This is an optimization exercise on Yosys and OpenROAD, whose aim is small area and a short achievable clock period, not a production implementation. The RTL was checked by simulation tests, not by an equivalence proof against the original design. Some runs may be left out. An edit can pass the tests and still lose a function that they never use.

File: design/flow/design.v
module ROTATING_VECTORING(clk,xi,yi,xf,yf);
 input clk;
 input [15:0]xi,yi; 
 output [15:0] xf,yf;
 wire [15:0]theta,norm;
 VECTORING first(clk,xi,yi,theta,norm);
 ROTATING second(xi,yi,theta,xf,yf,clk);
endmodule
module ROTATING(x0, y0, theta, xf, yf, clk);
  input clk;
  input [15:0] x0, y0;
  input [15:0] theta;
  output [15:0] xf, yf;
  wire [15:0] xi [0:7]; 
  wire [15:0] yi [0:7];
  reg [2:0] stage;
  wire [15:0] outangle [0:7];
  cordics r0(clk, 3'd0, x0, y0, theta, 16'd45_00, 16'd0, xi[0], yi[0], outangle[0]);
  cordics r1(clk, 3'd1, xi[0], yi[0], theta, 16'd26_57, outangle[0], xi[1], yi[1], outangle[1]);
  cordics r2(clk, 3'd2, xi[1], yi[1], theta, 16'd14_04, outangle[1], xi[2], yi[2], outangle[2]); 
  cordics r3(clk, 3'd3, xi[2], yi[2], theta, 16'd7_13, outangle[2], xi[3], yi[3], outangle[3]);
  cordics r4(clk, 3'd4, xi[3], yi[3], theta, 16'd3_58, outangle[3], xi[4], yi[4], outangle[4]);  
  cordics r5(clk, 3'd5, xi[4], yi[4], theta, 16'd1_79, outangle[4], xi[5], yi[5], outangle[5]);
  cordics r6(clk, 3'd6, xi[5], yi[5], theta, 16'd89, outangle[5], xi[6], yi[6], outangle[6]);
  cordics r7(clk, 3'd7, xi[6], yi[6], theta, 16'd44, outangle[6], xi[7], yi[7], outangle[7]);
  assign xf = xi[7];
  assign yf = yi[7];
endmodule
module cordics(clk,stage,xi,yi,theta,uangle,inangle,xf,yf,outangle);
 input clk;
 input [2:0] stage;
 input [15:0] xi,yi,theta,inangle,uangle;
 output reg [15:0] xf,yf,outangle;
 always @(posedge clk)begin
   if((inangle)>theta)begin                                    
    case({xi[15],yi[15]})
       2'b00 : begin
          xf <= xi+(yi>>stage);
            yf <= yi - (xi>>stage);
       end
       2'b01 : begin
          xf <= xi-((16'hffff-yi+1)>>stage);
          yf <= -(16'hffff-yi+1) - (xi>>stage);
       end 
      2'b10 : begin
          xf <= -(16'hffff-xi+1)+(yi>>stage);
          yf <= yi +((16'hffff-xi+1)>>stage);
       end
      2'b11 : begin 
          xf <= -(16'hffff-xi+1)-((16'hffff-yi+1)>>stage);
          yf <= -(16'hffff-yi+1) + ((16'hffff-xi+1)>>stage);
       end
    endcase
    outangle <= inangle-uangle;
   end
   else begin 
    case({xi[15],yi[15]})
       2'b00 : begin                                         
          xf <= xi-(yi>>stage);
          yf <= yi + (xi>>stage);
        end
       2'b01 : begin
            xf <= xi + ((16'hffff-yi+1)>>stage);
            yf <= -(16'hffff-yi+1) + (xi>>stage);
        end 
       2'b10 : begin
          xf <= -((16'hffff-xi+1))-(yi>>stage);
          yf <= yi - ((16'hffff-xi+1)>>stage);
        end 
       2'b11 : begin
          xf <= -(16'hffff-xi+1)+((16'hffff-yi+1)>>stage);
          yf <= -(16'hffff-yi+1) - ((16'hffff-xi+1)>>stage);
        end
    endcase
         outangle <= inangle+uangle;
   end
  end
endmodule
module VECTORING(clk, xi, yi, theta, norm);
input clk;
input [15:0] xi, yi;
output [15:0] theta, norm;
reg [2:0] stage;
wire [15:0] x [0:7];
wire [15:0] y [0:7];
wire [15:0] outangle [0:7];
   cordicvec v0(clk,3'd0,xi,yi,16'd0,x[0],y[0],outangle[0],16'd45_00);
   cordicvec v1(clk,3'd1,x[0],y[0],outangle[0],x[1],y[1],outangle[1],16'd26_57); 
   cordicvec v2(clk,3'd2,x[1],y[1],outangle[1],x[2],y[2],outangle[2],16'd14_04);
   cordicvec v3(clk,3'd3,x[2],y[2],outangle[2],x[3],y[3],outangle[3],16'd7_13);
   cordicvec v4(clk,3'd4,x[3],y[3],outangle[3],x[4],y[4],outangle[4],16'd3_58); 
   cordicvec v5(clk,3'd5,x[4],y[4],outangle[4],x[5],y[5],outangle[5],16'd1_79); 
   cordicvec v6(clk,3'd6,x[5],y[5],outangle[5],x[6],y[6],outangle[6],16'd89);
   cordicvec v7(clk,3'd7,x[6],y[6],outangle[6],x[7],y[7],outangle[7],16'd44); 
    assign norm = x[7];
    assign theta = outangle[7];
endmodule
module cordicvec (clk, stage, xi, yi, inangle, xf, yf, outangle, uangle);
input clk;
input [2:0] stage;
input [15:0] xi, yi, inangle, uangle;
output reg [15:0] xf, yf, outangle;
 always @(posedge clk)
 begin
  if (yi[15])
   begin
   case({xi[15],yi[15]})
       2'b00 : begin                               
          xf <= xi-(yi>>stage);
          yf <= yi + (xi>>stage);
        end
       2'b01 : begin
            xf <= xi + ((16'hffff-yi+1)>>stage);
            yf <= -(16'hffff-yi+1) + (xi>>stage);
        end 
       2'b10 : begin
          xf <= -((16'hffff-xi+1))-(yi>>stage);
          yf <= yi - ((16'hffff-xi+1)>>stage);
        end 
       2'b11 : begin
          xf <= -(16'hffff-xi+1)+((16'hffff-yi+1)>>stage);
          yf <= -(16'hffff-yi+1) - ((16'hffff-xi+1)>>stage);
        end
    endcase
         outangle <= inangle-uangle;
   end
     else begin                                     
    case({xi[15],yi[15]})
       2'b00 : begin
          xf <= xi+(yi>>stage);
            yf <= yi - (xi>>stage);
       end
       2'b01 : begin
          xf <= xi-((16'hffff-yi+1)>>stage);
          yf <= -(16'hffff-yi+1) - (xi>>stage);
       end 
      2'b10 : begin
          xf <= -(16'hffff-xi+1)+(yi>>stage);
          yf <= yi +((16'hffff-xi+1)>>stage);
       end
      2'b11 : begin 
          xf <= -(16'hffff-xi+1)-((16'hffff-yi+1)>>stage);
          yf <= -(16'hffff-yi+1) + ((16'hffff-xi+1)>>stage);
       end
    endcase
    outangle <= inangle+uangle;
   end
 end
 endmodule
File: design/flow/config.mk
export PLATFORM = sky130hd
export DESIGN_NAME = ROTATING_VECTORING
export DESIGN_NICKNAME = ROTATING_VECTORING
export VERILOG_FILES = /design/flow/design.v
export SDC_FILE = /design/flow/constraint.sdc
export NUM_CORES = 4
export LEC_CHECK = 0
export CAP_MARGIN = 20
export CORE_MARGIN = 2
export CORE_UTILIZATION = 40
export SLEW_MARGIN = 20
File: design/flow/constraint.sdc
create_clock -name core_clock -period 12.0 [get_ports {clk}]
set_input_delay 2.4000 -clock core_clock [delete_from_list [all_inputs] [get_ports {clk}]]
set_output_delay 2.4000 -clock core_clock [all_outputs]
set_load 0.01 [all_outputs]
File: design/flow/run.sh
#!/bin/bash
# synth_recipe.tcl (not shown) runs the flow's synth.tcl, then flattens the netlist and writes it again
# the make line also repeats each setting of config.mk as NAME=value (left out here)
make -C /OpenROAD-flow-scripts/flow DESIGN_CONFIG=/design/flow/config.mk WORK_HOME=/design/flow/orfs CLKGATE_MAP_FILE= SYNTH_SCRIPT=/design/flow/synth_recipe.tcl finish
==> run_1/floorplan.png <==
Bar = 200 um. Pins as bars on the die edge. Tap cells in gray.
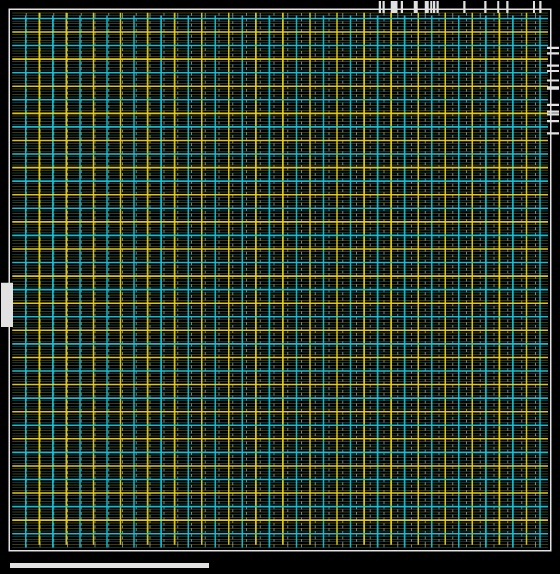
VDD: drawn in yellow. VSS: drawn in cyan.
The core has 197 rows. 3781 tap cells. 39 straps on met4.

==> run_1/m4.png <==
Supply wires on this layer in gray. Cells faint in the background.
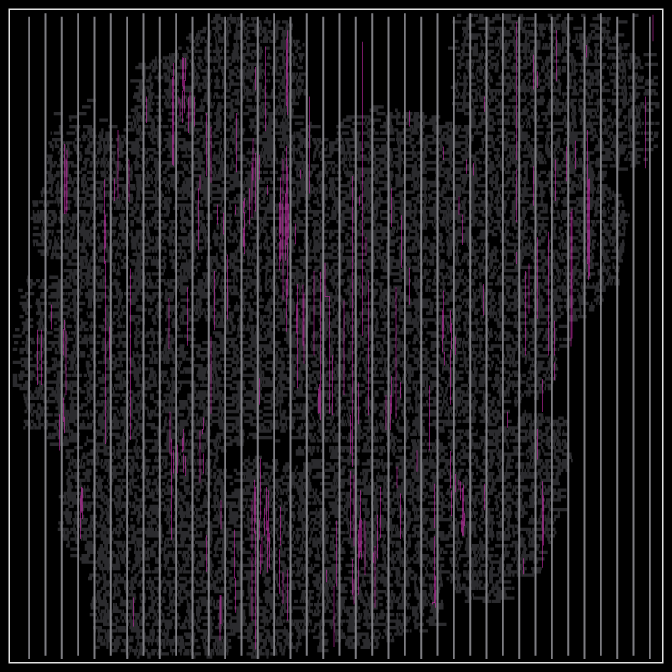
165 nets have wire on it. The wires run mostly vertical. The layer carries 8910 um of wire. The layer holds 2.6% of the routed length. The longest straight run is 244 um.
Post-Route WL: 346000 um
via count: 106000

==> run_1/top_view.png <==
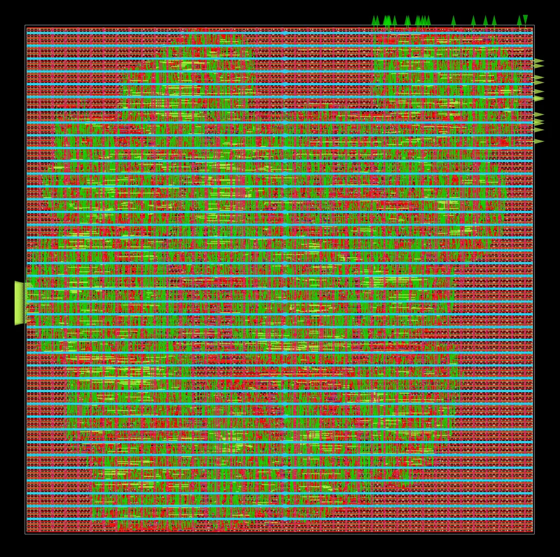
final non-filler cell total: 19300
fin util: 42.4%

==> flow_summary_export.csv, run 1 <==
group,metric,value,unit
run_status,outcome,"no timing/DRC/antenna violations",
timing,max_freq,133,MHz
flow_run,cap_violations,0,
synthesis,synth_seq_cells,630,
synthesis,synth_edf_count,0,
synthesis,synthTopCellsByArea,"ha_1 (20%), xnor2_1 (12%), dfxtp_1 (11%), xor2_1 (6.0%), a21oi_1 (5.5%)",
placed_design,dpl.cell_count,19100,
finish,n_fill_cell,29900,
route,wl_per_cell,18.0,um
worst_setup_path,critPathSlowestCell,"clkdlybuf4s50_1",
finish,final_cell_area,122000,sq um
route,final_antenna_net_count,0,
grt,antenna_found_initial,7,
route,drtIter0Drc,7066,
die,die_area,293000,sq um
clocking,path_clk_slew,60,ps
synthesis,synth_compound_area_share,20.8,%
timing,worst_slew_pin_slew,1070,ps
synthesis,synth_flop_cell,"dfxtp_1",
synthesis,synth-seq-area-share,10.9,%
placed_design,gp_congestion,0.936,
synthesis,yosysTopAreaCell,"ha_1",
die,dieWidth,542,um
worst_setup_path,cp.required,12640,ps
finish,nets,17400,
clocking,cts_root_buffer,"clkbuf_16",
synthesis,yosys_warnings,4,
timing,fin_skew,76.1,ps
grt,first_global_vias,100000,
grt,grt_usage,22.8,%
placed_design,io_buffers,64,
timing,finalMaxSlewViolations,0,
timing,finalCritPeriodShare,62.5,%
synthesis,syn_inst,15900,
synthesis,synth_top_area_share,19.6,%
clocking,cts-buffers-inserted,86,
timing,finalSetupViolCount,0,
placed_design,hpwl,282000,um
clocking,cts_tree,"built",
die,rows,197,
clocking,cts_max_path_buffers,3,
grt,grt.overflow.total,0,
synthesis,ys_types,106,
timing,timing.setup.tns,0,ps
worst_setup_path,crit_path_start_kind,"input pin",
placed_design,pre_cts_slack,3810,ps
grt,grt_pass1_wl,549000,um
synthesis,yosys.area_share.simple,19.5,%
synthesis,synth_fa_ha_area_share,21.5,%
route,via_per_inst,5.50,
clocking,cts_resized,0,
die,start_util,40.2,%
synthesis,synth_mux_area_share,2.52,%
die,core-area,288000,sq um
clocking,cts.sinks,630,
worst_setup_path,critical-path-max-stage-delay,680,ps
timing,rsz0062_at_grt,"no",
timing,min_period,7500,ps
die,ios,65,
placed_design,placed_area,119000,sq um
hold_path,min_path_type,"reg2reg",
clocking,clk_latency,750,ps
timing,hold_viol_final,0,
worst_setup_path,critical_path_arrival,8130,ps
worst_setup_path,crit_chain,"clkdlybuf4s50_1 -> inv_1 -> ha_1 -> inv_1 -> nor4_1 -> xnor2_1 -> nor4_1 -> and2_1 -> nand4_1 -> nor4_1 -> xnor2_1 -> ha_1 -> nor2_1 -> and3_1 -> a2111oi_0 -> xnor2_1 -> a21oi_1 -> a31oi_1 -> a221o_1",
synthesis,syn-mean-instance-area,7.28,sq um
timing,layout_setup_ws,4500,ps
die,die_h,542,um
synthesis,synth.most_common_cell,"ha_1",
worst_setup_path,critPathMaxFanout,9,
timing,slew_headroom,28.4,%
synthesis,synth_commonest_cells,"ha_1 (1811), xnor2_1 (1566), nor2_1 (1456)",
## run 1: worst register-to-register path, delay by kind of cell, from the launching register on
family          cells  cell delay (ps)
flops               1              620
simple gates        6             1990
compound gates      6             1270
buf+inv             1              360
fa+ha+maj           2              880
xor+xnor            2              450
## run 1: metrics by stage
stage               hold WS (ps)
floorplan                    310
global placement             310
detailed placement           315
CTS                          329
global route                 333
finish                       327
## run 1: area by class of cell
cell class / count / area, sq um / share of cell area, %
clock buffers: 104 / 2280 / 1.87
multi-input cells: 13200 / 95200 / 78.0
clock inverters: 52 / 781 / 0.640
diodes: 4 / 10.0 / 0.00820
flip-flops and latches: 630 / 12600 / 10.4
repair buffers: 145 / 1250 / 1.02
well taps: 3781 / 4730 / 3.88
inverters: 1376 / 5160 / 4.23
## run 1: layer usage
metal	up-vias	wire length (um)	GRT usage [%]
li1	53600	-	-
met1	49400	159000	30.2
met2	2482	163000	39.6
met3	494	15500	1.93
met4	0	8900	5.78
met5	-	0	0
## run 1: cells by family after synthesis
| logic type | Yosys count |
|---|---|
| xor+xnor | 2365 |
| flops | 630 |
| mux | 233 |
| other cells | 1 |
| buf+inv | 2072 |
| compound gates | 3819 |
| fa+ha+maj | 1919 |
| simple gates | 4844 |
## run 1: cells in the final DEF (no fill, tap or decap), drive strengths merged, types with 101 or more instances in the layout
master  instances
a211oi        142
a21o          273
a21oi        1272
a31oi         133
clkbuf        104
dfxtp         630
fa            106
ha           1811
inv          1381
mux2i         133
nand2        1434
nand2b        177
nand3         223
nor2         1458
nor2b         199
nor3          512
nor4          127
o211ai        105
o21ai         810
o21bai        284
o31ai         101
or3           211
xnor2        1567
xor2          798
## run 1: path summary, 6_finish.rpt
check / startpoint / cells after the start / slack, ps / endpoint
worst max-delay path: yi[1] / 19 / 4500 / first.v0.yf[15]
worst min-delay path: first.v1.outangle[1] / 0 / 330 / first.v2.outangle[1]
worst max register to register: first.v1.xf[2] / 17 / 6360 / first.v2.xf[15]
worst min register to register: first.v1.outangle[1] / 0 / 330 / first.v2.outangle[1]
==> run_1/m3.png <==
Bar = 200 um. Cells faint in the background.
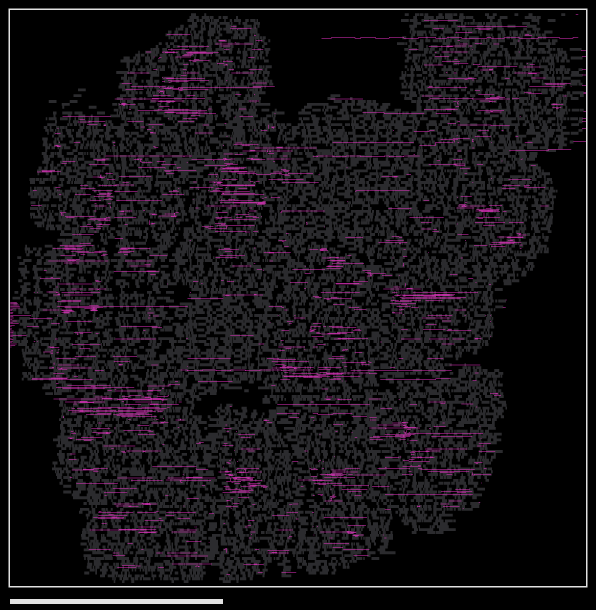

## Run 2: what changed since run 1
==> design/flow/design.v (replaced) <==
module ROTATING_VECTORING(clk,xi,yi,xf,yf);
 input clk;
 input [15:0] xi,yi;
 output [15:0] xf,yf;
 wire [14:0] theta;
 VECTORING first(.clk(clk), .xi(xi), .yi(yi), .theta(theta));
 ROTATING second(.clk(clk), .x0(xi), .y0(yi), .theta(theta), .xf(xf), .yf(yf));
endmodule
module cstep #(parameter K = 0) (
  input  [15:0] x, y,
  input         cw,
  output [15:0] xo, yo);
  wire [31:0] ex = {{16{x[15]}}, x} >> K;
  wire [15:0] sx = ex[15:0];
  wire [31:0] ey = {{16{y[15]}}, y} >> K;
  wire [15:0] sy = ey[15:0];
  wire cx, cy;
  generate
    if (K == 0) begin : g0
      assign cx = 1'b0;
      assign cy = 1'b0;
    end else begin : gk
      assign cx = x[15] & (|x[K-1:0]);
      assign cy = y[15] & (|y[K-1:0]);
    end
  endgenerate
  wire [16:0] xs = {x, 1'b1} + {sy ^ {16{~cw}}, cy ^ ~cw};
  wire [16:0] ys = {y, 1'b1} + {sx ^ {16{cw}},  cx ^ cw};
  assign xo = xs[16:1];
  assign yo = ys[16:1];
endmodule
module ROTATING(clk, x0, y0, theta, xf, yf);
  input clk;
  input [15:0] x0, y0;
  input [14:0] theta;
  output [15:0] xf, yf;
  localparam [8*15-1:0] UA = {15'd44, 15'd89, 15'd179, 15'd358, 15'd713, 15'd1404, 15'd2657, 15'd4500};
  reg  [15:0] xr [0:7];
  reg  [15:0] yr [0:7];
  reg  [14:0] ang [0:6];
  wire [15:0] xn [0:7];
  wire [15:0] yn [0:7];
  wire [14:0] ain [0:7];
  wire        cw [0:7];
  assign cw[0] = 1'b0;
  cstep #(0) s0(.x(x0), .y(y0), .cw(1'b0), .xo(xn[0]), .yo(yn[0]));
  always @(posedge clk) begin xr[0] <= xn[0]; yr[0] <= yn[0]; end
  genvar k;
  generate
    for (k = 1; k < 8; k = k + 1) begin : st
      if (k == 1) begin : a1
        assign ain[k] = 15'd4500;
      end else begin : ak
        assign ain[k] = ang[k-1];
      end
      assign cw[k] = ain[k] > theta;
      cstep #(k) s(.x(xr[k-1]), .y(yr[k-1]), .cw(cw[k]), .xo(xn[k]), .yo(yn[k]));
      always @(posedge clk) begin xr[k] <= xn[k]; yr[k] <= yn[k]; end
      if (k < 7) begin : an
        always @(posedge clk)
          ang[k] <= cw[k] ? ain[k] - UA[15*k +: 15] : ain[k] + UA[15*k +: 15];
      end
    end
  endgenerate
  assign xf = xr[7];
  assign yf = yr[7];
endmodule
module VECTORING(clk, xi, yi, theta);
  input clk;
  input [15:0] xi, yi;
  output [14:0] theta;
  localparam [8*15-1:0] UA = {15'd44, 15'd89, 15'd179, 15'd358, 15'd713, 15'd1404, 15'd2657, 15'd4500};
  reg  [15:0] xr [0:6];
  reg  [15:0] yr [0:6];
  reg  [14:0] ang [0:7];
  wire [15:0] xn [0:6];
  wire [15:0] yn [0:6];
  cstep #(0) s0(.x(xi), .y(yi), .cw(~yi[15]), .xo(xn[0]), .yo(yn[0]));
  always @(posedge clk) begin
    xr[0] <= xn[0]; yr[0] <= yn[0];
    ang[0] <= yi[15] ? -UA[0 +: 15] : UA[0 +: 15];
  end
  genvar k;
  generate
    for (k = 1; k < 7; k = k + 1) begin : st
      cstep #(k) s(.x(xr[k-1]), .y(yr[k-1]), .cw(~yr[k-1][15]), .xo(xn[k]), .yo(yn[k]));
      always @(posedge clk) begin
        xr[k] <= xn[k]; yr[k] <= yn[k];
        ang[k] <= yr[k-1][15] ? ang[k-1] - UA[15*k +: 15] : ang[k-1] + UA[15*k +: 15];
      end
    end
  endgenerate
  always @(posedge clk)
    ang[7] <= yr[6][15] ? ang[6] - UA[15*7 +: 15] : ang[6] + UA[15*7 +: 15];
  assign theta = ang[7];
endmodule
==> run_2/m3.png <==
Bar = 100 um. Cells faint in the background.
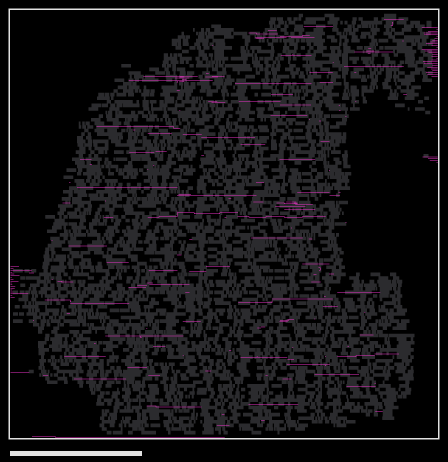
137 nets have wire on it. The layer carries 2630 um of wire. The longest straight run is 128 um. The layer holds 3.1% of the routed length.

==> run_2/layers.png <==
Bar = 100 um.
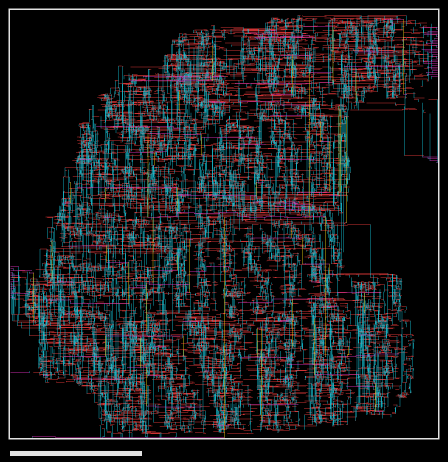
M1: drawn in red, wire length 42.8 mm. M4: drawn in yellow, wire length 1560 um. M3: drawn in magenta, wire length 2630 um. M2: drawn in cyan, wire length 37.3 mm.
Post-Route WL: 84300 um
Total Routing Usage GR: 16.3%
wire length per cell: 14.0 um
via count: 29500

==> run_2/top_view.png <==
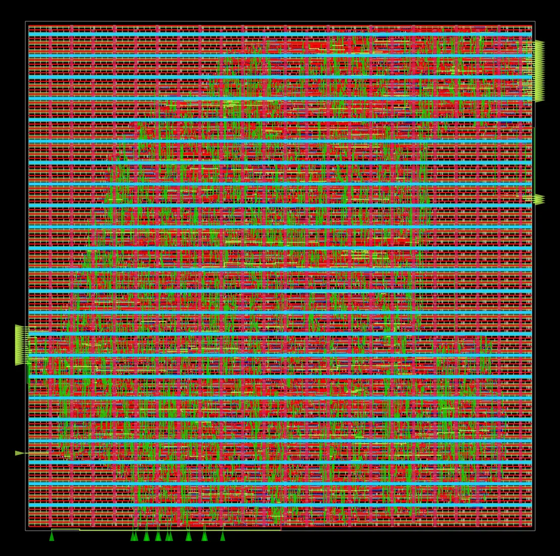
die area: 105000 sq um
number of I/O pins: 65

==> flow_summary_export.csv, run 2 <==
group,metric,value,unit
worst_setup_path,critical_path_arrival,6130,ps
clocking,cts.sinks,616,
route,wl_met1,42800,um
finish,diodes,0,
route,met2_length,37300,um
die,dieWidth,324,um
clocking,cts_tree,"built",
hold_path,min_path_type,"reg2reg",
synthesis,ys_types,73,
synthesis,synth_commonest_cells,"ha_1 (632), dfxtp_1 (616), xnor2_1 (538)",
grt,met2_usage,27.0,%
die,rows,117,
grt,grt.overflow.total,0,
timing,timing.setup.tns,0,ps
clocking,cts_resized,0,
clocking,cts-buffers-inserted,70,
flow_run,cap_violations,0,
route,via_per_inst,4.90,
route,final_antenna_net_count,0,
grt,first_global_vias,28900,
clocking,cts_max_path_buffers,3,
finish,final_cell_mix,"ha_1 (632), dfxtp_1 (612), xnor2_1 (538)",
timing,hold_viol_final,0,
synthesis,synth_top_area_share,30.2,%
timing,finalSetupViolCount,0,
synthesis,syn_inst,4500,
timing,finalMaxSlewViolations,0,
placed_design,pre_cts_slack,5900,ps
clocking,clk_latency,630,ps
synthesis,syn-mean-instance-area,9.09,sq um
finish,nets,5303,
run_status,outcome,"no timing/DRC/antenna violations",
finish,n_fill_cell,9871,
timing,rsz0062_at_grt,"no",
synthesis,synth_edf_count,0,
timing,min_period,5580,ps
die,start_util,40.3,%
placed_design,placed_area,43200,sq um
grt,gr-max-usage-layer,"met2",
synthesis,synthTopCellsByArea,"dfxtp_1 (30%), ha_1 (19%), xnor2_1 (12%), xor2_1 (6.1%), a21oi_1 (4.0%)",
placed_design,io_buffers,64,
placed_design,gp_congestion,0.834,
timing,worst_slew_pin_slew,1030,ps
timing,fin_skew,29.0,ps
route,top_layer,"met4",
die,core-area,102000,sq um
synthesis,yosysTopAreaCell,"dfxtp_1",
route,drtIter0Drc,1321,
finish,utilization,44.8,%
worst_setup_path,crit_path_start_kind,"input pin",
synthesis,synth.most_common_cell,"ha_1",
worst_setup_path,cp.required,12550,ps
die,die_h,324,um
timing,slew_headroom,31.6,%
timing,max_freq,179,MHz
synthesis,synth-seq-area-share,30.2,%
grt,antenna_found_initial,0,
synthesis,synth_flop_cell,"dfxtp_1",
clocking,cts_hold_buf,0,
grt,grt_use_met3,2.20,%
timing,finalCritPeriodShare,46.5,%
finish,final_cell_area,45500,sq um
worst_setup_path,critPathKind,"in2reg",
synthesis,synth_seq_cells,616,
route,wl_met3,2630,um
grt,grt_pass1_wl,141000,um
timing,layout_setup_ws,6420,ps
clocking,cts_root_buffer,"clkbuf_16",
finish,final_common_cell,"ha_1",
clocking,path_clk_slew,50,ps
worst_setup_path,critPathMaxFanout,6,
placed_design,hpwl,68300,um
finish,area.growth.synth_to_final,11.3,%
run 2: cell count changes after synthesis, sizes merged, moves of 205 or more:
cell | before | now
o21bai | 284 | 79
a21oi | 1272 | 327
ha | 1811 | 632
nand2 | 1434 | 192
xnor2 | 1567 | 538
o21ai | 810 | 252
nor3 | 512 | 82
xor2 | 798 | 284
clkbuf | 588 | 35
inv | 1369 | 330
nor2 | 1458 | 318
run 2: worst max-delay path: stages:
cell and delay, ps:
clkdlybuf4s50_1 620, ha_1 240, inv_1 70, fa_1 390
o21ba_2 210, o21ai_0 280, a21oi_1 120, o21ai_0 350
a21oi_1 160, o41ai_1 500, a21oi_1 160, o21bai_1 230
a21oi_1 100, o21bai_1 160, xnor2_1 140
run 2: cells by family (layout without fill, tap and decap cells):
group | count (synthesis) | count (layout) | share of synthesized area (%)
muxes | 10 | 10 | 0.245
xor gates and xnor gates | 822 | 822 | 17.6
buffers and inverters | 378 | 531 | 3.47
and+or+nand+nor | 937 | 937 | 10.9
adders and majority gates | 668 | 668 | 21.1
AOI/OAI and AO/OA | 1069 | 1069 | 16.6
DFF | 616 | 616 | 30.2
run 2: metrics by stage:
stage / cells / hold slack (ps)
after global placement: 5898 / 314
final: 6021 / 329
after detailed placement: 5898 / 315
after floorplan: 4500 / 310
after global routing: 6021 / 332
after CTS: 6021 / 328
run 2: final timing paths:
check	to	from	cells after the start	slack, ps
max	second.yr[0][14]	yi[0]	15	6420
min	first.ang[2][1]	first.ang[1][1]	0	330
max reg2reg	second.yr[4][14]	first.ang[7][13]	19	6500
min reg2reg	first.ang[2][1]	first.ang[1][1]	0	330
run 2: cell type report:
class | instances | area (sq um) | share of cell area, %
Clock inverter | 33 | 394 | 0.866
Timing Repair Buffer | 78 | 741 | 1.63
Clock buffer | 90 | 1910 | 4.19
Tap cell | 1368 | 1710 | 3.76
Multi-Input combinational cell | 3506 | 27200 | 59.7
Sequential cell | 616 | 12300 | 27.1
Inverter | 330 | 1240 | 2.72
==> run_2/floorplan.png <==
Bar = 100 um. Pins as bars on the die edge. Tap cells in gray.
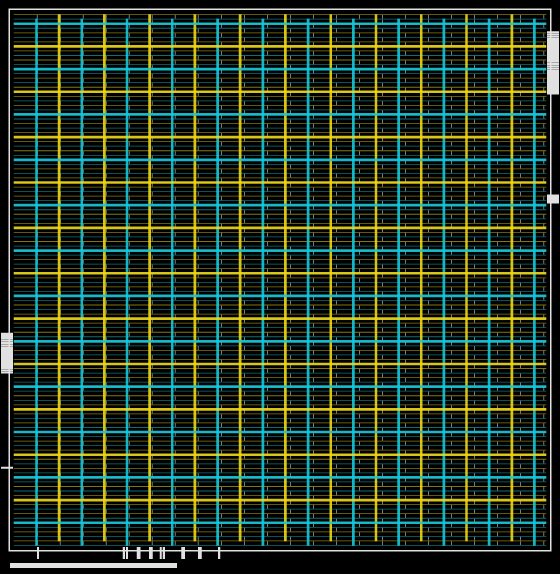

==> run 3: a larger rewrite; changed files in full <==
removed: design/flow/run.sh
==> design/flow/design.v <==
module ROTATING_VECTORING(clk,xi,yi,xf,yf);
 input clk;
 input [15:0] xi,yi;
 output [15:0] xf,yf;
  reg [15:0] a0, b0, c0;    
  reg        n0;            
  wire [15:0] a0n, b0n, c0n;
  addc u_a0(.a(xi), .b(~yi), .ci(1'b1), .s(a0n));
  addc u_b0(.a(xi), .b(yi),  .ci(1'b0), .s(b0n));
  addc u_c0(.a(yi), .b(~xi), .ci(1'b1), .s(c0n));
  always @(posedge clk) begin
    a0 <= a0n; b0 <= b0n; c0 <= c0n; n0 <= yi[15];
  end
  wire [15:0] vx0 = n0 ? a0 : b0;
  wire [15:0] vy0 = n0 ? b0 : c0;
  reg [15:0] vx1r, vy1r;
  wire [15:0] vx1n, vy1n;
  cstep #(1) v1(.x(vx0), .y(vy0), .cw(~vy0[15]), .xo(vx1n), .yo(vy1n));
  always @(posedge clk) begin vx1r <= vx1n; vy1r <= vy1n; end
  wire [15:0] vx1 = vx1r, vy1 = vy1r;
  reg [15:0] vx2r, vy2r;
  wire [15:0] vx2n, vy2n;
  cstep #(2) v2(.x(vx1), .y(vy1), .cw(~vy1[15]), .xo(vx2n), .yo(vy2n));
  always @(posedge clk) begin vx2r <= vx2n; vy2r <= vy2n; end
  wire [15:0] vx2 = vx2r, vy2 = vy2r;
  reg [15:0] vx3r, vy3r;
  wire [15:0] vx3n, vy3n;
  cstep #(3) v3(.x(vx2), .y(vy2), .cw(~vy2[15]), .xo(vx3n), .yo(vy3n));
  always @(posedge clk) begin vx3r <= vx3n; vy3r <= vy3n; end
  wire [15:0] vx3 = vx3r, vy3 = vy3r;
  reg [15:0] vx4r, vy4r;
  wire [15:0] vx4n, vy4n;
  cstep #(4) v4(.x(vx3), .y(vy3), .cw(~vy3[15]), .xo(vx4n), .yo(vy4n));
  always @(posedge clk) begin vx4r <= vx4n; vy4r <= vy4n; end
  wire [15:0] vx4 = vx4r, vy4 = vy4r;
  reg [15:0] vx5r, vy5r;
  wire [15:0] vx5n, vy5n;
  cstep #(5) v5(.x(vx4), .y(vy4), .cw(~vy4[15]), .xo(vx5n), .yo(vy5n));
  reg vx5l;   
  reg [15:6] vx5h;
  always @(posedge clk) begin vx5h <= vx5n[15:6]; vx5l <= |vx5n[5:0]; vy5r <= vy5n; end
  wire [15:0] vy5 = vy5r;
  wire [15:0] sx5 = {{6{vx5h[15]}}, vx5h};
  wire        cx5 = vx5h[15] & vx5l;
  wire [15:0] vy6n;
  addc v6(.a(vy5), .b(sx5 ^ {16{~vy5[15]}}), .ci(cx5 ^ ~vy5[15]), .s(vy6n));
  reg vs6;
  always @(posedge clk) vs6 <= vy6n[15];
  reg vd1_0, vd1_1;
  always @(posedge clk) begin vd1_0 <= n0; vd1_1 <= vy0[15]; end
  reg vd2_0, vd2_1, vd2_2;
  always @(posedge clk) begin vd2_0 <= vd1_0; vd2_1 <= vd1_1; vd2_2 <= vy1[15]; end
  reg vd3_0, vd3_1, vd3_2, vd3_3;
  always @(posedge clk) begin vd3_0 <= vd2_0; vd3_1 <= vd2_1; vd3_2 <= vd2_2; vd3_3 <= vy2[15]; end
  reg [14:0] vp4n;
  always @* begin
    case ({vd3_0, vd3_1, vd3_2, vd3_3, vy3[15]})
      5'd0: vp4n = 15'd9632;
      5'd1: vp4n = 15'd8916;
      5'd2: vp4n = 15'd8206;
      5'd3: vp4n = 15'd7490;
      5'd4: vp4n = 15'd6824;
      5'd5: vp4n = 15'd6108;
      5'd6: vp4n = 15'd5398;
      5'd7: vp4n = 15'd4682;
      5'd8: vp4n = 15'd4318;
      5'd9: vp4n = 15'd3602;
      5'd10: vp4n = 15'd2892;
      5'd11: vp4n = 15'd2176;
      5'd12: vp4n = 15'd1510;
      5'd13: vp4n = 15'd794;
      5'd14: vp4n = 15'd84;
      5'd15: vp4n = 15'd32136;
      5'd16: vp4n = 15'd632;
      5'd17: vp4n = 15'd32684;
      5'd18: vp4n = 15'd31974;
      5'd19: vp4n = 15'd31258;
      5'd20: vp4n = 15'd30592;
      5'd21: vp4n = 15'd29876;
      5'd22: vp4n = 15'd29166;
      5'd23: vp4n = 15'd28450;
      5'd24: vp4n = 15'd28086;
      5'd25: vp4n = 15'd27370;
      5'd26: vp4n = 15'd26660;
      5'd27: vp4n = 15'd25944;
      5'd28: vp4n = 15'd25278;
      5'd29: vp4n = 15'd24562;
      5'd30: vp4n = 15'd23852;
      5'd31: vp4n = 15'd23136;
      default: vp4n = 15'd0;
    endcase
  end
  reg [14:0] vp4;
  always @(posedge clk) vp4 <= vp4n;
  wire [15:0] ca1_s;
  addc u_ca1(.a({1'b0, vp4}), .b(16'd32589), .ci(1'b0), .s(ca1_s));
  wire [14:0] ca1 = ca1_s[14:0];
  wire [15:0] ca2_s;
  addc u_ca2(.a({1'b0, vp4}), .b(16'd179), .ci(1'b0), .s(ca2_s));
  wire [14:0] ca2 = ca2_s[14:0];
  reg [14:0] vp5;
  always @(posedge clk) vp5 <= vy4[15] ? ca1 : ca2;
  wire [15:0] ca3_s;
  addc u_ca3(.a({1'b0, vp5}), .b(16'd32679), .ci(1'b0), .s(ca3_s));
  wire [14:0] ca3 = ca3_s[14:0];
  wire [15:0] ca4_s;
  addc u_ca4(.a({1'b0, vp5}), .b(16'd89), .ci(1'b0), .s(ca4_s));
  wire [14:0] ca4 = ca4_s[14:0];
  reg [14:0] vp6;
  always @(posedge clk) vp6 <= vy5[15] ? ca3 : ca4;
  wire [15:0] ca5_s;
  addc u_ca5(.a({1'b0, vp6}), .b(16'd32724), .ci(1'b0), .s(ca5_s));
  wire [14:0] ca5 = ca5_s[14:0];
  wire [15:0] ca6_s;
  addc u_ca6(.a({1'b0, vp6}), .b(16'd44), .ci(1'b0), .s(ca6_s));
  wire [14:0] ca6 = ca6_s[14:0];
  wire [14:0] thn = vs6 ? ca5 : ca6;   
  wire [15:0] rx0 = a0, ry0 = b0;
  reg [7:1] cw;
  wire [14:0] rn0 = 15'd4500;
  reg [14:0] rn1;
  always @* begin
    case ({cw[1]})
      1'd0: rn1 = 15'd7157;
      1'd1: rn1 = 15'd1843;
      default: rn1 = 15'd0;
    endcase
  end
  reg rb1_1;
  always @(posedge clk) begin rb1_1 <= cw[1]; end
  reg [14:0] rn2;
  always @* begin
    case ({rb1_1, cw[2]})
      2'd0: rn2 = 15'd8561;
      2'd1: rn2 = 15'd5753;
      2'd2: rn2 = 15'd3247;
      2'd3: rn2 = 15'd439;
      default: rn2 = 15'd0;
    endcase
  end
  reg rb2_1, rb2_2;
  always @(posedge clk) begin rb2_1 <= rb1_1; rb2_2 <= cw[2]; end
  reg [14:0] rn3;
  always @* begin
    case ({rb2_1, rb2_2, cw[3]})
      3'd0: rn3 = 15'd9274;
      3'd1: rn3 = 15'd7848;
      3'd2: rn3 = 15'd6466;
      3'd3: rn3 = 15'd5040;
      3'd4: rn3 = 15'd3960;
      3'd5: rn3 = 15'd2534;
      3'd6: rn3 = 15'd1152;
      3'd7: rn3 = 15'd32494;
      default: rn3 = 15'd0;
    endcase
  end
  reg rb3_1, rb3_2, rb3_3;
  always @(posedge clk) begin rb3_1 <= rb2_1; rb3_2 <= rb2_2; rb3_3 <= cw[3]; end
  reg [14:0] rv3;
  always @(posedge clk) rv3 <= rn3;
  wire [15:0] ca7_s;
  addc u_ca7(.a({1'b0, rv3}), .b(16'd32410), .ci(1'b0), .s(ca7_s));
  wire [14:0] ca7 = ca7_s[14:0];
  wire [15:0] ca8_s;
  addc u_ca8(.a({1'b0, rv3}), .b(16'd358), .ci(1'b0), .s(ca8_s));
  wire [14:0] ca8 = ca8_s[14:0];
  wire [14:0] rn4 = cw[4] ? ca7 : ca8;
  reg [14:0] rv4;
  always @(posedge clk) rv4 <= rn4;
  wire [15:0] ca9_s;
  addc u_ca9(.a({1'b0, rv4}), .b(16'd32589), .ci(1'b0), .s(ca9_s));
  wire [14:0] ca9 = ca9_s[14:0];
  wire [15:0] ca10_s;
  addc u_ca10(.a({1'b0, rv4}), .b(16'd179), .ci(1'b0), .s(ca10_s));
  wire [14:0] ca10 = ca10_s[14:0];
  wire [14:0] rn5 = cw[5] ? ca9 : ca10;
  reg [14:0] rv5;
  always @(posedge clk) rv5 <= rn5;
  wire [15:0] ca11_s;
  addc u_ca11(.a({1'b0, rv5}), .b(16'd32679), .ci(1'b0), .s(ca11_s));
  wire [14:0] ca11 = ca11_s[14:0];
  wire [15:0] ca12_s;
  addc u_ca12(.a({1'b0, rv5}), .b(16'd89), .ci(1'b0), .s(ca12_s));
  wire [14:0] ca12 = ca12_s[14:0];
  wire [14:0] rn6 = cw[6] ? ca11 : ca12;
  always @(posedge clk) begin
    cw[1] <= rn0 > thn;
    cw[2] <= rn1 > thn;
    cw[3] <= rn2 > thn;
    cw[4] <= rn3 > thn;
    cw[5] <= rn4 > thn;
    cw[6] <= rn5 > thn;
    cw[7] <= rn6 > thn;
  end
  reg [15:0] rx1r, ry1r;
  wire [15:0] rx1n, ry1n;
  cstep #(1) r1(.x(rx0), .y(ry0), .cw(cw[1]), .xo(rx1n), .yo(ry1n));
  always @(posedge clk) begin rx1r <= rx1n; ry1r <= ry1n; end
  wire [15:0] rx1 = rx1r, ry1 = ry1r;
  reg [15:0] rx2r, ry2r;
  wire [15:0] rx2n, ry2n;
  cstep #(2) r2(.x(rx1), .y(ry1), .cw(cw[2]), .xo(rx2n), .yo(ry2n));
  always @(posedge clk) begin rx2r <= rx2n; ry2r <= ry2n; end
  wire [15:0] rx2 = rx2r, ry2 = ry2r;
  reg [15:0] rx3r, ry3r;
  wire [15:0] rx3n, ry3n;
  cstep #(3) r3(.x(rx2), .y(ry2), .cw(cw[3]), .xo(rx3n), .yo(ry3n));
  always @(posedge clk) begin rx3r <= rx3n; ry3r <= ry3n; end
  wire [15:0] rx3 = rx3r, ry3 = ry3r;
  reg [15:0] rx4r, ry4r;
  wire [15:0] rx4n, ry4n;
  cstep #(4) r4(.x(rx3), .y(ry3), .cw(cw[4]), .xo(rx4n), .yo(ry4n));
  always @(posedge clk) begin rx4r <= rx4n; ry4r <= ry4n; end
  wire [15:0] rx4 = rx4r, ry4 = ry4r;
  reg [15:0] rx5r, ry5r;
  wire [15:0] rx5n, ry5n;
  cstep #(5) r5(.x(rx4), .y(ry4), .cw(cw[5]), .xo(rx5n), .yo(ry5n));
  always @(posedge clk) begin rx5r <= rx5n; ry5r <= ry5n; end
  wire [15:0] rx5 = rx5r, ry5 = ry5r;
  reg [15:0] rx6r, ry6r;
  wire [15:0] rx6n, ry6n;
  cstep #(6) r6(.x(rx5), .y(ry5), .cw(cw[6]), .xo(rx6n), .yo(ry6n));
  always @(posedge clk) begin rx6r <= rx6n; ry6r <= ry6n; end
  wire [15:0] rx6 = rx6r, ry6 = ry6r;
  reg [15:0] rx7r, ry7r;
  wire [15:0] rx7n, ry7n;
  cstep #(7) r7(.x(rx6), .y(ry6), .cw(cw[7]), .xo(rx7n), .yo(ry7n));
  always @(posedge clk) begin rx7r <= rx7n; ry7r <= ry7n; end
  wire [15:0] rx7 = rx7r, ry7 = ry7r;
  assign xf = rx7;
  assign yf = ry7;
endmodule
module cstep #(parameter K = 1) (
  input  [15:0] x, y,
  input         cw,
  output [15:0] xo, yo);
  wire [31:0] ex = {{16{x[15]}}, x} >> K;
  wire [31:0] ey = {{16{y[15]}}, y} >> K;
  wire [15:0] sx = ex[15:0];
  wire [15:0] sy = ey[15:0];
  wire cx = x[15] & (|x[K-1:0]);
  wire cy = y[15] & (|y[K-1:0]);
  addc ax(.a(x), .b(sy ^ {16{~cw}}), .ci(cy ^ ~cw), .s(xo));
  addc ay(.a(y), .b(sx ^ {16{cw}}),  .ci(cx ^ cw),  .s(yo));
endmodule
module addc(input [15:0] a, input [15:0] b, input ci, output [15:0] s);
  wire [16:0] g0 = {a & b, ci};
  wire [16:0] p0 = {a ^ b, 1'b0};
  wire [16:0] g1, p1, g2, p2, g3, p3, g4, p4, g5, p5;
  sklev #(0) l0(.gi(g0), .pi(p0), .go(g1), .po(p1));
  sklev #(1) l1(.gi(g1), .pi(p1), .go(g2), .po(p2));
  sklev #(2) l2(.gi(g2), .pi(p2), .go(g3), .po(p3));
  sklev #(3) l3(.gi(g3), .pi(p3), .go(g4), .po(p4));
  sklev #(4) l4(.gi(g4), .pi(p4), .go(g5), .po(p5));
  assign s = a ^ b ^ g5[15:0];
endmodule
module sklev #(parameter L = 0) (input [16:0] gi, pi, output [16:0] go, po);
  genvar i;
  generate
    for (i = 0; i < 17; i = i + 1) begin : nd
      if ((i >> L) & 1) begin : c
        assign go[i] = gi[i] | (pi[i] & gi[((i >> L) << L) - 1]);
        assign po[i] = pi[i] & pi[((i >> L) << L) - 1];
      end else begin : t
        assign go[i] = gi[i];
        assign po[i] = pi[i];
      end
    end
  endgenerate
endmodule
==> design/flow/flow/run.sh <==
#!/bin/bash
# Own layout flow: the standard ORFS flow, with timing repair aimed at a
# slack margin below the clock period and stronger port buffers.
set -euo pipefail
export SETUP_SLACK_MARGIN=8.0
export BUFFER_PORTS_ARGS="-buffer_cell sky130_fd_sc_hd__buf_2"
bash standard.sh > standard_flow.log 2>&1
==> design/flow/standard.sh <==
#!/bin/bash
# synth_recipe.tcl (not shown) runs the flow's synth.tcl, then flattens the netlist and writes it again
# the make line also repeats each setting of config.mk as NAME=value (left out here)
make -C /OpenROAD-flow-scripts/flow DESIGN_CONFIG=/design/flow/config.mk WORK_HOME=/design/flow/orfs CLKGATE_MAP_FILE= SYNTH_SCRIPT=/design/flow/synth_recipe.tcl "${@:-finish}"
==> run_3/floorplan.png <==
Bar = 100 um. Pins as bars on the die edge. Tap cells in gray.
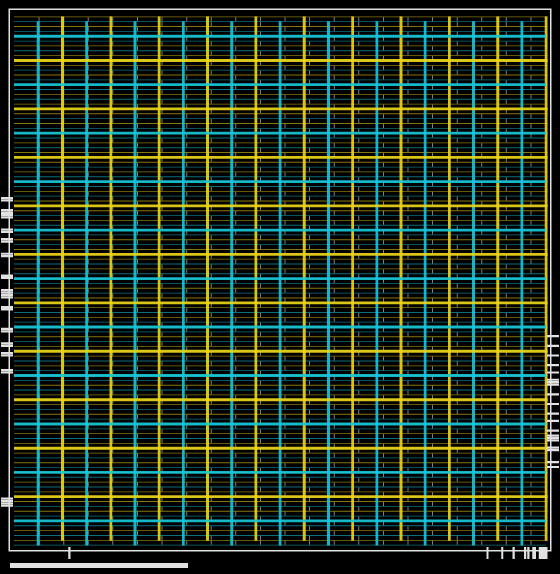
VDD: drawn in yellow. VSS: drawn in cyan.
21 straps on met5. 110 met1 rails follow the rows. 65 signal pins sit on the boundary. 1165 tap cells.
chip width: 303 um
Die H: 303 um

==> run_3/m4.png <==
Supply wires on this layer in gray. Cells faint in the background.
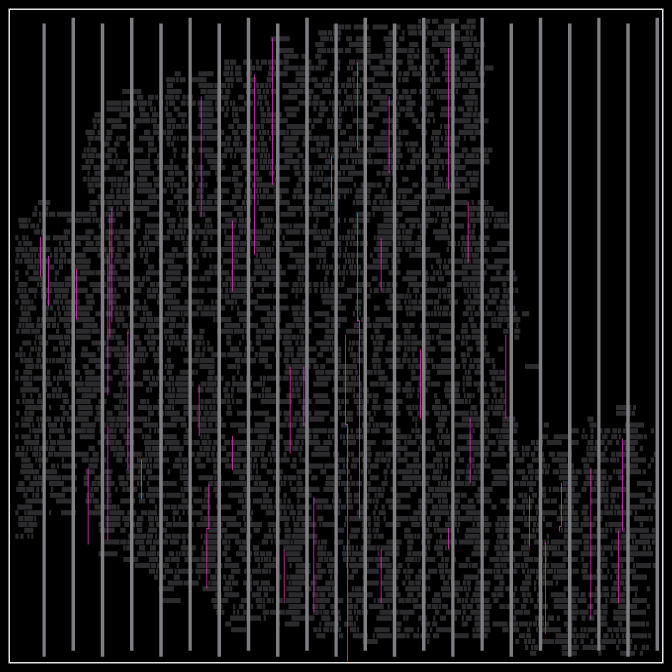
The layer carries 1760 um of wire. 21 nets have wire on it.
Post-Route WL: 67900 um
via count: 23900

==> run_3/routed.png <==
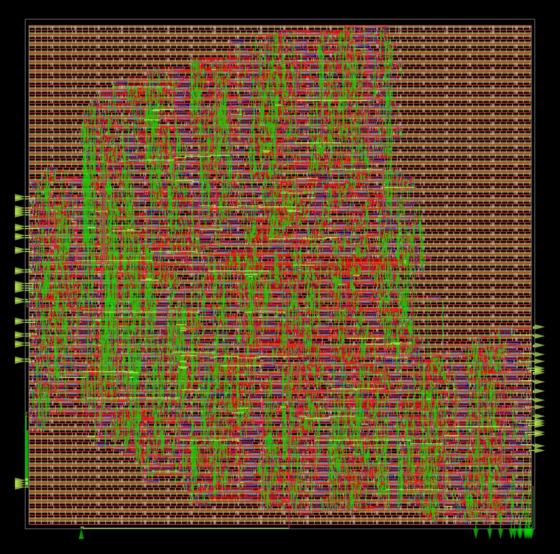
wire length per cell: 13.4 um
Post-Route M1 WL: 32600 um
max layer used: met4
Total Routing Usage GR: 15.1%
met3 WL: 1700 um

==> flow_summary_export.csv, run 3 <==
group,metric,value,unit
timing,finalCritPeriodShare,32.3,%
timing,timing.setup.tns,0,ps
hold_path,min_path_type,"reg2reg",
synthesis,synthTopCellsByArea,"dfxtp_1 (30%), ha_1 (17%), xnor2_1 (11%), fa_1 (5.9%), xor2_1 (5.8%)",
finish,seq_area,10900,sq um
finish,nets,4489,
timing,max_freq,258,MHz
placed_design,pre_cts_slack,7090,ps
clocking,cts-buffers-inserted,58,
grt,grt_pass1_wl,115000,um
route,drtIter0Drc,1024,
clocking,cts.sinks,542,
synthesis,yosysTopAreaCell,"dfxtp_1",
worst_setup_path,critPathMaxFanout,5,
clocking,cts_root_buffer,"clkbuf_16",
timing,layout_setup_ws,8120,ps
route,final_antenna_net_count,0,
worst_setup_path,critPathKind,"in2reg",
timing,finalMaxSlewViolations,0,
synthesis,synth_seq_cells,542,
route,via_per_inst,4.72,
finish,multi_input_area,23300,sq um
clocking,cts_tree,"built",
timing,fin_skew,34.3,ps
finish,diodes,0,
worst_setup_path,worstReg2RegStart,"n0",
placed_design,gp_congestion,0.826,
synthesis,syn_inst,3776,
grt,grt.overflow.total,0,
finish,n_fill_cell,8509,
synthesis,ys_types,72,
worst_setup_path,cp.required,12490,ps
clocking,path_clk_slew,60,ps
die,ios,65,
finish,final_common_cell,"dfxtp_1",
timing,hold_viol_final,0,
worst_setup_path,crit_path_start_kind,"input pin",
finish,final_cell_area,39600,sq um
synthesis,synth_commonest_cells,"dfxtp_1 (542), ha_1 (499), xnor2_1 (456)",
clocking,cts_max_path_buffers,3,
placed_design,hpwl,55500,um
finish,final_cell_mix,"dfxtp_1 (533), ha_1 (495), xnor2_1 (456)",
worst_setup_path,critical_path_arrival,4370,ps
run_status,outcome,"no timing/DRC/antenna violations",
timing,rsz0062_at_grt,"no",
grt,first_global_vias,23700,
die,start_util,40.4,%
==> run 3: worst max-delay path, cell delays in order <==
cell and delay, ps:
buf_4 140, inv_2 90, ha_4 210, nor2b_1 120
o21ai_0 220, a21o_1 220, a21bo_2 170, a31oi_1 120
or3_1 380, a31oi_1 210, xnor2_1 90
==> run 3: through the flow <==
stage | cells | utilization [%]
5_1_grt | 5065 | 44.8
3_5_place_dp | 4951 | 42.4
4_1_cts | 5061 | 44.7
6_report | 5065 | 44.8
3_3_place_gp | 4951 | 42.4
2_1_floorplan | 3777 | -
==> run 3: logic make-up (layout without fill, tap and decap cells) <==
group                      after synthesis  after routing  synth area share, %
AOI/OAI and AO/OA                      728            728                 13.3
xor gates and xnor gates               694            694                 17.1
and+or+nand+nor                        678            678                 9.34
adders and majority gates              607            607                 23.4
DFF                                    542            542                 30.3
buffers and inverters                  472            595                 4.96
muxes                                   54             54                 1.59
other                                    1              2               0.0105
==> run 3: per-layer routing <==
metal	up-vias	GRT usage [%]	share of wire [%]
met5	-	0	0
met4	0	4.46	2.6
met3	101	1.78	2.5
met2	240	26.2	47
met1	10800	19.5	48
li1	12800	-	-
==> run 3: final timing paths <==
path | slack (ps) | to | cells after the start
max | 8120 | c0[14] | 11
max reg2reg | 8310 | vy1r[15] | 14
min reg2reg | 330 | vd3_1 | 0
min | 330 | vd3_1 | 0
==> run 3: layout make-up <==
| class | instances | share of cell area (%) |
|---|---|---|
| sequential | 542 | 27.4 |
| clock buffer | 84 | 4.34 |
| clock inverter | 24 | 0.685 |
| multi-input combinational | 2763 | 58.7 |
| inverter | 393 | 3.77 |
| tap | 1165 | 3.68 |
| timing repair buffer | 94 | 1.43 |
==> run 3: timing repair <==
| item | in CTS | in global routing |
|---|---|---|
| setup buffers | 2 | 4 |
| hold endpoints to repair | 0 | 0 |
| setup endpoints to repair | 6 | 26 |
| gates resized for setup | 8 | 14 |
| pin swaps | 4 | 4 |
==> run_3/layers.png <==
Bar = 100 um.
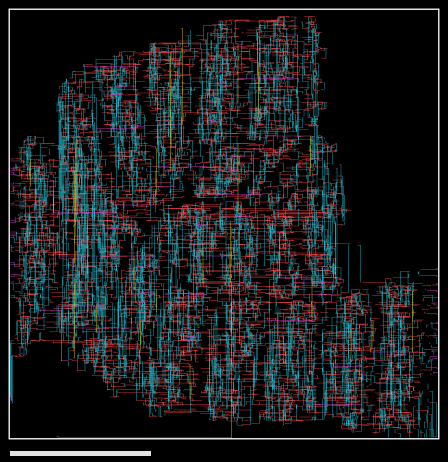

## Run 4: what changed since run 3
==> design/flow/flow/run.sh (replaced) <==
#!/bin/bash
# Own layout flow: the standard ORFS flow, with timing repair aimed at a
# slack margin below the clock period and stronger port buffers.
set -euo pipefail
export SETUP_SLACK_MARGIN=9.2
export BUFFER_PORTS_ARGS="-buffer_cell sky130_fd_sc_hd__buf_2"
bash standard.sh > standard_flow.log 2>&1
==> run_4/layers.png <==
Bar = 100 um.
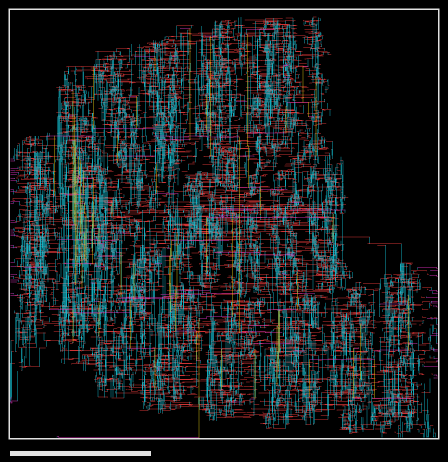
M4: drawn in yellow, wire length 2290 um. M1: drawn in red, wire length 35.1 mm. M3: drawn in magenta, wire length 1790 um. M2: drawn in cyan, wire length 37.9 mm.
wire length per cell: 14.6 um
via count: 25400

==> run_4/routed.png <==
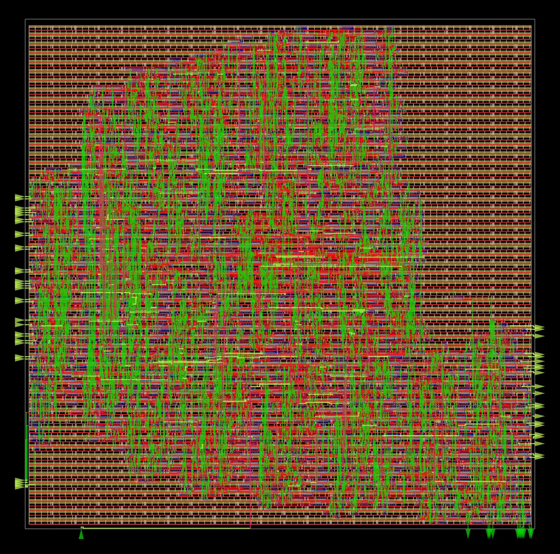
Post-Route WL: 77100 um
Total Routing Usage GR: 16.5%
Post-Route M1 WL: 35100 um
met3 WL: 1790 um
WL met2: 37900 um

==> flow_summary_export.csv, run 4 <==
group,metric,value,unit
finish,utilization,50.8,%
run_status,outcome,"no timing/DRC/antenna violations",
timing,layout_setup_ws,8230,ps
clocking,cts_root_buffer,"clkbuf_16",
hold_path,min_path_type,"reg2reg",
placed_design,hpwl,55800,um
grt,first_global_vias,25200,
synthesis,syn-mean-instance-area,9.47,sq um
synthesis,synthTopCellsByArea,"dfxtp_1 (30%), ha_1 (17%), xnor2_1 (11%), fa_1 (5.9%), xor2_1 (5.8%)",
clocking,cts-buffers-inserted,58,
finish,final_cell_area,45000,sq um
die,ios,65,
synthesis,ys_types,72,
worst_setup_path,critPathKind,"in2reg",
timing,hold_viol_final,0,
clocking,cts_tree,"built",
die,start_util,40.4,%
die,die_area,91800,sq um
synthesis,synth_seq_cells,542,
timing,max_freq,265,MHz
worst_setup_path,critPathMaxFanout,3,
synthesis,syn_inst,3776,
synthesis,yosysTopAreaCell,"dfxtp_1",
finish,final_cells,5298,
worst_setup_path,crit_path_start_kind,"input pin",
finish,final_cell_mix,"dfxtp_1 (485), ha_1 (463), xnor2_1 (416)",
timing,timing.setup.tns,0,ps
timing,finalSetupViolCount,0,
route,final_antenna_net_count,0,
worst_setup_path,cp.required,12480,ps
clocking,cts_max_path_buffers,3,
finish,diodes,0,
finish,nets,4725,
finish,final_common_cell,"dfxtp_1",
clocking,clk_latency,630,ps
timing,fin_skew,32.7,ps
timing,finalMaxSlewViolations,0,
placed_design,io_buffers,64,
die,rows,109,
placed_design,gp_congestion,0.834,
synthesis,yosys_warnings,1,
grt,grt.overflow.total,0,
timing,finalCritPeriodShare,31.4,%
route,via_per_inst,4.79,
grt,grt_pass1_wl,125000,um
==> run_4/m4.png <==
Supply wires on this layer in gray. Cells faint in the background.
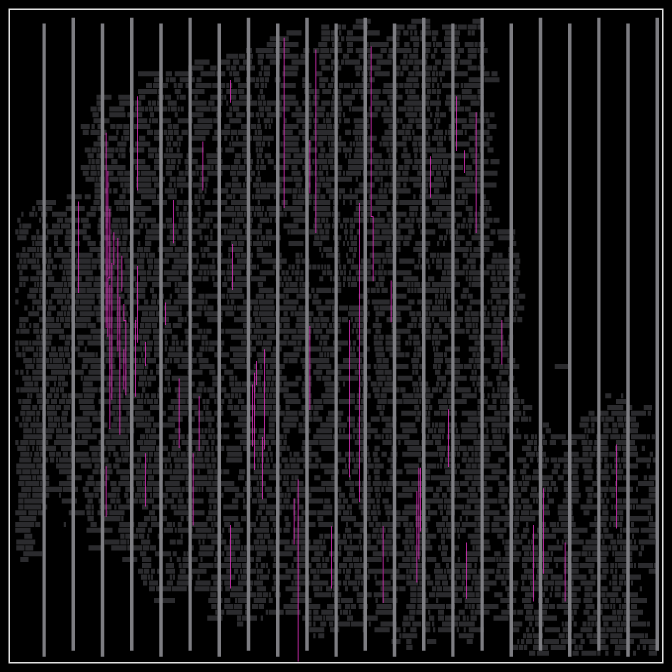
The wires run mostly vertical. The layer carries 2290 um of wire. 37 nets have wire on it.

## run 4: worst paths after layout
path	startpoint	end	slack, ps	cells past startpoint
setup reg to reg	rx6r[2]	ry7r[15]	8820	13
hold reg to reg	vd2_2	vd3_2	330	0
hold / removal	vd2_2	vd3_2	330	0
setup / recovery	xi[1]	c0[14]	8230	12
## run 4: cell families after synthesis
logic type / Yosys count / share of synthesized area, %
AO/OA/AOI/OAI: 728 / 13.3
XOR/XNOR: 694 / 17.1
adder cells (fa/ha/maj): 607 / 23.4
buffers and inverters: 472 / 4.96
flip-flops: 542 / 30.3
multiplexers: 54 / 1.59
other: 1 / 0.0105
AND/OR/NAND/NOR: 678 / 9.34
## run 4: cell type report
type / count / area [sq um]
repair buffers: 330 / 3100
well taps: 1165 / 1460
clock buffers: 79 / 1690
clock inverters: 26 / 325
inverters: 393 / 1550
multi-input cells: 2763 / 25900
fillers: 7895 / 43500
flip-flops and latches: 542 / 11000
## run 4: repair_timing
action / 4_1_cts / 5_1_grt
endpoints found under the setup margin: 311 / 266
hold buffers: 0 / 0
resized for setup: 367 / 297
cloned: 10 / 1
pin swaps: 180 / 214
buffers inserted: 162 / 72
## run 4: critical path: stages
cell and delay [ps]:
buf_12 110, inv_12 40, ha_4 200, buf_6 110
nor2b_1 120, o21ai_1 140, a21o_1 220, a21bo_4 180
a31oi_4 100, or3_4 360, a31oi_2 200, xnor2_1 80
## run 4: metal layers
metal / global-route usage, % / share of wire [%] / vias to the layer above
met5: 0 / 0 / -
met4: 5.09 / 3.0 / 0
met2: 29.4 / 49 / 275
met1: 20.7 / 46 / 11700
met3: 1.85 / 2.3 / 133
li1: - / - / 13300
==> run_4/floorplan.png <==
Bar = 100 um. Pins as bars on the die edge. Tap cells in gray.
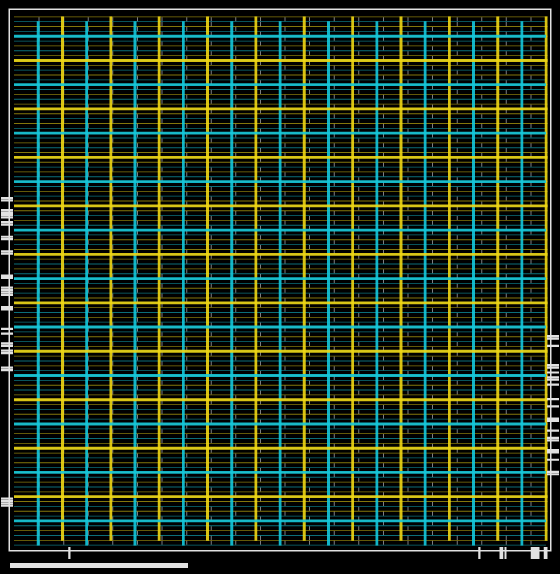

## Run 5: what changed since run 4
==> design/flow/flow/run.sh (replaced) <==
#!/bin/bash
# Own layout flow: the standard ORFS flow, with timing repair aimed at a
# slack margin below the clock period and stronger port buffers.
set -euo pipefail
export SETUP_SLACK_MARGIN=8.6
export BUFFER_PORTS_ARGS="-buffer_cell sky130_fd_sc_hd__buf_2"
bash standard.sh > standard_flow.log 2>&1
==> run_5/floorplan.png <==
Bar = 100 um. Pins as bars on the die edge. Tap cells in gray.
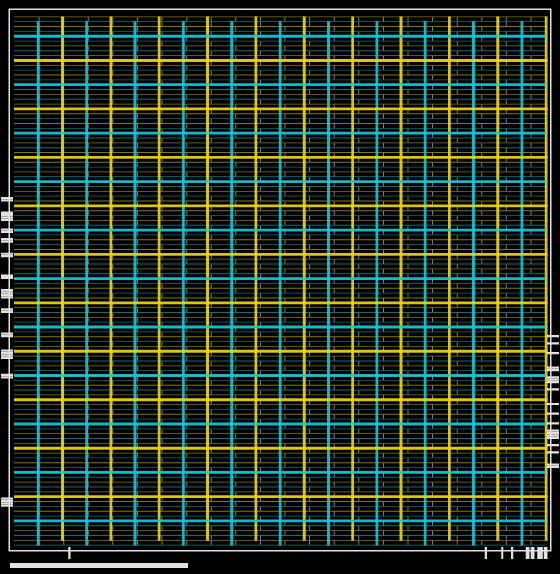
VDD: drawn in yellow. VSS: drawn in cyan.
22 straps on met4. 65 signal pins sit on the boundary. 110 met1 rails follow the rows. The core has 109 rows. 1165 tap cells.
core area: 88500 sq um

==> run_5/m3.png <==
Bar = 100 um. Cells faint in the background.
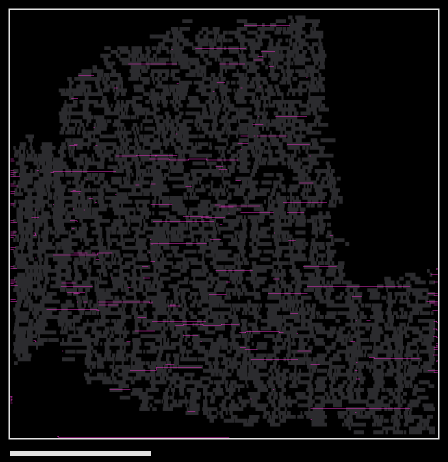
The layer carries 1840 um of wire. The layer holds 2.6% of the routed length. The longest straight run is 121 um. The wires run mostly horizontal.
Post-Route WL: 70700 um
met3 Track Usage GR: 1.93%

==> flow_summary_export.csv, run 5 <==
group,metric,value,unit
clocking,cts_root_buffer,"clkbuf_16",
finish,n_fill_cell,8207,
finish,area.growth.synth_to_final,15.7,%
timing,min_period,3770,ps
hold_path,holdPathStages,0,
clocking,clk_latency,630,ps
placed_design,gp_congestion,0.835,
clocking,cts-buffers-inserted,60,
die,dieWidth,303,um
timing,timing.setup.tns,0,ps
worst_setup_path,critical-path-max-stage-delay,380,ps
finish,final_common_cell,"dfxtp_1",
synthesis,async_flop_share,0,%
worst_setup_path,cp.required,12500,ps
hold_path,min_path_type,"reg2reg",
timing,finalSetupViolCount,0,
synthesis,syn-mean-instance-area,9.47,sq um
worst_setup_path,crit_path_start_kind,"input pin",
clocking,h-tree-depth,2,
placed_design,io_buffers,64,
finish,final_cell_mix,"dfxtp_1 (511), ha_1 (487), xnor2_1 (452)",
clocking,cts_max_path_buffers,3,
grt,grt_pass1_wl,116000,um
placed_design,hpwl,55400,um
grt,antenna_found_initial,0,
synthesis,synth_commonest_cells,"dfxtp_1 (542), ha_1 (499), xnor2_1 (456)",
finish,diodes,0,
timing,slew_headroom,39.7,%
route,firstDrtPassIters,5,
route,via_per_inst,4.74,
timing,rsz0062_at_grt,"yes",
worst_setup_path,critical_path_arrival,4270,ps
synthesis,synth_area,35800,sq um
run_status,outcome,"no timing/DRC/antenna violations",
synthesis,synth_flop_cell,"dfxtp_1",
synthesis,synth-seq-area-share,30.3,%
grt,grt.overflow.total,0,
worst_setup_path,cpMostUsedCell,"a31oi_4",
die,die_area,91800,sq um
route,wl_per_cell,13.8,um
grt,grt_max_degree,47,
worst_setup_path,crit_chain,"buf_12 -> inv_12 -> ha_4 -> buf_6 -> nor2b_4 -> o21ai_2 -> a21o_1 -> a21bo_2 -> a31oi_4 -> or3_4 -> a31oi_4 -> xnor2_1",
finish,drive_gt1_share,11.9,%
clocking,cts_tree,"built",
die,die_h,303,um
worst_setup_path,r2r_end,"vy1r[15]",
synthesis,synth_top_area_share,30.3,%
timing,max_freq,265,MHz
finish,nets,4543,
timing,finalCritPeriodShare,31.5,%
hold_path,min-delay-start,"vd2_1",
synthesis,syn_inst,3776,
worst_setup_path,endpoint_kind,"register",
grt,grt_usage,15.2,%
synthesis,yosys_warnings,1,
worst_setup_path,critPathSlowestCell,"or3_4",
synthesis,synth_seq_cells,542,
synthesis,synth.most_common_cell,"dfxtp_1",
grt,first_global_vias,23800,
die,start_util,40.4,%
worst_setup_path,reg2reg_depth,13,
synthesis,synthTopCellsByArea,"dfxtp_1 (30%), ha_1 (17%), xnor2_1 (11%), fa_1 (5.9%), xor2_1 (5.8%)",
timing,hold_viol_final,0,
timing,hold_slack,327,ps
synthesis,ys_types,72,
die,rows,109,
flow_run,cap_violations,0,
route,drc,0,
worst_setup_path,reg2reg_slack,8630,ps
synthesis,synth_edf_count,0,
worst_setup_path,worstReg2RegStart,"b0[15]",
die,ios,65,
clocking,cts.sinks,542,
synthesis,yosysTopAreaCell,"dfxtp_1",
route,final_antenna_net_count,0,
worst_setup_path,critPathMaxFanout,2,
timing,fin_skew,28.1,ps
timing,finalMaxSlewViolations,0,
hold_path,min_to,"vd3_1",
worst_setup_path,critPathKind,"in2reg",
timing,worst_slew_pin_slew,903,ps
route,drtIter0Drc,927,
==> run_5/m4.png <==
Supply wires on this layer in gray. Cells faint in the background.
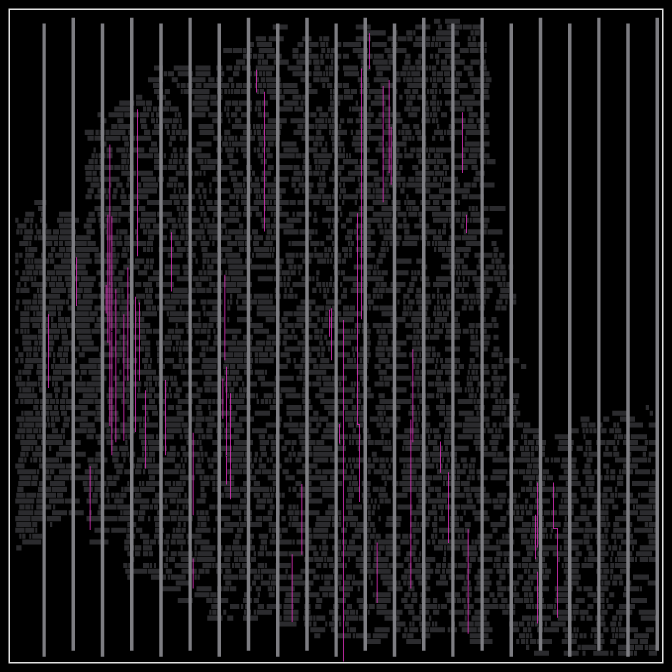
The layer carries 2210 um of wire. The wires run mostly vertical. 31 nets have wire on it. The longest straight run is 158 um.
via count: 24300

-- run 5: cell counts after synthesis --
No cell type changed its count.
-- run 5: logic make-up (layout without fill, tap and decap cells) --
family	after synthesis	in the layout	share of synthesized area [%]
simple gates	678	678	9.34
other cells	1	2	0.0105
buf+inv	472	651	4.96
fa+ha+maj	607	607	23.4
xor+xnor	694	694	17.1
mux	54	54	1.59
compound gates	728	728	13.3
flops	542	542	30.3
-- run 5: cell type report --
type	instances	area (sq um)	share of cell area, %
Sequential cell	542	10900	26.3
Tap cell	1165	1460	3.52
Clock buffer	78	1710	4.13
Multi-Input combinational cell	2763	23900	57.8
Clock inverter	34	520	1.26
Inverter	393	1520	3.67
Timing Repair Buffer	146	1370	3.30
-- run 5: repair_timing --
action	4_1_cts	5_1_grt
hold buffers	0	0
pin swaps	26	51
gates resized for setup	92	154
setup endpoints to repair	147	128
gates cloned	1	5
buffers inserted	22	29
-- run 5: critical path: cells and delay by family --
kind	cells	cell delay (ps)
buffers and inverters	3	260
AOI/OAI and AO/OA	5	830
and+or+nand+nor	2	500
xor gates and xnor gates	1	80
adders and majority gates	1	190
-- run 5: worst max-delay path by stage --
stage	endpoint	cells past startpoint	startpoint	slack, ps
2_1_floorplan	c0[14]	10	yi[4]	7840
3_3_place_gp	b0[14]	11	xi[1]	7150
3_5_place_dp	b0[14]	11	xi[1]	7060
4_1_cts	b0[15]	13	xi[1]	8250
5_1_grt	b0[15]	13	xi[1]	8180
6_report	a0[14]	12	xi[1]	8230
-- run 5: layer usage --
metal / up-vias / GRT usage (%) / part of all wire (%)
li1: 12900 / - / -
met1: 11000 / 19.6 / 47
met2: 261 / 26.1 / 47
met3: 122 / 1.93 / 2.6
met4: 0 / 5.28 / 3.1
met5: - / 0 / 0
-- run 5: stage by stage --
stage | utilization, % | instances | setup slack (ps) | area, sq um
after CTS | 45.7 | 5087 | 8250 | 40400
after global routing | 46.8 | 5121 | 8180 | 41400
after global placement | 42.5 | 4952 | 7150 | 37600
final | 46.8 | 5121 | 8230 | 41400
after floorplan | - | 3777 | 7840 | 35900
after detailed placement | 42.5 | 4952 | 7060 | 37600
==> run_5/routed.png <==
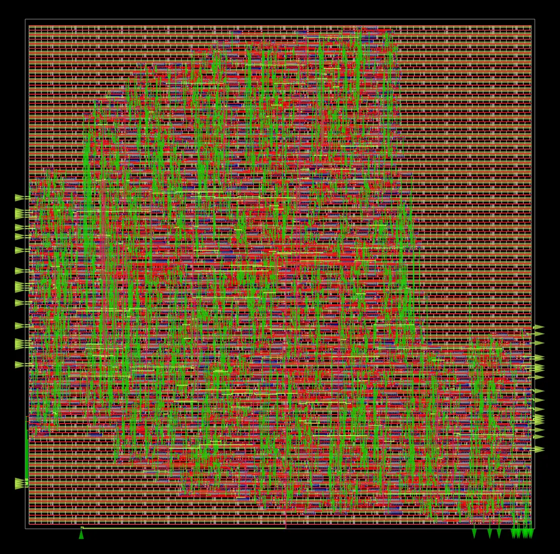

## Run 6: what changed since run 5
==> design/flow/run.sh (new file) <==
#!/bin/bash
# synth_recipe.tcl (not shown) runs the flow's synth.tcl, then flattens the netlist and writes it again
# the make line also repeats each setting of config.mk as NAME=value (left out here)
make -C /OpenROAD-flow-scripts/flow DESIGN_CONFIG=/design/flow/config.mk WORK_HOME=/design/flow/orfs CLKGATE_MAP_FILE= SYNTH_SCRIPT=/design/flow/synth_recipe.tcl finish
removed: design/flow/flow/run.sh
removed: design/flow/standard.sh
==> run_6/routed.png <==
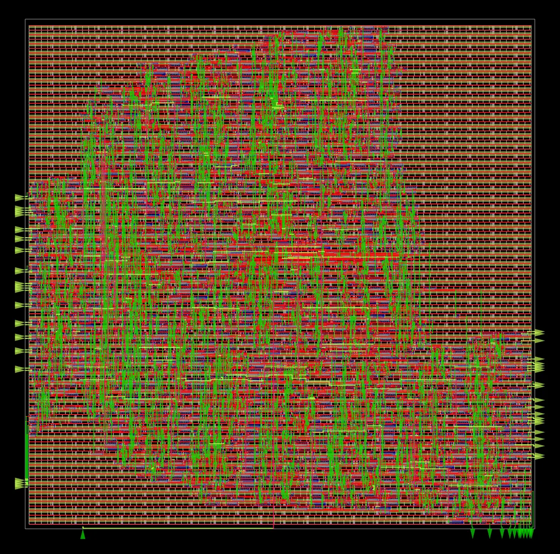
Post-Route WL: 67700 um
via count: 24000
met3 WL: 1720 um
Post-Route M1 WL: 32300 um

==> run_6/layers.png <==
Bar = 100 um.
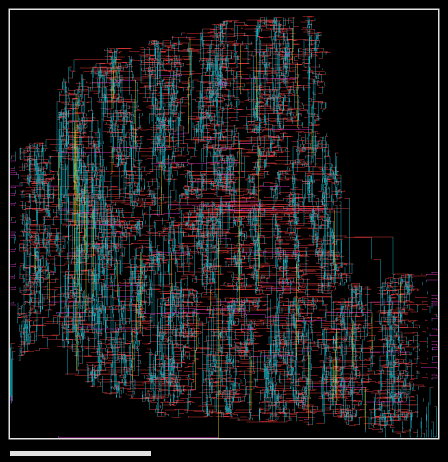
M2: drawn in cyan, wire length 31.6 mm. M4: drawn in yellow, wire length 2040 um. M3: drawn in magenta, wire length 1720 um. M1: drawn in red, wire length 32.3 mm.
wire length per cell: 13.4 um
Total Routing Usage GR: 14.9%

==> flow_summary_export.csv, run 6 <==
group,metric,value,unit
placed_design,gp_congestion,0.834,
placed_design,dpl.cell_count,4952,
finish,final_common_cell,"dfxtp_1",
clocking,cts.sinks,542,
hold_path,min_path_type,"reg2reg",
worst_setup_path,worstReg2RegStart,"n0",
die,die_area,91800,sq um
grt,grt.overflow.total,0,
die,start_util,40.4,%
route,drc,0,
die,rows,109,
synthesis,synth_area,35800,sq um
synthesis,synth_edf_count,0,
worst_setup_path,critPathMaxFanout,5,
run_status,outcome,"no timing/DRC/antenna violations",
finish,n_fill_cell,8491,
timing,timing.setup.tns,0,ps
synthesis,ys_types,72,
finish,area.growth.synth_to_final,11.3,%
finish,seq_area,10900,sq um
worst_setup_path,endpoint_kind,"register",
clocking,cts_tree,"built",
die,die_h,303,um
timing,fin_skew,38.4,ps
synthesis,yosysTopAreaCell,"dfxtp_1",
flow_run,cap_violations,0,
timing,worst_slew_pin_slew,973,ps
worst_setup_path,cp.required,12520,ps
clocking,cts_resized,0,
synthesis,synth_commonest_cells,"dfxtp_1 (542), ha_1 (499), xnor2_1 (456)",
synthesis,synth_top_area_share,30.3,%
synthesis,synth.most_common_cell,"dfxtp_1",
grt,antenna_found_initial,0,
clocking,cts_hold_buf,0,
hold_path,min_to,"vd2_1",
clocking,cts-buffers-inserted,59,
route,drtIter0Drc,880,
synthesis,syn_inst,3776,
hold_path,min-delay-start,"vd1_1",
worst_setup_path,reg2reg_depth,14,
clocking,post_cts_buffers,0,
synthesis,synth_flop_cell,"dfxtp_1",
clocking,cts_max_path_buffers,3,
synthesis,synth-seq-area-share,30.3,%
timing,hold_viol_final,0,
timing,finalMaxSlewViolations,0,
synthesis,synth_seq_cells,542,
worst_setup_path,critical_path_arrival,5510,ps
finish,final_cell_mix,"dfxtp_1 (536), ha_1 (499), xnor2_1 (456)",
grt,first_global_vias,23500,
timing,slew_headroom,35.0,%
route,via_per_inst,4.74,
worst_setup_path,reg2reg_slack,7920,ps
clocking,clk_latency,640,ps
timing,rsz0062_at_grt,"no",
timing,hold_slack,327,ps
route,final_antenna_net_count,0,
finish,diodes,0,
route,firstDrtPassIters,5,
die,core-area,88500,sq um
synthesis,async_flop_share,0,%
finish,multi_input_area,23200,sq um
finish,final_cells,5058,
==> run_6/floorplan.png <==
Bar = 100 um. Pins as bars on the die edge. Tap cells in gray.
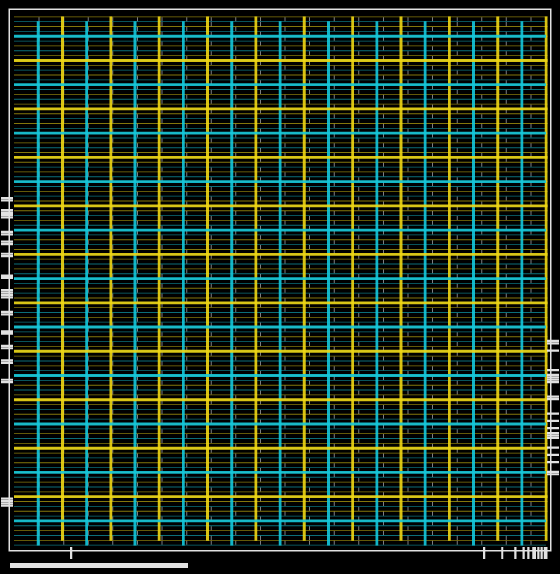
VSS: drawn in cyan. VDD: drawn in yellow.
65 signal pins sit on the boundary. 1165 tap cells.

-- run 6: metal layers --
layer,vias up,global-route usage (%),wire (um)
met5,-,0,0
met4,0,4.79,2040
met3,112,1.76,1720
met2,250,26.2,31600
met1,10800,19.0,32300
li1,12800,-,-
-- run 6: area by class of cell --
type	instances	area share, %
clock inverter	29	0.968
multi-input combinational	2763	58.2
timing repair buffer	89	2.08
tap	1165	3.66
clock buffer	77	4.11
inverter	393	3.71
sequential	542	27.3
-- run 6: cell families after synthesis --
group                      Yosys count  synth area share, %
other                                1               0.0105
adders and majority gates          607                 23.4
AOI/OAI and AO/OA                  728                 13.3
and+or+nand+nor                    678                 9.34
DFF                                542                 30.3
muxes                               54                 1.59
xor gates and xnor gates           694                 17.1
buffers and inverters              472                 4.96
-- run 6: worst max path at each step --
stage / start / end / slack [ps] / cells after the start
after floorplan: xi[4] / c0[14] / 7660 / 11
final: xi[1] / b0[14] / 7010 / 11
after global routing: xi[1] / b0[14] / 6740 / 11
after global placement: xi[1] / b0[14] / 6380 / 11
after CTS: xi[1] / b0[14] / 6960 / 11
after detailed placement: xi[1] / b0[14] / 6300 / 11
-- run 6: metrics by stage --
step	setup WS [ps]	util (%)
6_report	7010	45.0
5_1_grt	6740	45.0
4_1_cts	6960	45.0
3_5_place_dp	6300	42.7
3_3_place_gp	6380	42.7
2_1_floorplan	7660	-
-- run 6: worst max-delay path, stage by stage --
cell and delay (ps):
clkdlybuf4s50_1 610, inv_1 130, ha_1 330, nor2b_1 50, o21bai_1 170, a21oi_1 110, o41ai_1 590, a211oi_1 210
o31ai_1 480, nand2_1 160, o311ai_1 260
==> run_6/m4.png <==
Supply wires on this layer in gray. Cells faint in the background.
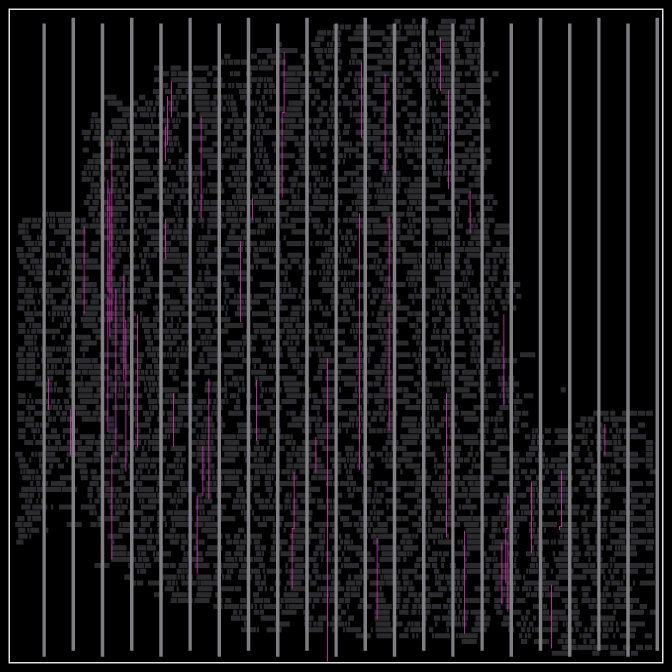

## Run 7: large edit since run 6, in outline
design/flow/design.v: 270 -> 6389 lines; modules unchanged: 0
  ROTATING_VECTORING: edited, 232 -> 6369 lines
  addc0: new, 20 lines
  removed: cstep, addc, sklev
==> module addc0 as of run 7 <==
module addc0(input [15:0] a, input [15:0] b, input ci, output [15:0] s);
  wire [6*17-1:0] g, p;
  assign g[16:0] = {a & b, ci};
  assign p[16:0] = {a ^ b, 1'b0};
  genvar i, l;
  generate
    for (l = 0; l < 5; l = l + 1) begin : lv
      for (i = 0; i < 17; i = i + 1) begin : nd
        if (i >= (1 << l)) begin : c
          assign g[(l+1)*17+i] = g[l*17+i] | (p[l*17+i] & g[l*17+i-(1<<l)]);
          assign p[(l+1)*17+i] = p[l*17+i] & p[l*17+i-(1<<l)];
        end else begin : t
          assign g[(l+1)*17+i] = g[l*17+i];
          assign p[(l+1)*17+i] = p[l*17+i];
        end
      end
    end
  endgenerate
  assign s = a ^ b ^ g[5*17+15:5*17];
endmodule
==> design/flow/flow/run.sh (new file) <==
#!/bin/bash
# Own layout flow: the standard ORFS flow, with timing repair aimed at a
# slack margin below the clock period and stronger port buffers.
set -euo pipefail
export SETUP_SLACK_MARGIN=8.0
export BUFFER_PORTS_ARGS="-buffer_cell sky130_fd_sc_hd__buf_2"
bash standard.sh > standard_flow.log 2>&1
==> design/flow/standard.sh (new file) <==
#!/bin/bash
# synth_recipe.tcl (not shown) runs the flow's synth.tcl, then flattens the netlist and writes it again
# the make line also repeats each setting of config.mk as NAME=value (left out here)
make -C /OpenROAD-flow-scripts/flow DESIGN_CONFIG=/design/flow/config.mk WORK_HOME=/design/flow/orfs CLKGATE_MAP_FILE= SYNTH_SCRIPT=/design/flow/synth_recipe.tcl "${@:-finish}"
--- a/design/flow/config.mk
+++ b/design/flow/config.mk
@@ -10,2 +10,3 @@
 export CORE_UTILIZATION = 40
 export SLEW_MARGIN = 20
+export SYNTH_HIERARCHICAL = 1
removed: design/flow/run.sh
==> run_7/m4.png <==
Supply wires on this layer in gray. Cells faint in the background.
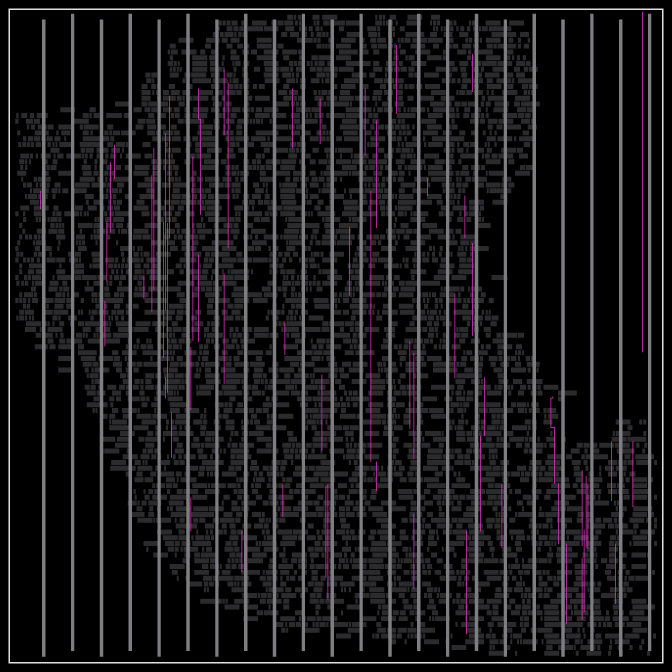
The wires run mostly vertical. The longest straight run is 160 um. The layer holds 3.2% of the routed length. The layer carries 2400 um of wire. 36 nets have wire on it.

==> run_7/routed.png <==
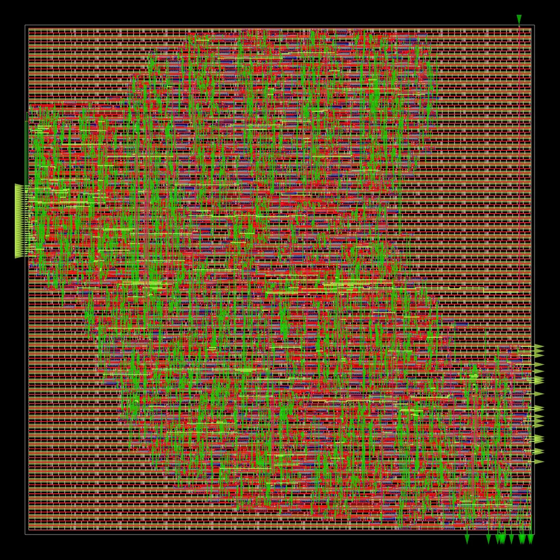
Post-Route M1 WL: 36100 um
via count: 25600

==> flow_summary_export.csv, run 7 <==
group,metric,value,unit
run_status,outcome,"no timing/DRC/antenna violations",
synthesis,synth_top_area_share,29.7,%
die,die_area,94000,sq um
flow_run,cap_violations,0,
timing,layout_setup_ws,8230,ps
finish,area.growth.synth_to_final,10.8,%
synthesis,synth_commonest_cells,"dfxtp_1 (544), ha_1 (499), xnor2_1 (413)",
placed_design,pre_cts_slack,7730,ps
finish,n_fill_cell,8818,
placed_design,dpl.cell_count,5094,
clocking,cts_hold_buf,0,
synthesis,ys_types,82,
timing,timing.setup.tns,0,ps
synthesis,yosys.area_share.simple,10.3,%
synthesis,synth_area,36600,sq um
finish,final_common_cell,"dfxtp_1",
synthesis,synth_flop_cell,"dfxtp_1",
finish,drive_gt1_share,6.79,%
grt,first_global_vias,25200,
worst_setup_path,critical-path-top-delay-family,"adder cells",
finish,multi_input_area,24100,sq um
clocking,cts.sinks,544,
finish,seq_area,10900,sq um
synthesis,yosysTopAreaCell,"dfxtp_1",
finish,nets,4604,
timing,fin_skew,15.4,ps
synthesis,synth_top_family_by_area,"adder cells",
clocking,clk_latency,620,ps
synthesis,synth-xor-area-share,16.5,%
route,via_per_inst,4.92,
grt,grt_use_met3,1.95,%
worst_setup_path,critPathSlowestCell,"or2_2",
route,drtIter0Drc,1086,
die,core-area,91200,sq um
finish,diodes,0,
timing,hold_viol_final,0,
synthesis,synth.most_common_cell,"dfxtp_1",
timing,slew_headroom,30.9,%
route,drc,0,
worst_setup_path,endpoint_kind,"register",
grt,grt_usage,15.8,%
synthesis,synth_edf_count,0,
synthesis,synth_fa_ha_area_share,22.5,%
finish,final_cell_mix,"dfxtp_1 (535), ha_1 (499), xnor2_1 (413)",
finish,final_cells,5209,
grt,grt_use_met1,20.7,%
synthesis,syn_inst,3889,
route,wl_per_cell,14.4,um
route,final_antenna_net_count,0,
worst_setup_path,path_buf_inv,3,
die,start_util,40.2,%
worst_setup_path,critical_path_arrival,4270,ps
timing,worst_slew_pin_slew,1030,ps
synthesis,synth_mux_area_share,2.03,%
grt,grt.overflow.total,0,
grt,grt_pass1_wl,124000,um
timing,min_period,3770,ps
timing,finalMaxSlewViolations,0,
synthesis,synth-seq-area-share,29.7,%
hold_path,min_path_type,"reg2reg",
timing,rsz0062_at_grt,"no",
synthesis,async_flop_share,0,%
die,rows,111,
grt,gr-max-usage-layer,"met2",
route,firstDrtPassIters,5,
clocking,cts_max_path_buffers,3,
grt,met2_usage,26.9,%
synthesis,synth_seq_cells,544,
clocking,cts_tree,"built",
grt,antenna_found_initial,0,
worst_setup_path,cp.required,12500,ps
worst_setup_path,critPathMaxFanout,37,
==> run_7/top_view.png <==
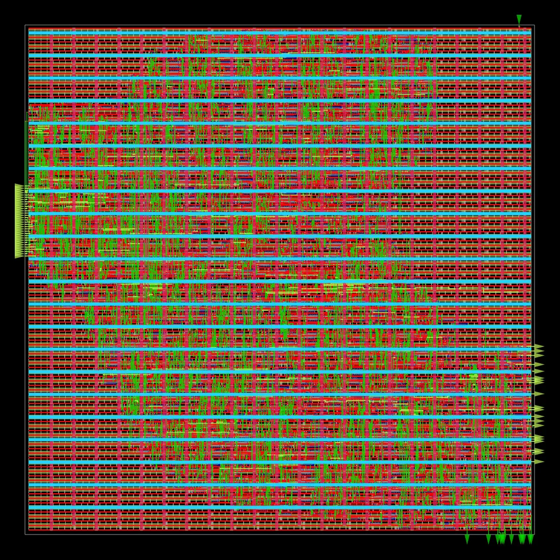
Post-Route WL: 75300 um
fin util: 44.5%
chip width: 307 um

[run 7: cell types whose count changed after synthesis, sizes merged, moves of 30 or more]
cell / previous run / this run
nand4: 7 / 46
xor2: 238 / 278
o211ai: 7 / 40
nand2: 127 / 179
a21oi: 175 / 244
a21o: 67 / 97
nand3: 31 / 72
xnor2: 456 / 413
o21ai: 177 / 125
nor2: 215 / 184
nor2b: 77 / 41
[run 7: stage by stage]
| stage | hold WS, ps | instance area (sq um) |
|---|---|---|
| floorplan | 310 | 36700 |
| global placement | 312 | 38400 |
| detailed placement | 312 | 38400 |
| CTS | 325 | 40500 |
| global route | 331 | 40600 |
| finish | 322 | 40600 |
[run 7: path summary, 6_finish.rpt]
check                           endpoint  cells after the start   from  slack, ps
worst max-delay path              rn3[4]                     13  cw[2]       8230
worst min register to register     vd3_1                      0  vd2_1        320
worst max register to register    rn3[4]                     13  cw[2]       8230
worst min-delay path               vd3_1                      0  vd2_1        320
[run 7: cell families after synthesis]
| logic type | after synthesis |
|---|---|
| compound gates | 788 |
| simple gates | 748 |
| xor+xnor | 691 |
| fa+ha+maj | 600 |
| flops | 544 |
| buf+inv | 445 |
| mux | 71 |
| other cells | 2 |
[run 7: routing by layer]
layer	vias up	share of wire [%]
met4	0	3.2
met2	353	46
li1	13500	-
met3	139	3.2
met1	11600	48
met5	-	0
[run 7: modules after synthesis (local to each module, per instance)]
module	area, sq um	cells	flip-flops and latches
ROTATING_VECTORING	34000	3550	544
addc0	867	113	0
[run 7: final cells by class]
type                       count  share of cell area [%]
multi-input combinational   2909                    59.5
sequential                   544                    26.9
clock buffer                  77                    4.16
tap                         1186                    3.66
inverter                     370                    3.42
timing repair buffer          88                    1.29
clock inverter                35                    1.13
[run 7: worst register-to-register path, cell delays in order (launching register included)]
cell	delay (ps)
dfxtp_2	320
buf_6	320
inv_1	310
ha_1	290
or2_2	330
ha_1	280
a211oi_1	220
o21ai_0	130
o22a_1	200
maj3_2	330
o211ai_4	270
buf_12	150
ha_1	230
mux2_2	260
[run 7: repair_timing]
action	CTS	global route
buffers inserted	0	3
gates cloned	0	0
resized for setup	3	6
setup endpoints to repair	3	10
pin swaps	0	1
==> run_7/m3.png <==
Bar = 100 um. Cells faint in the background.
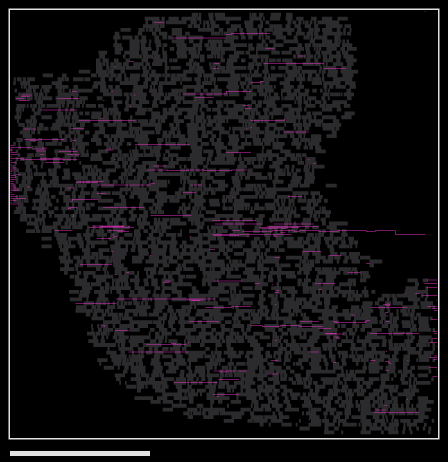

## Run 8: what changed since run 7
==> design/flow/flow/run.sh (replaced) <==
#!/bin/bash
# Own layout flow: the standard ORFS flow, with timing repair aimed at a
# slack margin below the clock period and stronger port buffers.
set -euo pipefail
export SETUP_SLACK_MARGIN=8.4
export BUFFER_PORTS_ARGS="-buffer_cell sky130_fd_sc_hd__buf_2"
bash standard.sh > standard_flow.log 2>&1
==> run_8/m3.png <==
Bar = 100 um. Cells faint in the background.
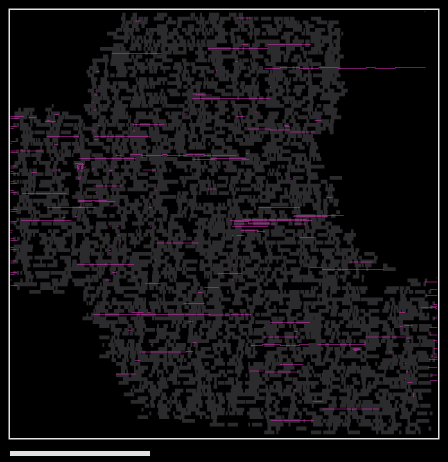
The wires run mostly horizontal. The layer carries 2170 um of wire. The layer holds 2.9% of the routed length.

==> run_8/routed.png <==
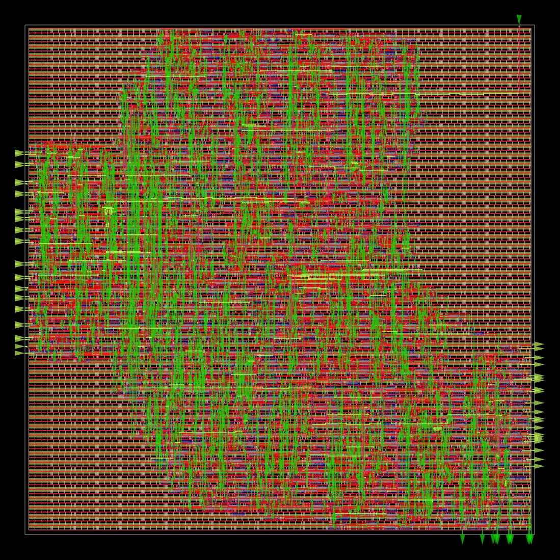
Post-Route M1 WL: 34900 um
met3 WL: 2170 um
Total Routing Usage GR: 15.7%
Post-Route WL: 74700 um

==> run_8/top_view.png <==
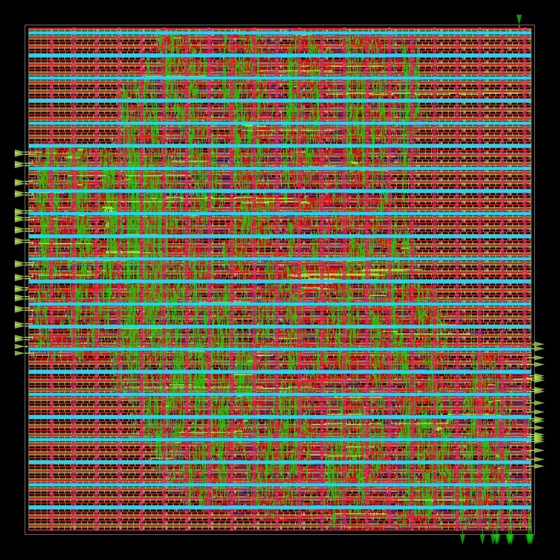
row count: 111
die area: 94000 sq um
fin util: 45.1%

==> flow_summary_export.csv, run 8 <==
group,metric,value,unit
die,ios,65,
worst_setup_path,critical-path-top-delay-family,"compound AO/OA/AOI/OAI gates",
worst_setup_path,critical_path_arrival,4100,ps
worst_setup_path,cp.required,12580,ps
timing,rsz0062_at_grt,"yes",
clocking,h-tree-depth,2,
worst_setup_path,critPathMaxFanout,5,
placed_design,dpl.cell_count,5094,
clocking,cts.sinks,544,
timing,timing.setup.tns,0,ps
synthesis,synth.most_common_cell,"dfxtp_1",
worst_setup_path,crit_path_start_kind,"input pin",
grt,grt_pass1_wl,123000,um
finish,final_cell_mix,"dfxtp_1 (530), ha_1 (475), xnor2_1 (413)",
placed_design,hpwl,60700,um
finish,n_fill_cell,8753,
finish,final_cells,5219,
timing,finalMaxSlewViolations,0,
run_status,outcome,"no timing/DRC/antenna violations",
die,start_util,40.2,%
grt,grt.overflow.total,0,
clocking,cts_root_buffer,"clkbuf_16",
timing,hold_slack,327,ps
clocking,cts_max_path_buffers,3,
worst_setup_path,reg2reg_slack,8540,ps
timing,slew_headroom,37.9,%
route,wl_per_cell,14.3,um
finish,nets,4613,
finish,drive_gt1_share,8.53,%
placed_design,gp_congestion,0.858,
clocking,path_clk_slew,60,ps
worst_setup_path,endpoint_kind,"register",
synthesis,async_flop_share,0,%
die,dieWidth,307,um
route,num_vias,25700,
synthesis,synth_seq_cells,544,
clocking,clk_latency,660,ps
flow_run,cap_violations,0,
hold_path,min_path_type,"reg2reg",
synthesis,yosys_warnings,21,
placed_design,pre_cts_slack,7820,ps
clocking,cts-buffers-inserted,60,
timing,min_period,3520,ps
worst_setup_path,crit_chain,"buf_2 -> inv_1 -> ha_4 -> o211ai_1 -> o211ai_1 -> nand3_1 -> a21oi_1 -> nand3b_1",
synthesis,syn_inst,3889,
route,drtIter0Drc,982,
timing,max_freq,284,MHz
synthesis,synth_top_area_share,29.7,%
timing,fin_skew,32.2,ps
placed_design,io_buffers,64,
die,die_h,307,um
worst_setup_path,cpMostUsedCell,"o211ai_1",
route,via_per_inst,4.92,
synthesis,syn-mean-instance-area,9.42,sq um
timing,hold_viol_final,0,
synthesis,ys_types,82,
route,final_antenna_net_count,0,
clocking,cts_tree,"built",
placed_design,placed_area,38700,sq um
grt,grt_max_degree,49,
grt,antenna_found_initial,0,
route,firstDrtPassIters,5,
synthesis,synthTopCellsByArea,"dfxtp_1 (30%), ha_1 (17%), xnor2_1 (9.9%), xor2_1 (6.6%), fa_1 (5.4%)",
synthesis,yosysTopAreaCell,"dfxtp_1",
finish,diodes,0,
timing,finalSetupViolCount,0,
worst_setup_path,path_buf_inv,2,
route,drc,0,
die,core-area,91200,sq um
synthesis,synth-seq-area-share,29.7,%
synthesis,synth_commonest_cells,"dfxtp_1 (544), ha_1 (499), xnor2_1 (413)",
worst_setup_path,critPathKind,"in2reg",
grt,first_global_vias,25000,
timing,layout_setup_ws,8480,ps
finish,area.growth.synth_to_final,12.2,%
synthesis,synth_edf_count,0,
finish,final_common_cell,"dfxtp_1",
synthesis,synth_flop_cell,"dfxtp_1",
finish,final_cell_area,41100,sq um
timing,finalCritPeriodShare,29.3,%
timing,worst_slew_pin_slew,930,ps
worst_setup_path,critPathSlowestCell,"o211ai_1",
synthesis,synth_area,36600,sq um
worst_setup_path,critical-path-max-stage-delay,480,ps
run 8: what timing repair did:
action | in CTS | in global routing
pin swaps | 3 | 3
hold buffers | 0 | 0
resized for setup | 13 | 25
buffers inserted | 3 | 9
endpoints found under the setup margin | 21 | 17
run 8: modules after synthesis, one instance, submodules excluded:
module,cells inside,copies in the design,flip-flops and latches
ROTATING_VECTORING,3550,1,544
addc0,113,3,0
run 8: cells by family (layout without fill, tap and decap cells):
| kind of cell | Yosys count | count (layout) | share of synthesized area, % |
|---|---|---|---|
| multiplexers | 71 | 71 | 2.03 |
| adder cells (fa/ha/maj) | 600 | 600 | 22.5 |
| buffers and inverters | 445 | 580 | 4.59 |
| other | 2 | 11 | 0.0205 |
| flip-flops | 544 | 544 | 29.7 |
| AND/OR/NAND/NOR | 748 | 748 | 10.3 |
| XOR/XNOR | 691 | 691 | 16.5 |
| AO/OA/AOI/OAI | 788 | 788 | 14.3 |
run 8: final timing paths:
kind,from,to,cells after the start
hold reg to reg,vd2_2,vd3_2,0
setup reg to reg,vp6[8],rn3[4],12
setup / recovery,yi[3],a0[12],8
hold / removal,vd2_2,vd3_2,0
run 8: worst reg2reg max path, cell delays in order (launching register included):
cell and delay, ps:
dfxtp_1 360, or2_0 260, a2111oi_4 430, nand2b_1 150, nor3_1 150, nor2_1 70, xor2_1 150, buf_4 180
ha_1 220, or4_4 550, o211ai_4 270, ha_1 280, mux2_2 270
run 8: area by class of cell:
cell class,instances,area (sq um),share of cell area [%]
multi-input cells,2909,24500,59.7
flip-flops and latches,544,10900,26.6
clock buffers,73,1630,3.97
well taps,1186,1480,3.61
inverters,370,1410,3.42
repair buffers,97,611,1.49
clock inverters,40,523,1.27
run 8: routing by layer:
layer  share of wire (%)  track usage [%]  vias up
li1                    -                -    13500
met1                  47             19.7    11700
met2                  48             28.0      311
met3                 2.9             2.21      127
met4                 2.4             4.41        0
met5                   0                0        -
==> run_8/layers.png <==
Bar = 100 um.
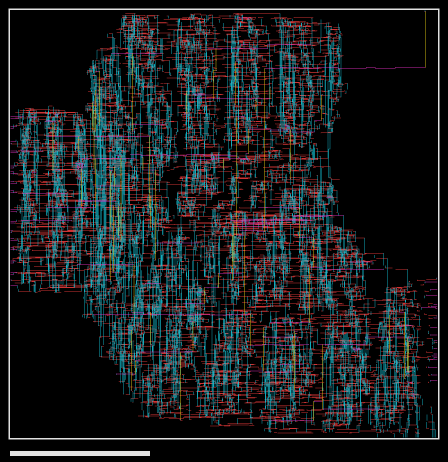

## Run 9: what changed since run 8
--- a/design/flow/flow/run.sh
+++ b/design/flow/flow/run.sh
@@ -4,4 +4,5 @@
 set -euo pipefail
 export SETUP_SLACK_MARGIN=8.4
 export BUFFER_PORTS_ARGS="-buffer_cell sky130_fd_sc_hd__buf_2"
+export CTS_ARGS="-sink_clustering_enable -repair_clock_nets -dont_use_dummy_load"
 bash standard.sh > standard_flow.log 2>&1
==> run_9/layers.png <==
Bar = 100 um.
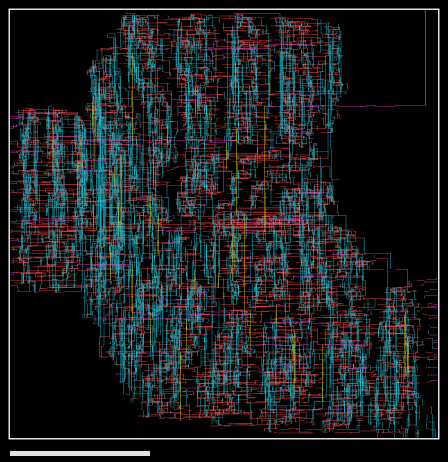
M4: drawn in yellow, wire length 1670 um. M1: drawn in red, wire length 34.7 mm. M2: drawn in cyan, wire length 36.0 mm. M3: drawn in magenta, wire length 2220 um.

==> run_9/m4.png <==
Supply wires on this layer in gray. Cells faint in the background.
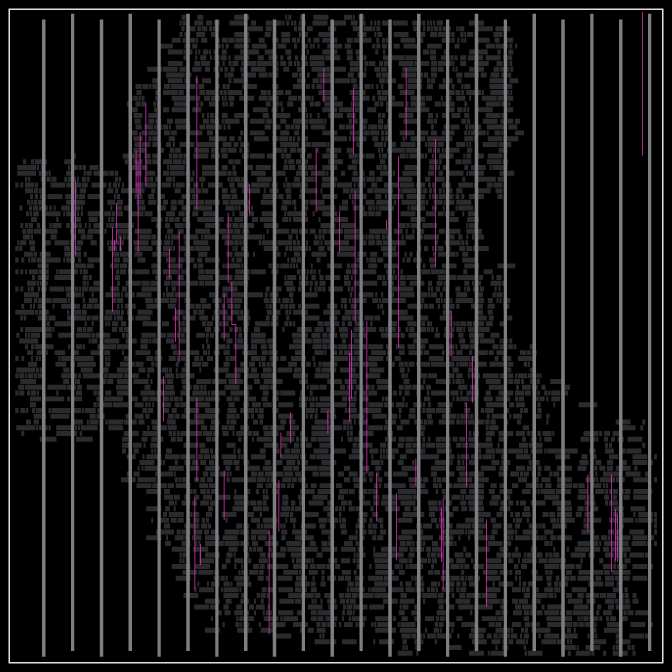
The longest straight run is 89.8 um. The wires run mostly vertical. The layer carries 1670 um of wire. 30 nets have wire on it. The layer holds 2.2% of the routed length.
via count: 25600
Post-Route WL: 74600 um

==> flow_summary_export.csv, run 9 <==
group,metric,value,unit
worst_setup_path,r2r_end,"rn3[13]",
clocking,cts-buffers-inserted,60,
worst_setup_path,critPathMaxFanout,6,
synthesis,synth_flop_cell,"dfxtp_1",
worst_setup_path,critical-path-max-stage-delay,360,ps
clocking,path_clk_slew,50,ps
grt,grt_max_degree,49,
grt,grt_use_met1,19.5,%
finish,final_cells,5165,
timing,max_freq,282,MHz
synthesis,synth-xor-area-share,16.5,%
synthesis,synth_mux_area_share,2.03,%
route,drc,0,
synthesis,synth_edf_count,0,
synthesis,async_flop_share,0,%
timing,finalCritPeriodShare,29.6,%
die,rows,111,
synthesis,synth_area,36600,sq um
grt,grt_use_met3,2.16,%
die,dieWidth,307,um
run_status,outcome,"no timing/DRC/antenna violations",
synthesis,synth_seq_cells,544,
synthesis,yosys.area_share.simple,10.3,%
worst_setup_path,crit_path_start_kind,"input pin",
grt,gr-max-usage-layer,"met2",
finish,diodes,0,
timing,hold_viol_final,0,
die,core-area,91200,sq um
finish,final_cell_mix,"dfxtp_1 (530), ha_1 (475), xnor2_1 (413)",
worst_setup_path,critPathKind,"in2reg",
finish,final_common_cell,"dfxtp_1",
finish,nets,4612,
clocking,cts_max_path_buffers,3,
grt,grt_pass1_wl,122000,um
clocking,cts.sinks,544,
die,start_util,40.2,%
worst_setup_path,cp.required,12480,ps
worst_setup_path,reg2reg_slack,8530,ps
grt,grt.overflow.total,0,
placed_design,io_buffers,64,
route,firstDrtPassIters,5,
synthesis,synth_compound_area_share,14.3,%
timing,slew_headroom,38.1,%
synthesis,synth_fa_ha_area_share,22.5,%
synthesis,synth_top_area_share,29.7,%
grt,first_global_vias,24900,
timing,min_period,3550,ps
synthesis,synth_commonest_cells,"dfxtp_1 (544), ha_1 (499), xnor2_1 (413)",
synthesis,ys_types,82,
worst_setup_path,endpoint_kind,"register",
timing,finalSetupViolCount,0,
worst_setup_path,path_buf_inv,2,
hold_path,min_path_type,"reg2reg",
die,ios,65,
hold_path,min-delay-start,"rn3[12]",
worst_setup_path,critical_path_arrival,4030,ps
grt,met2_usage,27.9,%
synthesis,synth-seq-area-share,29.7,%
hold_path,min_to,"rv3[12]",
timing,timing.setup.tns,0,ps
die,die_h,307,um
grt,antenna_found_initial,0,
synthesis,synth_top_family_by_area,"adder cells",
timing,rsz0062_at_grt,"yes",
worst_setup_path,reg2reg_depth,15,
clocking,h-tree-depth,2,
timing,worst_slew_pin_slew,928,ps
placed_design,hpwl,60700,um
finish,area.growth.synth_to_final,10.5,%
synthesis,syn_inst,3889,
synthesis,syn-mean-instance-area,9.42,sq um
synthesis,yosys_warnings,21,
worst_setup_path,critical-path-top-delay-family,"compound AO/OA/AOI/OAI gates",
synthesis,yosysTopAreaCell,"dfxtp_1",
timing,finalMaxSlewViolations,0,
worst_setup_path,critPathSlowestCell,"ha_1",
placed_design,dpl.cell_count,5094,
route,final_antenna_net_count,0,
route,via_per_inst,4.95,
placed_design,gp_congestion,0.858,
flow_run,cap_violations,0,
synthesis,synthTopCellsByArea,"dfxtp_1 (30%), ha_1 (17%), xnor2_1 (9.9%), xor2_1 (6.6%), fa_1 (5.4%)",
finish,drive_gt1_share,7.39,%
hold_path,holdPathStages,0,
timing,fin_skew,73.2,ps
worst_setup_path,worstReg2RegStart,"vp6[8]",
clocking,cts_tree,"built",
synthesis,synth.most_common_cell,"dfxtp_1",
worst_setup_path,crit_chain,"buf_2 -> inv_1 -> ha_1 -> a21o_1 -> a21oi_1 -> o21a_1 -> o221ai_1 -> a221o_1",
clocking,clk_latency,660,ps
route,drtIter0Drc,1021,
clocking,cts_root_buffer,"clkbuf_16",
die,die_area,94000,sq um
timing,hold_slack,309,ps
==> run_9/routed.png <==
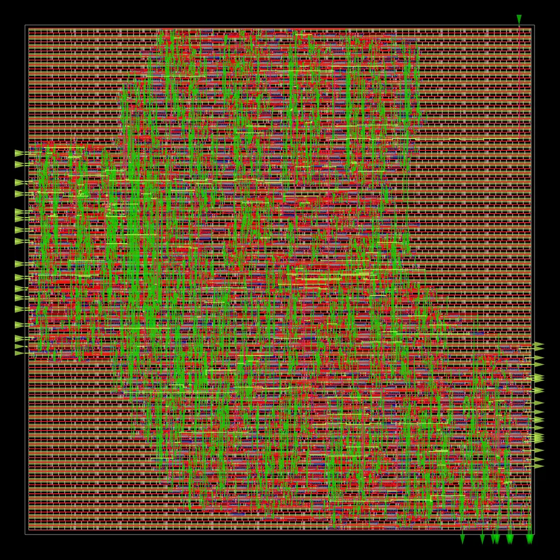
Total Routing Usage GR: 15.6%
wire length per cell: 14.4 um

==> run 9: cell counts after synthesis <==
Identical to the previous run, type by type.
==> run 9: kinds of logic (layout without fill, tap and decap cells) <==
kind of cell	after synthesis	in the layout
buf+inv	445	526
other cells	2	11
simple gates	748	748
xor+xnor	691	691
fa+ha+maj	600	600
flops	544	544
mux	71	71
compound gates	788	788
==> run 9: cell type report <==
cell class	count	area, sq um
fill	8798	50800
inverter	370	1410
multi-input combinational	2909	24500
sequential	544	10900
tap	1186	1480
clock buffer	60	1500
timing repair buffer	96	631
==> run 9: how the worst max path moves through the flow <==
stage	from	endpoint	slack, ps	cells past startpoint
5_1_grt	n0	vy1r[15]	8340	11
3_5_place_dp	xi[3]	c0[12]	7820	8
3_3_place_gp	xi[3]	c0[12]	7840	8
4_1_cts	n0	vy1r[15]	8290	11
6_report	yi[6]	a0[15]	8450	8
2_1_floorplan	yi[12]	a0[15]	8230	7
==> run 9: stage by stage <==
| stage | util (%) | instance area (sq um) | setup slack (ps) |
|---|---|---|---|
| final | 44.4 | 40500 | 8450 |
| after global routing | 44.4 | 40500 | 8340 |
| after detailed placement | 42.5 | 38700 | 7820 |
| after floorplan | - | 37100 | 8230 |
| after global placement | 42.5 | 38700 | 7840 |
| after CTS | 44.2 | 40300 | 8290 |
==> run 9: layer usage <==
layer,wire length [um],vias up
met1,34700,11600
met4,1670,0
li1,-,13500
met5,0,-
met2,36000,317
met3,2220,122
==> run 9: per-module statistics from Yosys (local to each module, per instance) <==
| module | copies in the design | cells inside | area [sq um] | flip-flops and latches |
|---|---|---|---|---|
| ROTATING_VECTORING | 1 | 3550 | 34000 | 544 |
| addc0 | 3 | 113 | 867 | 0 |
==> run 9: what timing repair did <==
item                                    4_1_cts  5_1_grt
endpoints found under the setup margin       21       23
gates cloned                                  0        1
hold buffers                                  0        0
buffers inserted                              3        7
pin swaps                                     1        7
gates resized for setup                      10       29
==> run_9/m3.png <==
Bar = 100 um. Cells faint in the background.
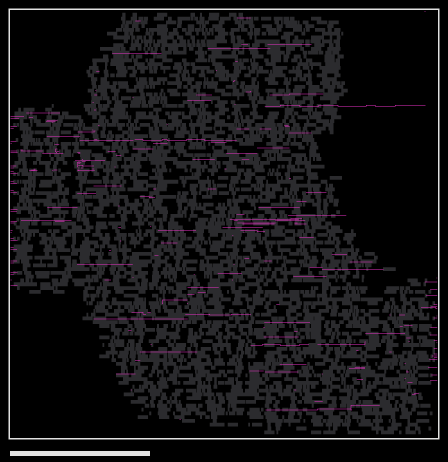

## Run 10: what changed since run 9
==> design/flow/flow/run.sh (replaced) <==
#!/bin/bash
# Own layout flow: the standard ORFS flow, with timing repair aimed at a
# slack margin below the clock period and stronger port buffers.
set -euo pipefail
export SETUP_SLACK_MARGIN=8.4
export BUFFER_PORTS_ARGS="-buffer_cell sky130_fd_sc_hd__buf_2"
export CTS_ARGS="-sink_clustering_enable -repair_clock_nets -dont_use_dummy_load -buf_list {sky130_fd_sc_hd__clkbuf_4 sky130_fd_sc_hd__clkbuf_8}"
bash standard.sh > standard_flow.log 2>&1
==> run_10/m3.png <==
Bar = 100 um. Cells faint in the background.
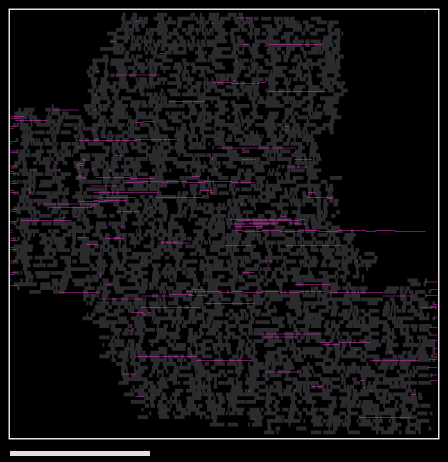
The longest straight run is 55.9 um. The layer holds 3.2% of the routed length. 143 nets have wire on it.
via count: 25600
Post-Route WL: 74400 um
met3 Track Usage GR: 2.53%

==> run_10/routed.png <==
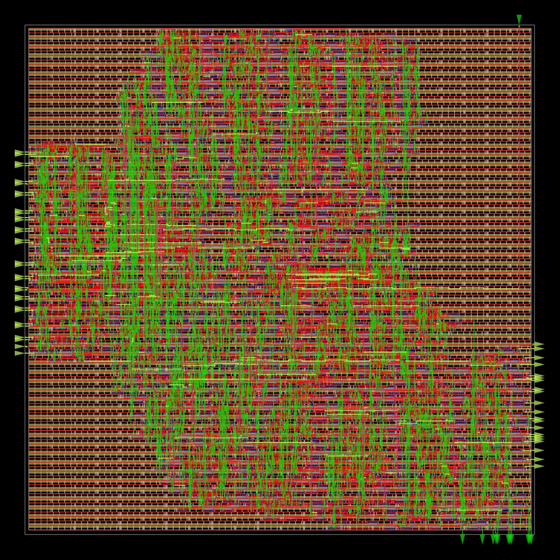
wire length per cell: 14.3 um
WL met2: 35500 um
met3 WL: 2390 um

==> run_10/layers.png <==
Bar = 100 um.
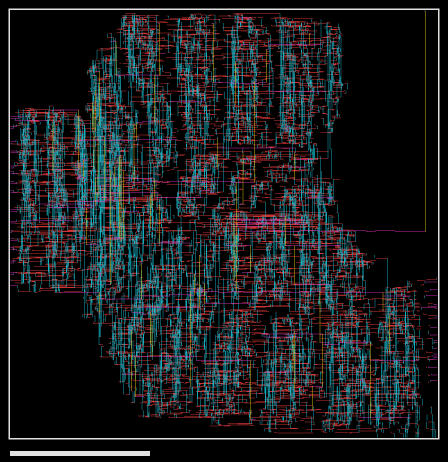
M4: drawn in yellow, wire length 2030 um. M1: drawn in red, wire length 34.6 mm. M2: drawn in cyan, wire length 35.5 mm. M3: drawn in magenta, wire length 2390 um.

==> flow_summary_export.csv, run 10 <==
group,metric,value,unit
placed_design,placed_area,38700,sq um
timing,finalSetupViolCount,0,
route,final_antenna_net_count,0,
synthesis,synth-seq-area-share,29.7,%
die,core-area,91200,sq um
finish,final_cells,5197,
finish,final_cell_mix,"dfxtp_1 (532), ha_1 (476), xnor2_1 (413)",
finish,n_fill_cell,8862,
clocking,cts_root_buffer,"clkbuf_8",
placed_design,io_buffers,64,
synthesis,synth.most_common_cell,"dfxtp_1",
synthesis,synth_seq_cells,544,
clocking,cts.sinks,544,
placed_design,pre_cts_slack,7820,ps
finish,nets,4643,
clocking,cts_hold_buf,0,
grt,grt_usage,15.7,%
synthesis,synth_compound_area_share,14.3,%
worst_setup_path,endpoint_kind,"primary output",
timing,rsz0062_at_grt,"yes",
worst_setup_path,cp.depth,1,
synthesis,synth_mux_area_share,2.03,%
die,rows,111,
timing,worst_slew_pin_slew,920,ps
die,start_util,40.2,%
clocking,cts_max_path_buffers,3,
route,via_per_inst,4.93,
grt,first_global_vias,25100,
clocking,cts_tree,"built",
timing,hold_viol_final,0,
synthesis,synth-xor-area-share,16.5,%
finish,seq_area,10900,sq um
grt,grt.overflow.total,0,
finish,area.growth.synth_to_final,9.75,%
timing,slew_headroom,38.6,%
clocking,cts-buffers-inserted,93,
placed_design,hpwl,60700,um
hold_path,holdPathStages,0,
timing,timing.setup.tns,0,ps
worst_setup_path,crit_path_start_kind,"register",
synthesis,synth_commonest_cells,"dfxtp_1 (544), ha_1 (499), xnor2_1 (413)",
finish,multi_input_area,24500,sq um
synthesis,synth_flop_cell,"dfxtp_1",
synthesis,synthTopCellsByArea,"dfxtp_1 (30%), ha_1 (17%), xnor2_1 (9.9%), xor2_1 (6.6%), fa_1 (5.4%)",
die,dieWidth,307,um
die,die_h,307,um
synthesis,ys_types,82,
worst_setup_path,critPathKind,"reg2out",
route,drtIter0Drc,985,
worst_setup_path,critPathMaxFanout,1,
finish,drive_gt1_share,8.00,%
run_status,outcome,"no timing/DRC/antenna violations",
timing,min_period,3510,ps
clocking,path_clk_slew,60,ps
synthesis,synth_top_family_by_area,"adder cells",
route,drc,0,
die,die_area,94000,sq um
synthesis,yosysTopAreaCell,"dfxtp_1",
worst_setup_path,critical-path-top-delay-family,"flip-flops",
synthesis,synth_edf_count,0,
timing,layout_setup_ws,8490,ps
timing,finalMaxSlewViolations,0,
finish,final_common_cell,"dfxtp_1",
synthesis,yosys_warnings,21,
worst_setup_path,critPathSlowestCell,"dfxtp_1",
hold_path,min_path_type,"reg2reg",
synthesis,syn-mean-instance-area,9.42,sq um
worst_setup_path,crit_chain,"buf_2",
synthesis,syn_inst,3889,
finish,final_cell_area,40200,sq um
route,firstDrtPassIters,5,
timing,fin_skew,80.9,ps
worst_setup_path,critical-path-max-stage-delay,310,ps
timing,max_freq,285,MHz
flow_run,cap_violations,0,
clocking,h-tree-depth,3,
clocking,clk_latency,680,ps
die,ios,65,
worst_setup_path,path_buf_inv,1,
synthesis,async_flop_share,0,%
worst_setup_path,cp.required,9600,ps
placed_design,dpl.cell_count,5094,
worst_setup_path,reg2reg_depth,11,
synthesis,synth_area,36600,sq um
## run 10: what timing repair did
action,4_1_cts,5_1_grt
resized for setup,14,21
pin swaps,1,1
setup endpoints to repair,24,14
setup buffers,4,5
## run 10: path summary, 6_finish.rpt
| check | endpoint | from | slack [ps] |
|---|---|---|---|
| worst max register to register | vy1r[15] | n0 | 8580 |
| worst min-delay path | vd3_0 | vd2_0 | 320 |
| worst max-delay path | xf[0] | rx7r[0] | 8490 |
| worst min register to register | vd3_0 | vd2_0 | 320 |
## run 10: logic make-up (layout without fill, tap and decap cells)
| kind of cell | after synthesis | count (layout) |
|---|---|---|
| AO/OA/AOI/OAI | 788 | 788 |
| XOR/XNOR | 691 | 691 |
| adder cells (fa/ha/maj) | 600 | 600 |
| buffers and inverters | 445 | 557 |
| flip-flops | 544 | 544 |
| multiplexers | 71 | 71 |
| other | 2 | 12 |
| AND/OR/NAND/NOR | 748 | 748 |
## run 10: modules after synthesis, one instance, submodules excluded
module / flops+latches / cells / copies in the design
ROTATING_VECTORING: 544 / 3550 / 1
addc0: 0 / 113 / 3
## run 10: cell type report
class	instances	share of cell area, %
timing repair buffer	94	1.49
inverter	370	3.49
tap	1186	3.69
clock buffer	93	3.18
multi-input combinational	2909	61.0
sequential	544	27.1
antenna	1	0.00622
## run 10: per-stage QoR
| stage | hold slack (ps) | utilization [%] |
|---|---|---|
| 2_1_floorplan | 310 | - |
| 3_3_place_gp | 311 | 42.5 |
| 3_5_place_dp | 312 | 42.5 |
| 4_1_cts | 324 | 44.0 |
| 5_1_grt | 326 | 44.1 |
| 6_report | 323 | 44.1 |
## run 10: routing by layer
layer	routed length [um]	vias to the layer above	GRT usage, %
li1	-	13500	-
met1	34600	11600	19.4
met2	35500	333	27.6
met3	2390	143	2.53
met4	2030	0	5.40
met5	0	-	0
==> run_10/m4.png <==
Supply wires on this layer in gray. Cells faint in the background.
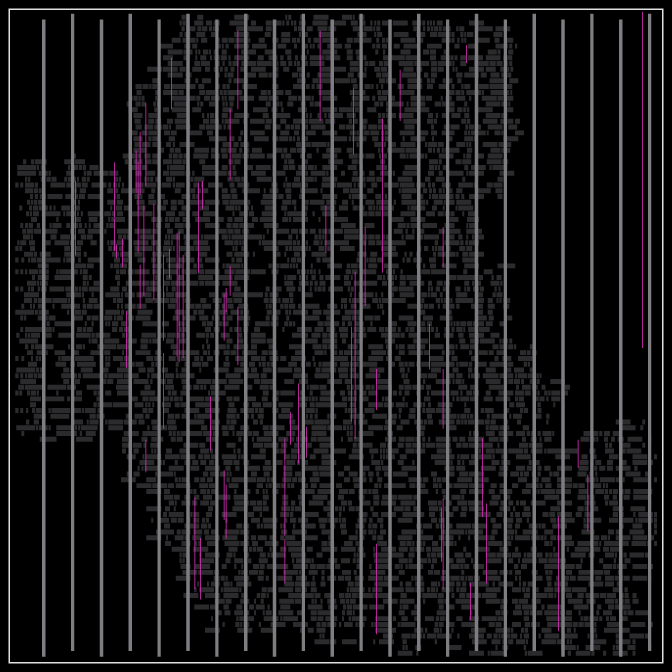

## Run 11: what changed since run 10
--- a/design/flow/config.mk
+++ b/design/flow/config.mk
@@ -7,6 +7,6 @@
 export LEC_CHECK = 0
 export CAP_MARGIN = 20
 export CORE_MARGIN = 2
-export CORE_UTILIZATION = 40
+export CORE_UTILIZATION = 55
 export SLEW_MARGIN = 20
 export SYNTH_HIERARCHICAL = 1
==> run_11/m4.png <==
Supply wires on this layer in gray. Cells faint in the background.
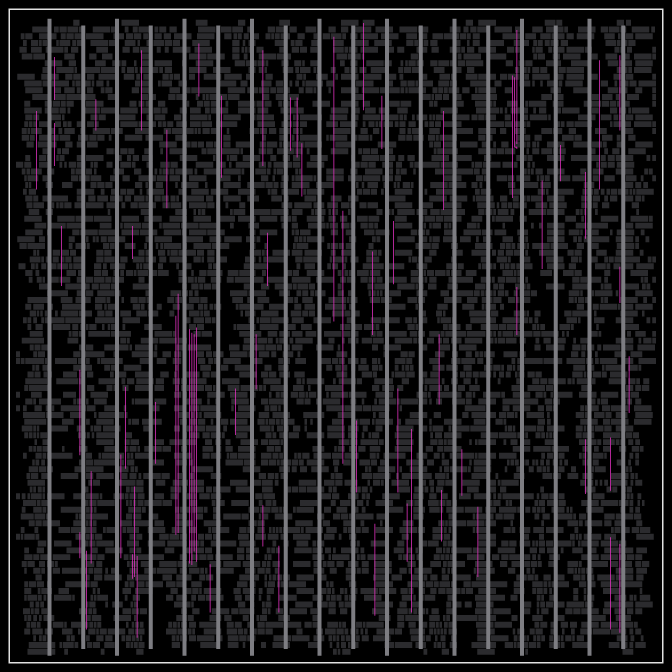
via count: 26600
Post-Route WL: 82700 um

==> run_11/m3.png <==
Bar = 100 um. Cells faint in the background.
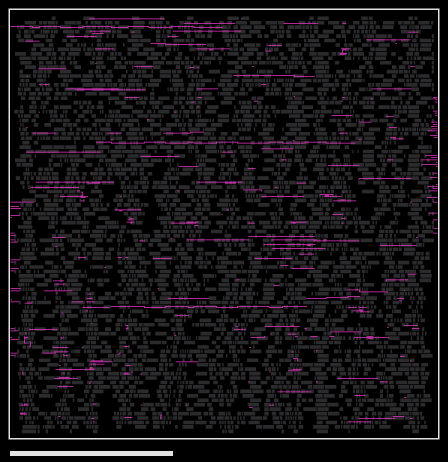
208 nets have wire on it. The longest straight run is 46.0 um. The layer carries 2720 um of wire.
met3 Track Usage GR: 3.23%

==> run_11/layers.png <==
Bar = 100 um.
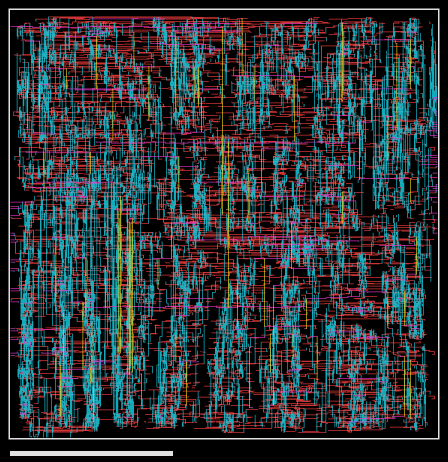
M3: drawn in magenta, wire length 2720 um. M4: drawn in yellow, wire length 2430 um. M2: drawn in cyan, wire length 38.8 mm. M1: drawn in red, wire length 38.8 mm.

==> flow_summary_export.csv, run 11 <==
group,metric,value,unit
placed_design,placed_area,38300,sq um
clocking,cts_max_path_buffers,3,
worst_setup_path,path_buf_inv,2,
worst_setup_path,critPathKind,"in2reg",
grt,grt_usage,24.1,%
timing,worst_slew_pin_slew,1000,ps
placed_design,dpl.cell_count,4767,
die,ios,65,
finish,nets,4647,
finish,final_cell_area,40000,sq um
timing,layout_setup_ws,8390,ps
clocking,path_clk_slew,60,ps
worst_setup_path,critical-path-max-stage-delay,550,ps
worst_setup_path,cp.required,12500,ps
die,dieWidth,262,um
grt,first_global_vias,26900,
synthesis,synth-seq-area-share,29.7,%
grt,met2_usage,41.2,%
clocking,cts_tree,"built",
timing,finalSetupViolCount,0,
finish,area.growth.synth_to_final,9.04,%
flow_run,cap_violations,0,
clocking,cts.sinks,544,
placed_design,pre_cts_slack,7710,ps
finish,drive_gt1_share,8.40,%
timing,timing.setup.tns,0,ps
synthesis,synth_area,36600,sq um
die,rows,94,
route,firstDrtPassIters,5,
worst_setup_path,critical-path-top-delay-family,"compound AO/OA/AOI/OAI gates",
placed_design,hpwl,67000,um
finish,final_cells,4879,
synthesis,syn-mean-instance-area,9.42,sq um
hold_path,min_path_type,"reg2reg",
die,start_util,55.6,%
worst_setup_path,crit_path_start_kind,"input pin",
placed_design,io_buffers,64,
hold_path,holdPathStages,0,
clocking,clk_latency,660,ps
route,drtIter0Drc,1112,
timing,finalMaxSlewViolations,0,
finish,final_common_cell,"dfxtp_1",
grt,grt_use_met1,31.4,%
timing,rsz0062_at_grt,"yes",
synthesis,synth_seq_cells,544,
worst_setup_path,endpoint_kind,"register",
die,core-area,65900,sq um
timing,slew_headroom,32.6,%
timing,max_freq,277,MHz
synthesis,synth_edf_count,0,
route,final_antenna_net_count,0,
route,drc,0,
route,wl_per_cell,17.0,um
die,die_h,262,um
clocking,cts-buffers-inserted,91,
worst_setup_path,critPathMaxFanout,5,
synthesis,syn_inst,3889,
clocking,cts_root_buffer,"clkbuf_8",
synthesis,synth.most_common_cell,"dfxtp_1",
synthesis,synth_commonest_cells,"dfxtp_1 (544), ha_1 (499), xnor2_1 (413)",
worst_setup_path,cp.depth,8,
clocking,h-tree-depth,3,
run_status,outcome,"no timing/DRC/antenna violations",
synthesis,async_flop_share,0,%
finish,final_cell_mix,"dfxtp_1 (529), ha_1 (474), xnor2_1 (413)",
synthesis,yosysTopAreaCell,"dfxtp_1",
worst_setup_path,critPathSlowestCell,"o211ai_1",
grt,grt.overflow.total,0,
timing,fin_skew,55.3,ps
synthesis,synth_flop_cell,"dfxtp_1",
die,die_area,68700,sq um
synthesis,synthTopCellsByArea,"dfxtp_1 (30%), ha_1 (17%), xnor2_1 (9.9%), xor2_1 (6.6%), fa_1 (5.4%)",
grt,gr-max-usage-layer,"met2",
worst_setup_path,reg2reg_depth,11,
## run 11: cell counts after synthesis
No cell type changed its count.
## run 11: modules after synthesis (local to each module, per instance)
module | cells | copies in the design | cell area [sq um] | flip-flops and latches
addc0 | 113 | 3 | 867 | 0
ROTATING_VECTORING | 3550 | 1 | 34000 | 544
## run 11: layout make-up
type,count,area [sq um]
fillers,5683,25900
multi-input cells,2909,24600
flip-flops and latches,544,10900
inverters,370,1400
clock buffers,91,1250
well taps,864,1080
repair buffers,100,683
diodes,1,2.50
## run 11: through the flow
stage                     hold WS [ps]  util [%]
final                              332      60.7
after global routing               327      60.7
after CTS                          318      60.2
after detailed placement           345      58.2
after global placement             336      58.2
after floorplan                    310         -
## run 11: per-layer routing
metal / part of all wire (%) / routed length [um]
met5: 0 / 0
met4: 2.9 / 2430
met3: 3.3 / 2720
met2: 47 / 38800
met1: 47 / 38800
## run 11: path summary, 6_finish.rpt
kind / from / end / slack (ps)
min reg2reg: vd1_1 / vd2_1 / 330
max: yi[2] / a0[12] / 8390
min: vd1_1 / vd2_1 / 330
max reg2reg: vp6[8] / rn3[4] / 8500
## run 11: logic make-up after synthesis
| family | Yosys count | share of synthesized area, % |
|---|---|---|
| adder cells (fa/ha/maj) | 600 | 22.5 |
| AO/OA/AOI/OAI | 788 | 14.3 |
| AND/OR/NAND/NOR | 748 | 10.3 |
| flip-flops | 544 | 29.7 |
| XOR/XNOR | 691 | 16.5 |
| multiplexers | 71 | 2.03 |
| buffers and inverters | 445 | 4.59 |
| other | 2 | 0.0205 |
## run 11: what timing repair did
action                     in CTS  in global routing
pin swaps                       2                  8
hold buffers                    0                  0
buffers inserted                7                 13
hold endpoints to repair        0                  0
setup endpoints to repair      28                 17
gates resized for setup        12                 32

[static timing again, ports no longer ideal]
In the flow no input, the clock included, has a driving cell. The finished layouts below were timed again as built, in two steps. Step 1 assumes that a clkbuf_16 drives the clock port and a buf_2 every other input. Step 2, shift: input delay + t, output delay - t, t = (earliest + latest rising clock arrival at the registers) / 2. This alone moves slack from input paths to output paths. Slacks: no drivers / after step 1 / after step 2; pairs: no drivers / after step 1.
run | t (ns) | setup slack, ns | hold WS [ns] | worst setup path at the end | worst data-port slew with drivers (ns)
run 1 | 0.821 | 4.504 / 4.586 / 3.765 | 0.327 / 0.327 / 0.327 | input to register | 0.06
run 2 | 0.683 | 6.424 / 6.455 / 5.772 | 0.329 / 0.329 / 0.329 | input to register | 0.05
run 3 | 0.674 | 8.123 / 8.145 / 7.471 | 0.328 / 0.328 / 0.328 | input to register | 0.05
run 4 | 0.674 | 8.227 / 8.218 / 7.543 | 0.328 / 0.328 / 0.328 | input to register | 0.08
run 5 | 0.677 | 8.226 / 8.215 / 7.537 | 0.327 / 0.327 / 0.327 | input to register | 0.09
run 6 | 0.672 | 7.014 / 7.025 / 6.353 | 0.327 / 0.327 / 0.327 | input to register | 0.05
run 7 | 0.677 | 8.234 / 8.234 / 7.735 | 0.322 / 0.322 / 0.322 | input to register | 0.05
run 8 | 0.710 | 8.483 / 8.438 / 7.818 | 0.327 / 0.327 / 0.327 | input to register | 0.03
run 9 | 0.684 | 8.453 / 8.446 / 7.813 | 0.309 / 0.309 / 0.309 | input to register | 0.03
run 10 | 0.706 | 8.492 / 8.430 / 7.839 | 0.323 / 0.323 / 0.323 | input to register | 0.03
run 11 | 0.701 | 8.391 / 8.433 / 7.733 | 0.332 / 0.332 / 0.332 | input to register | 0.03
After both steps every run listed still meets setup and hold. For run 1, which loses most, drivers alone change the setup slack by +0.082 ns; drivers and shift together by -0.739 ns.
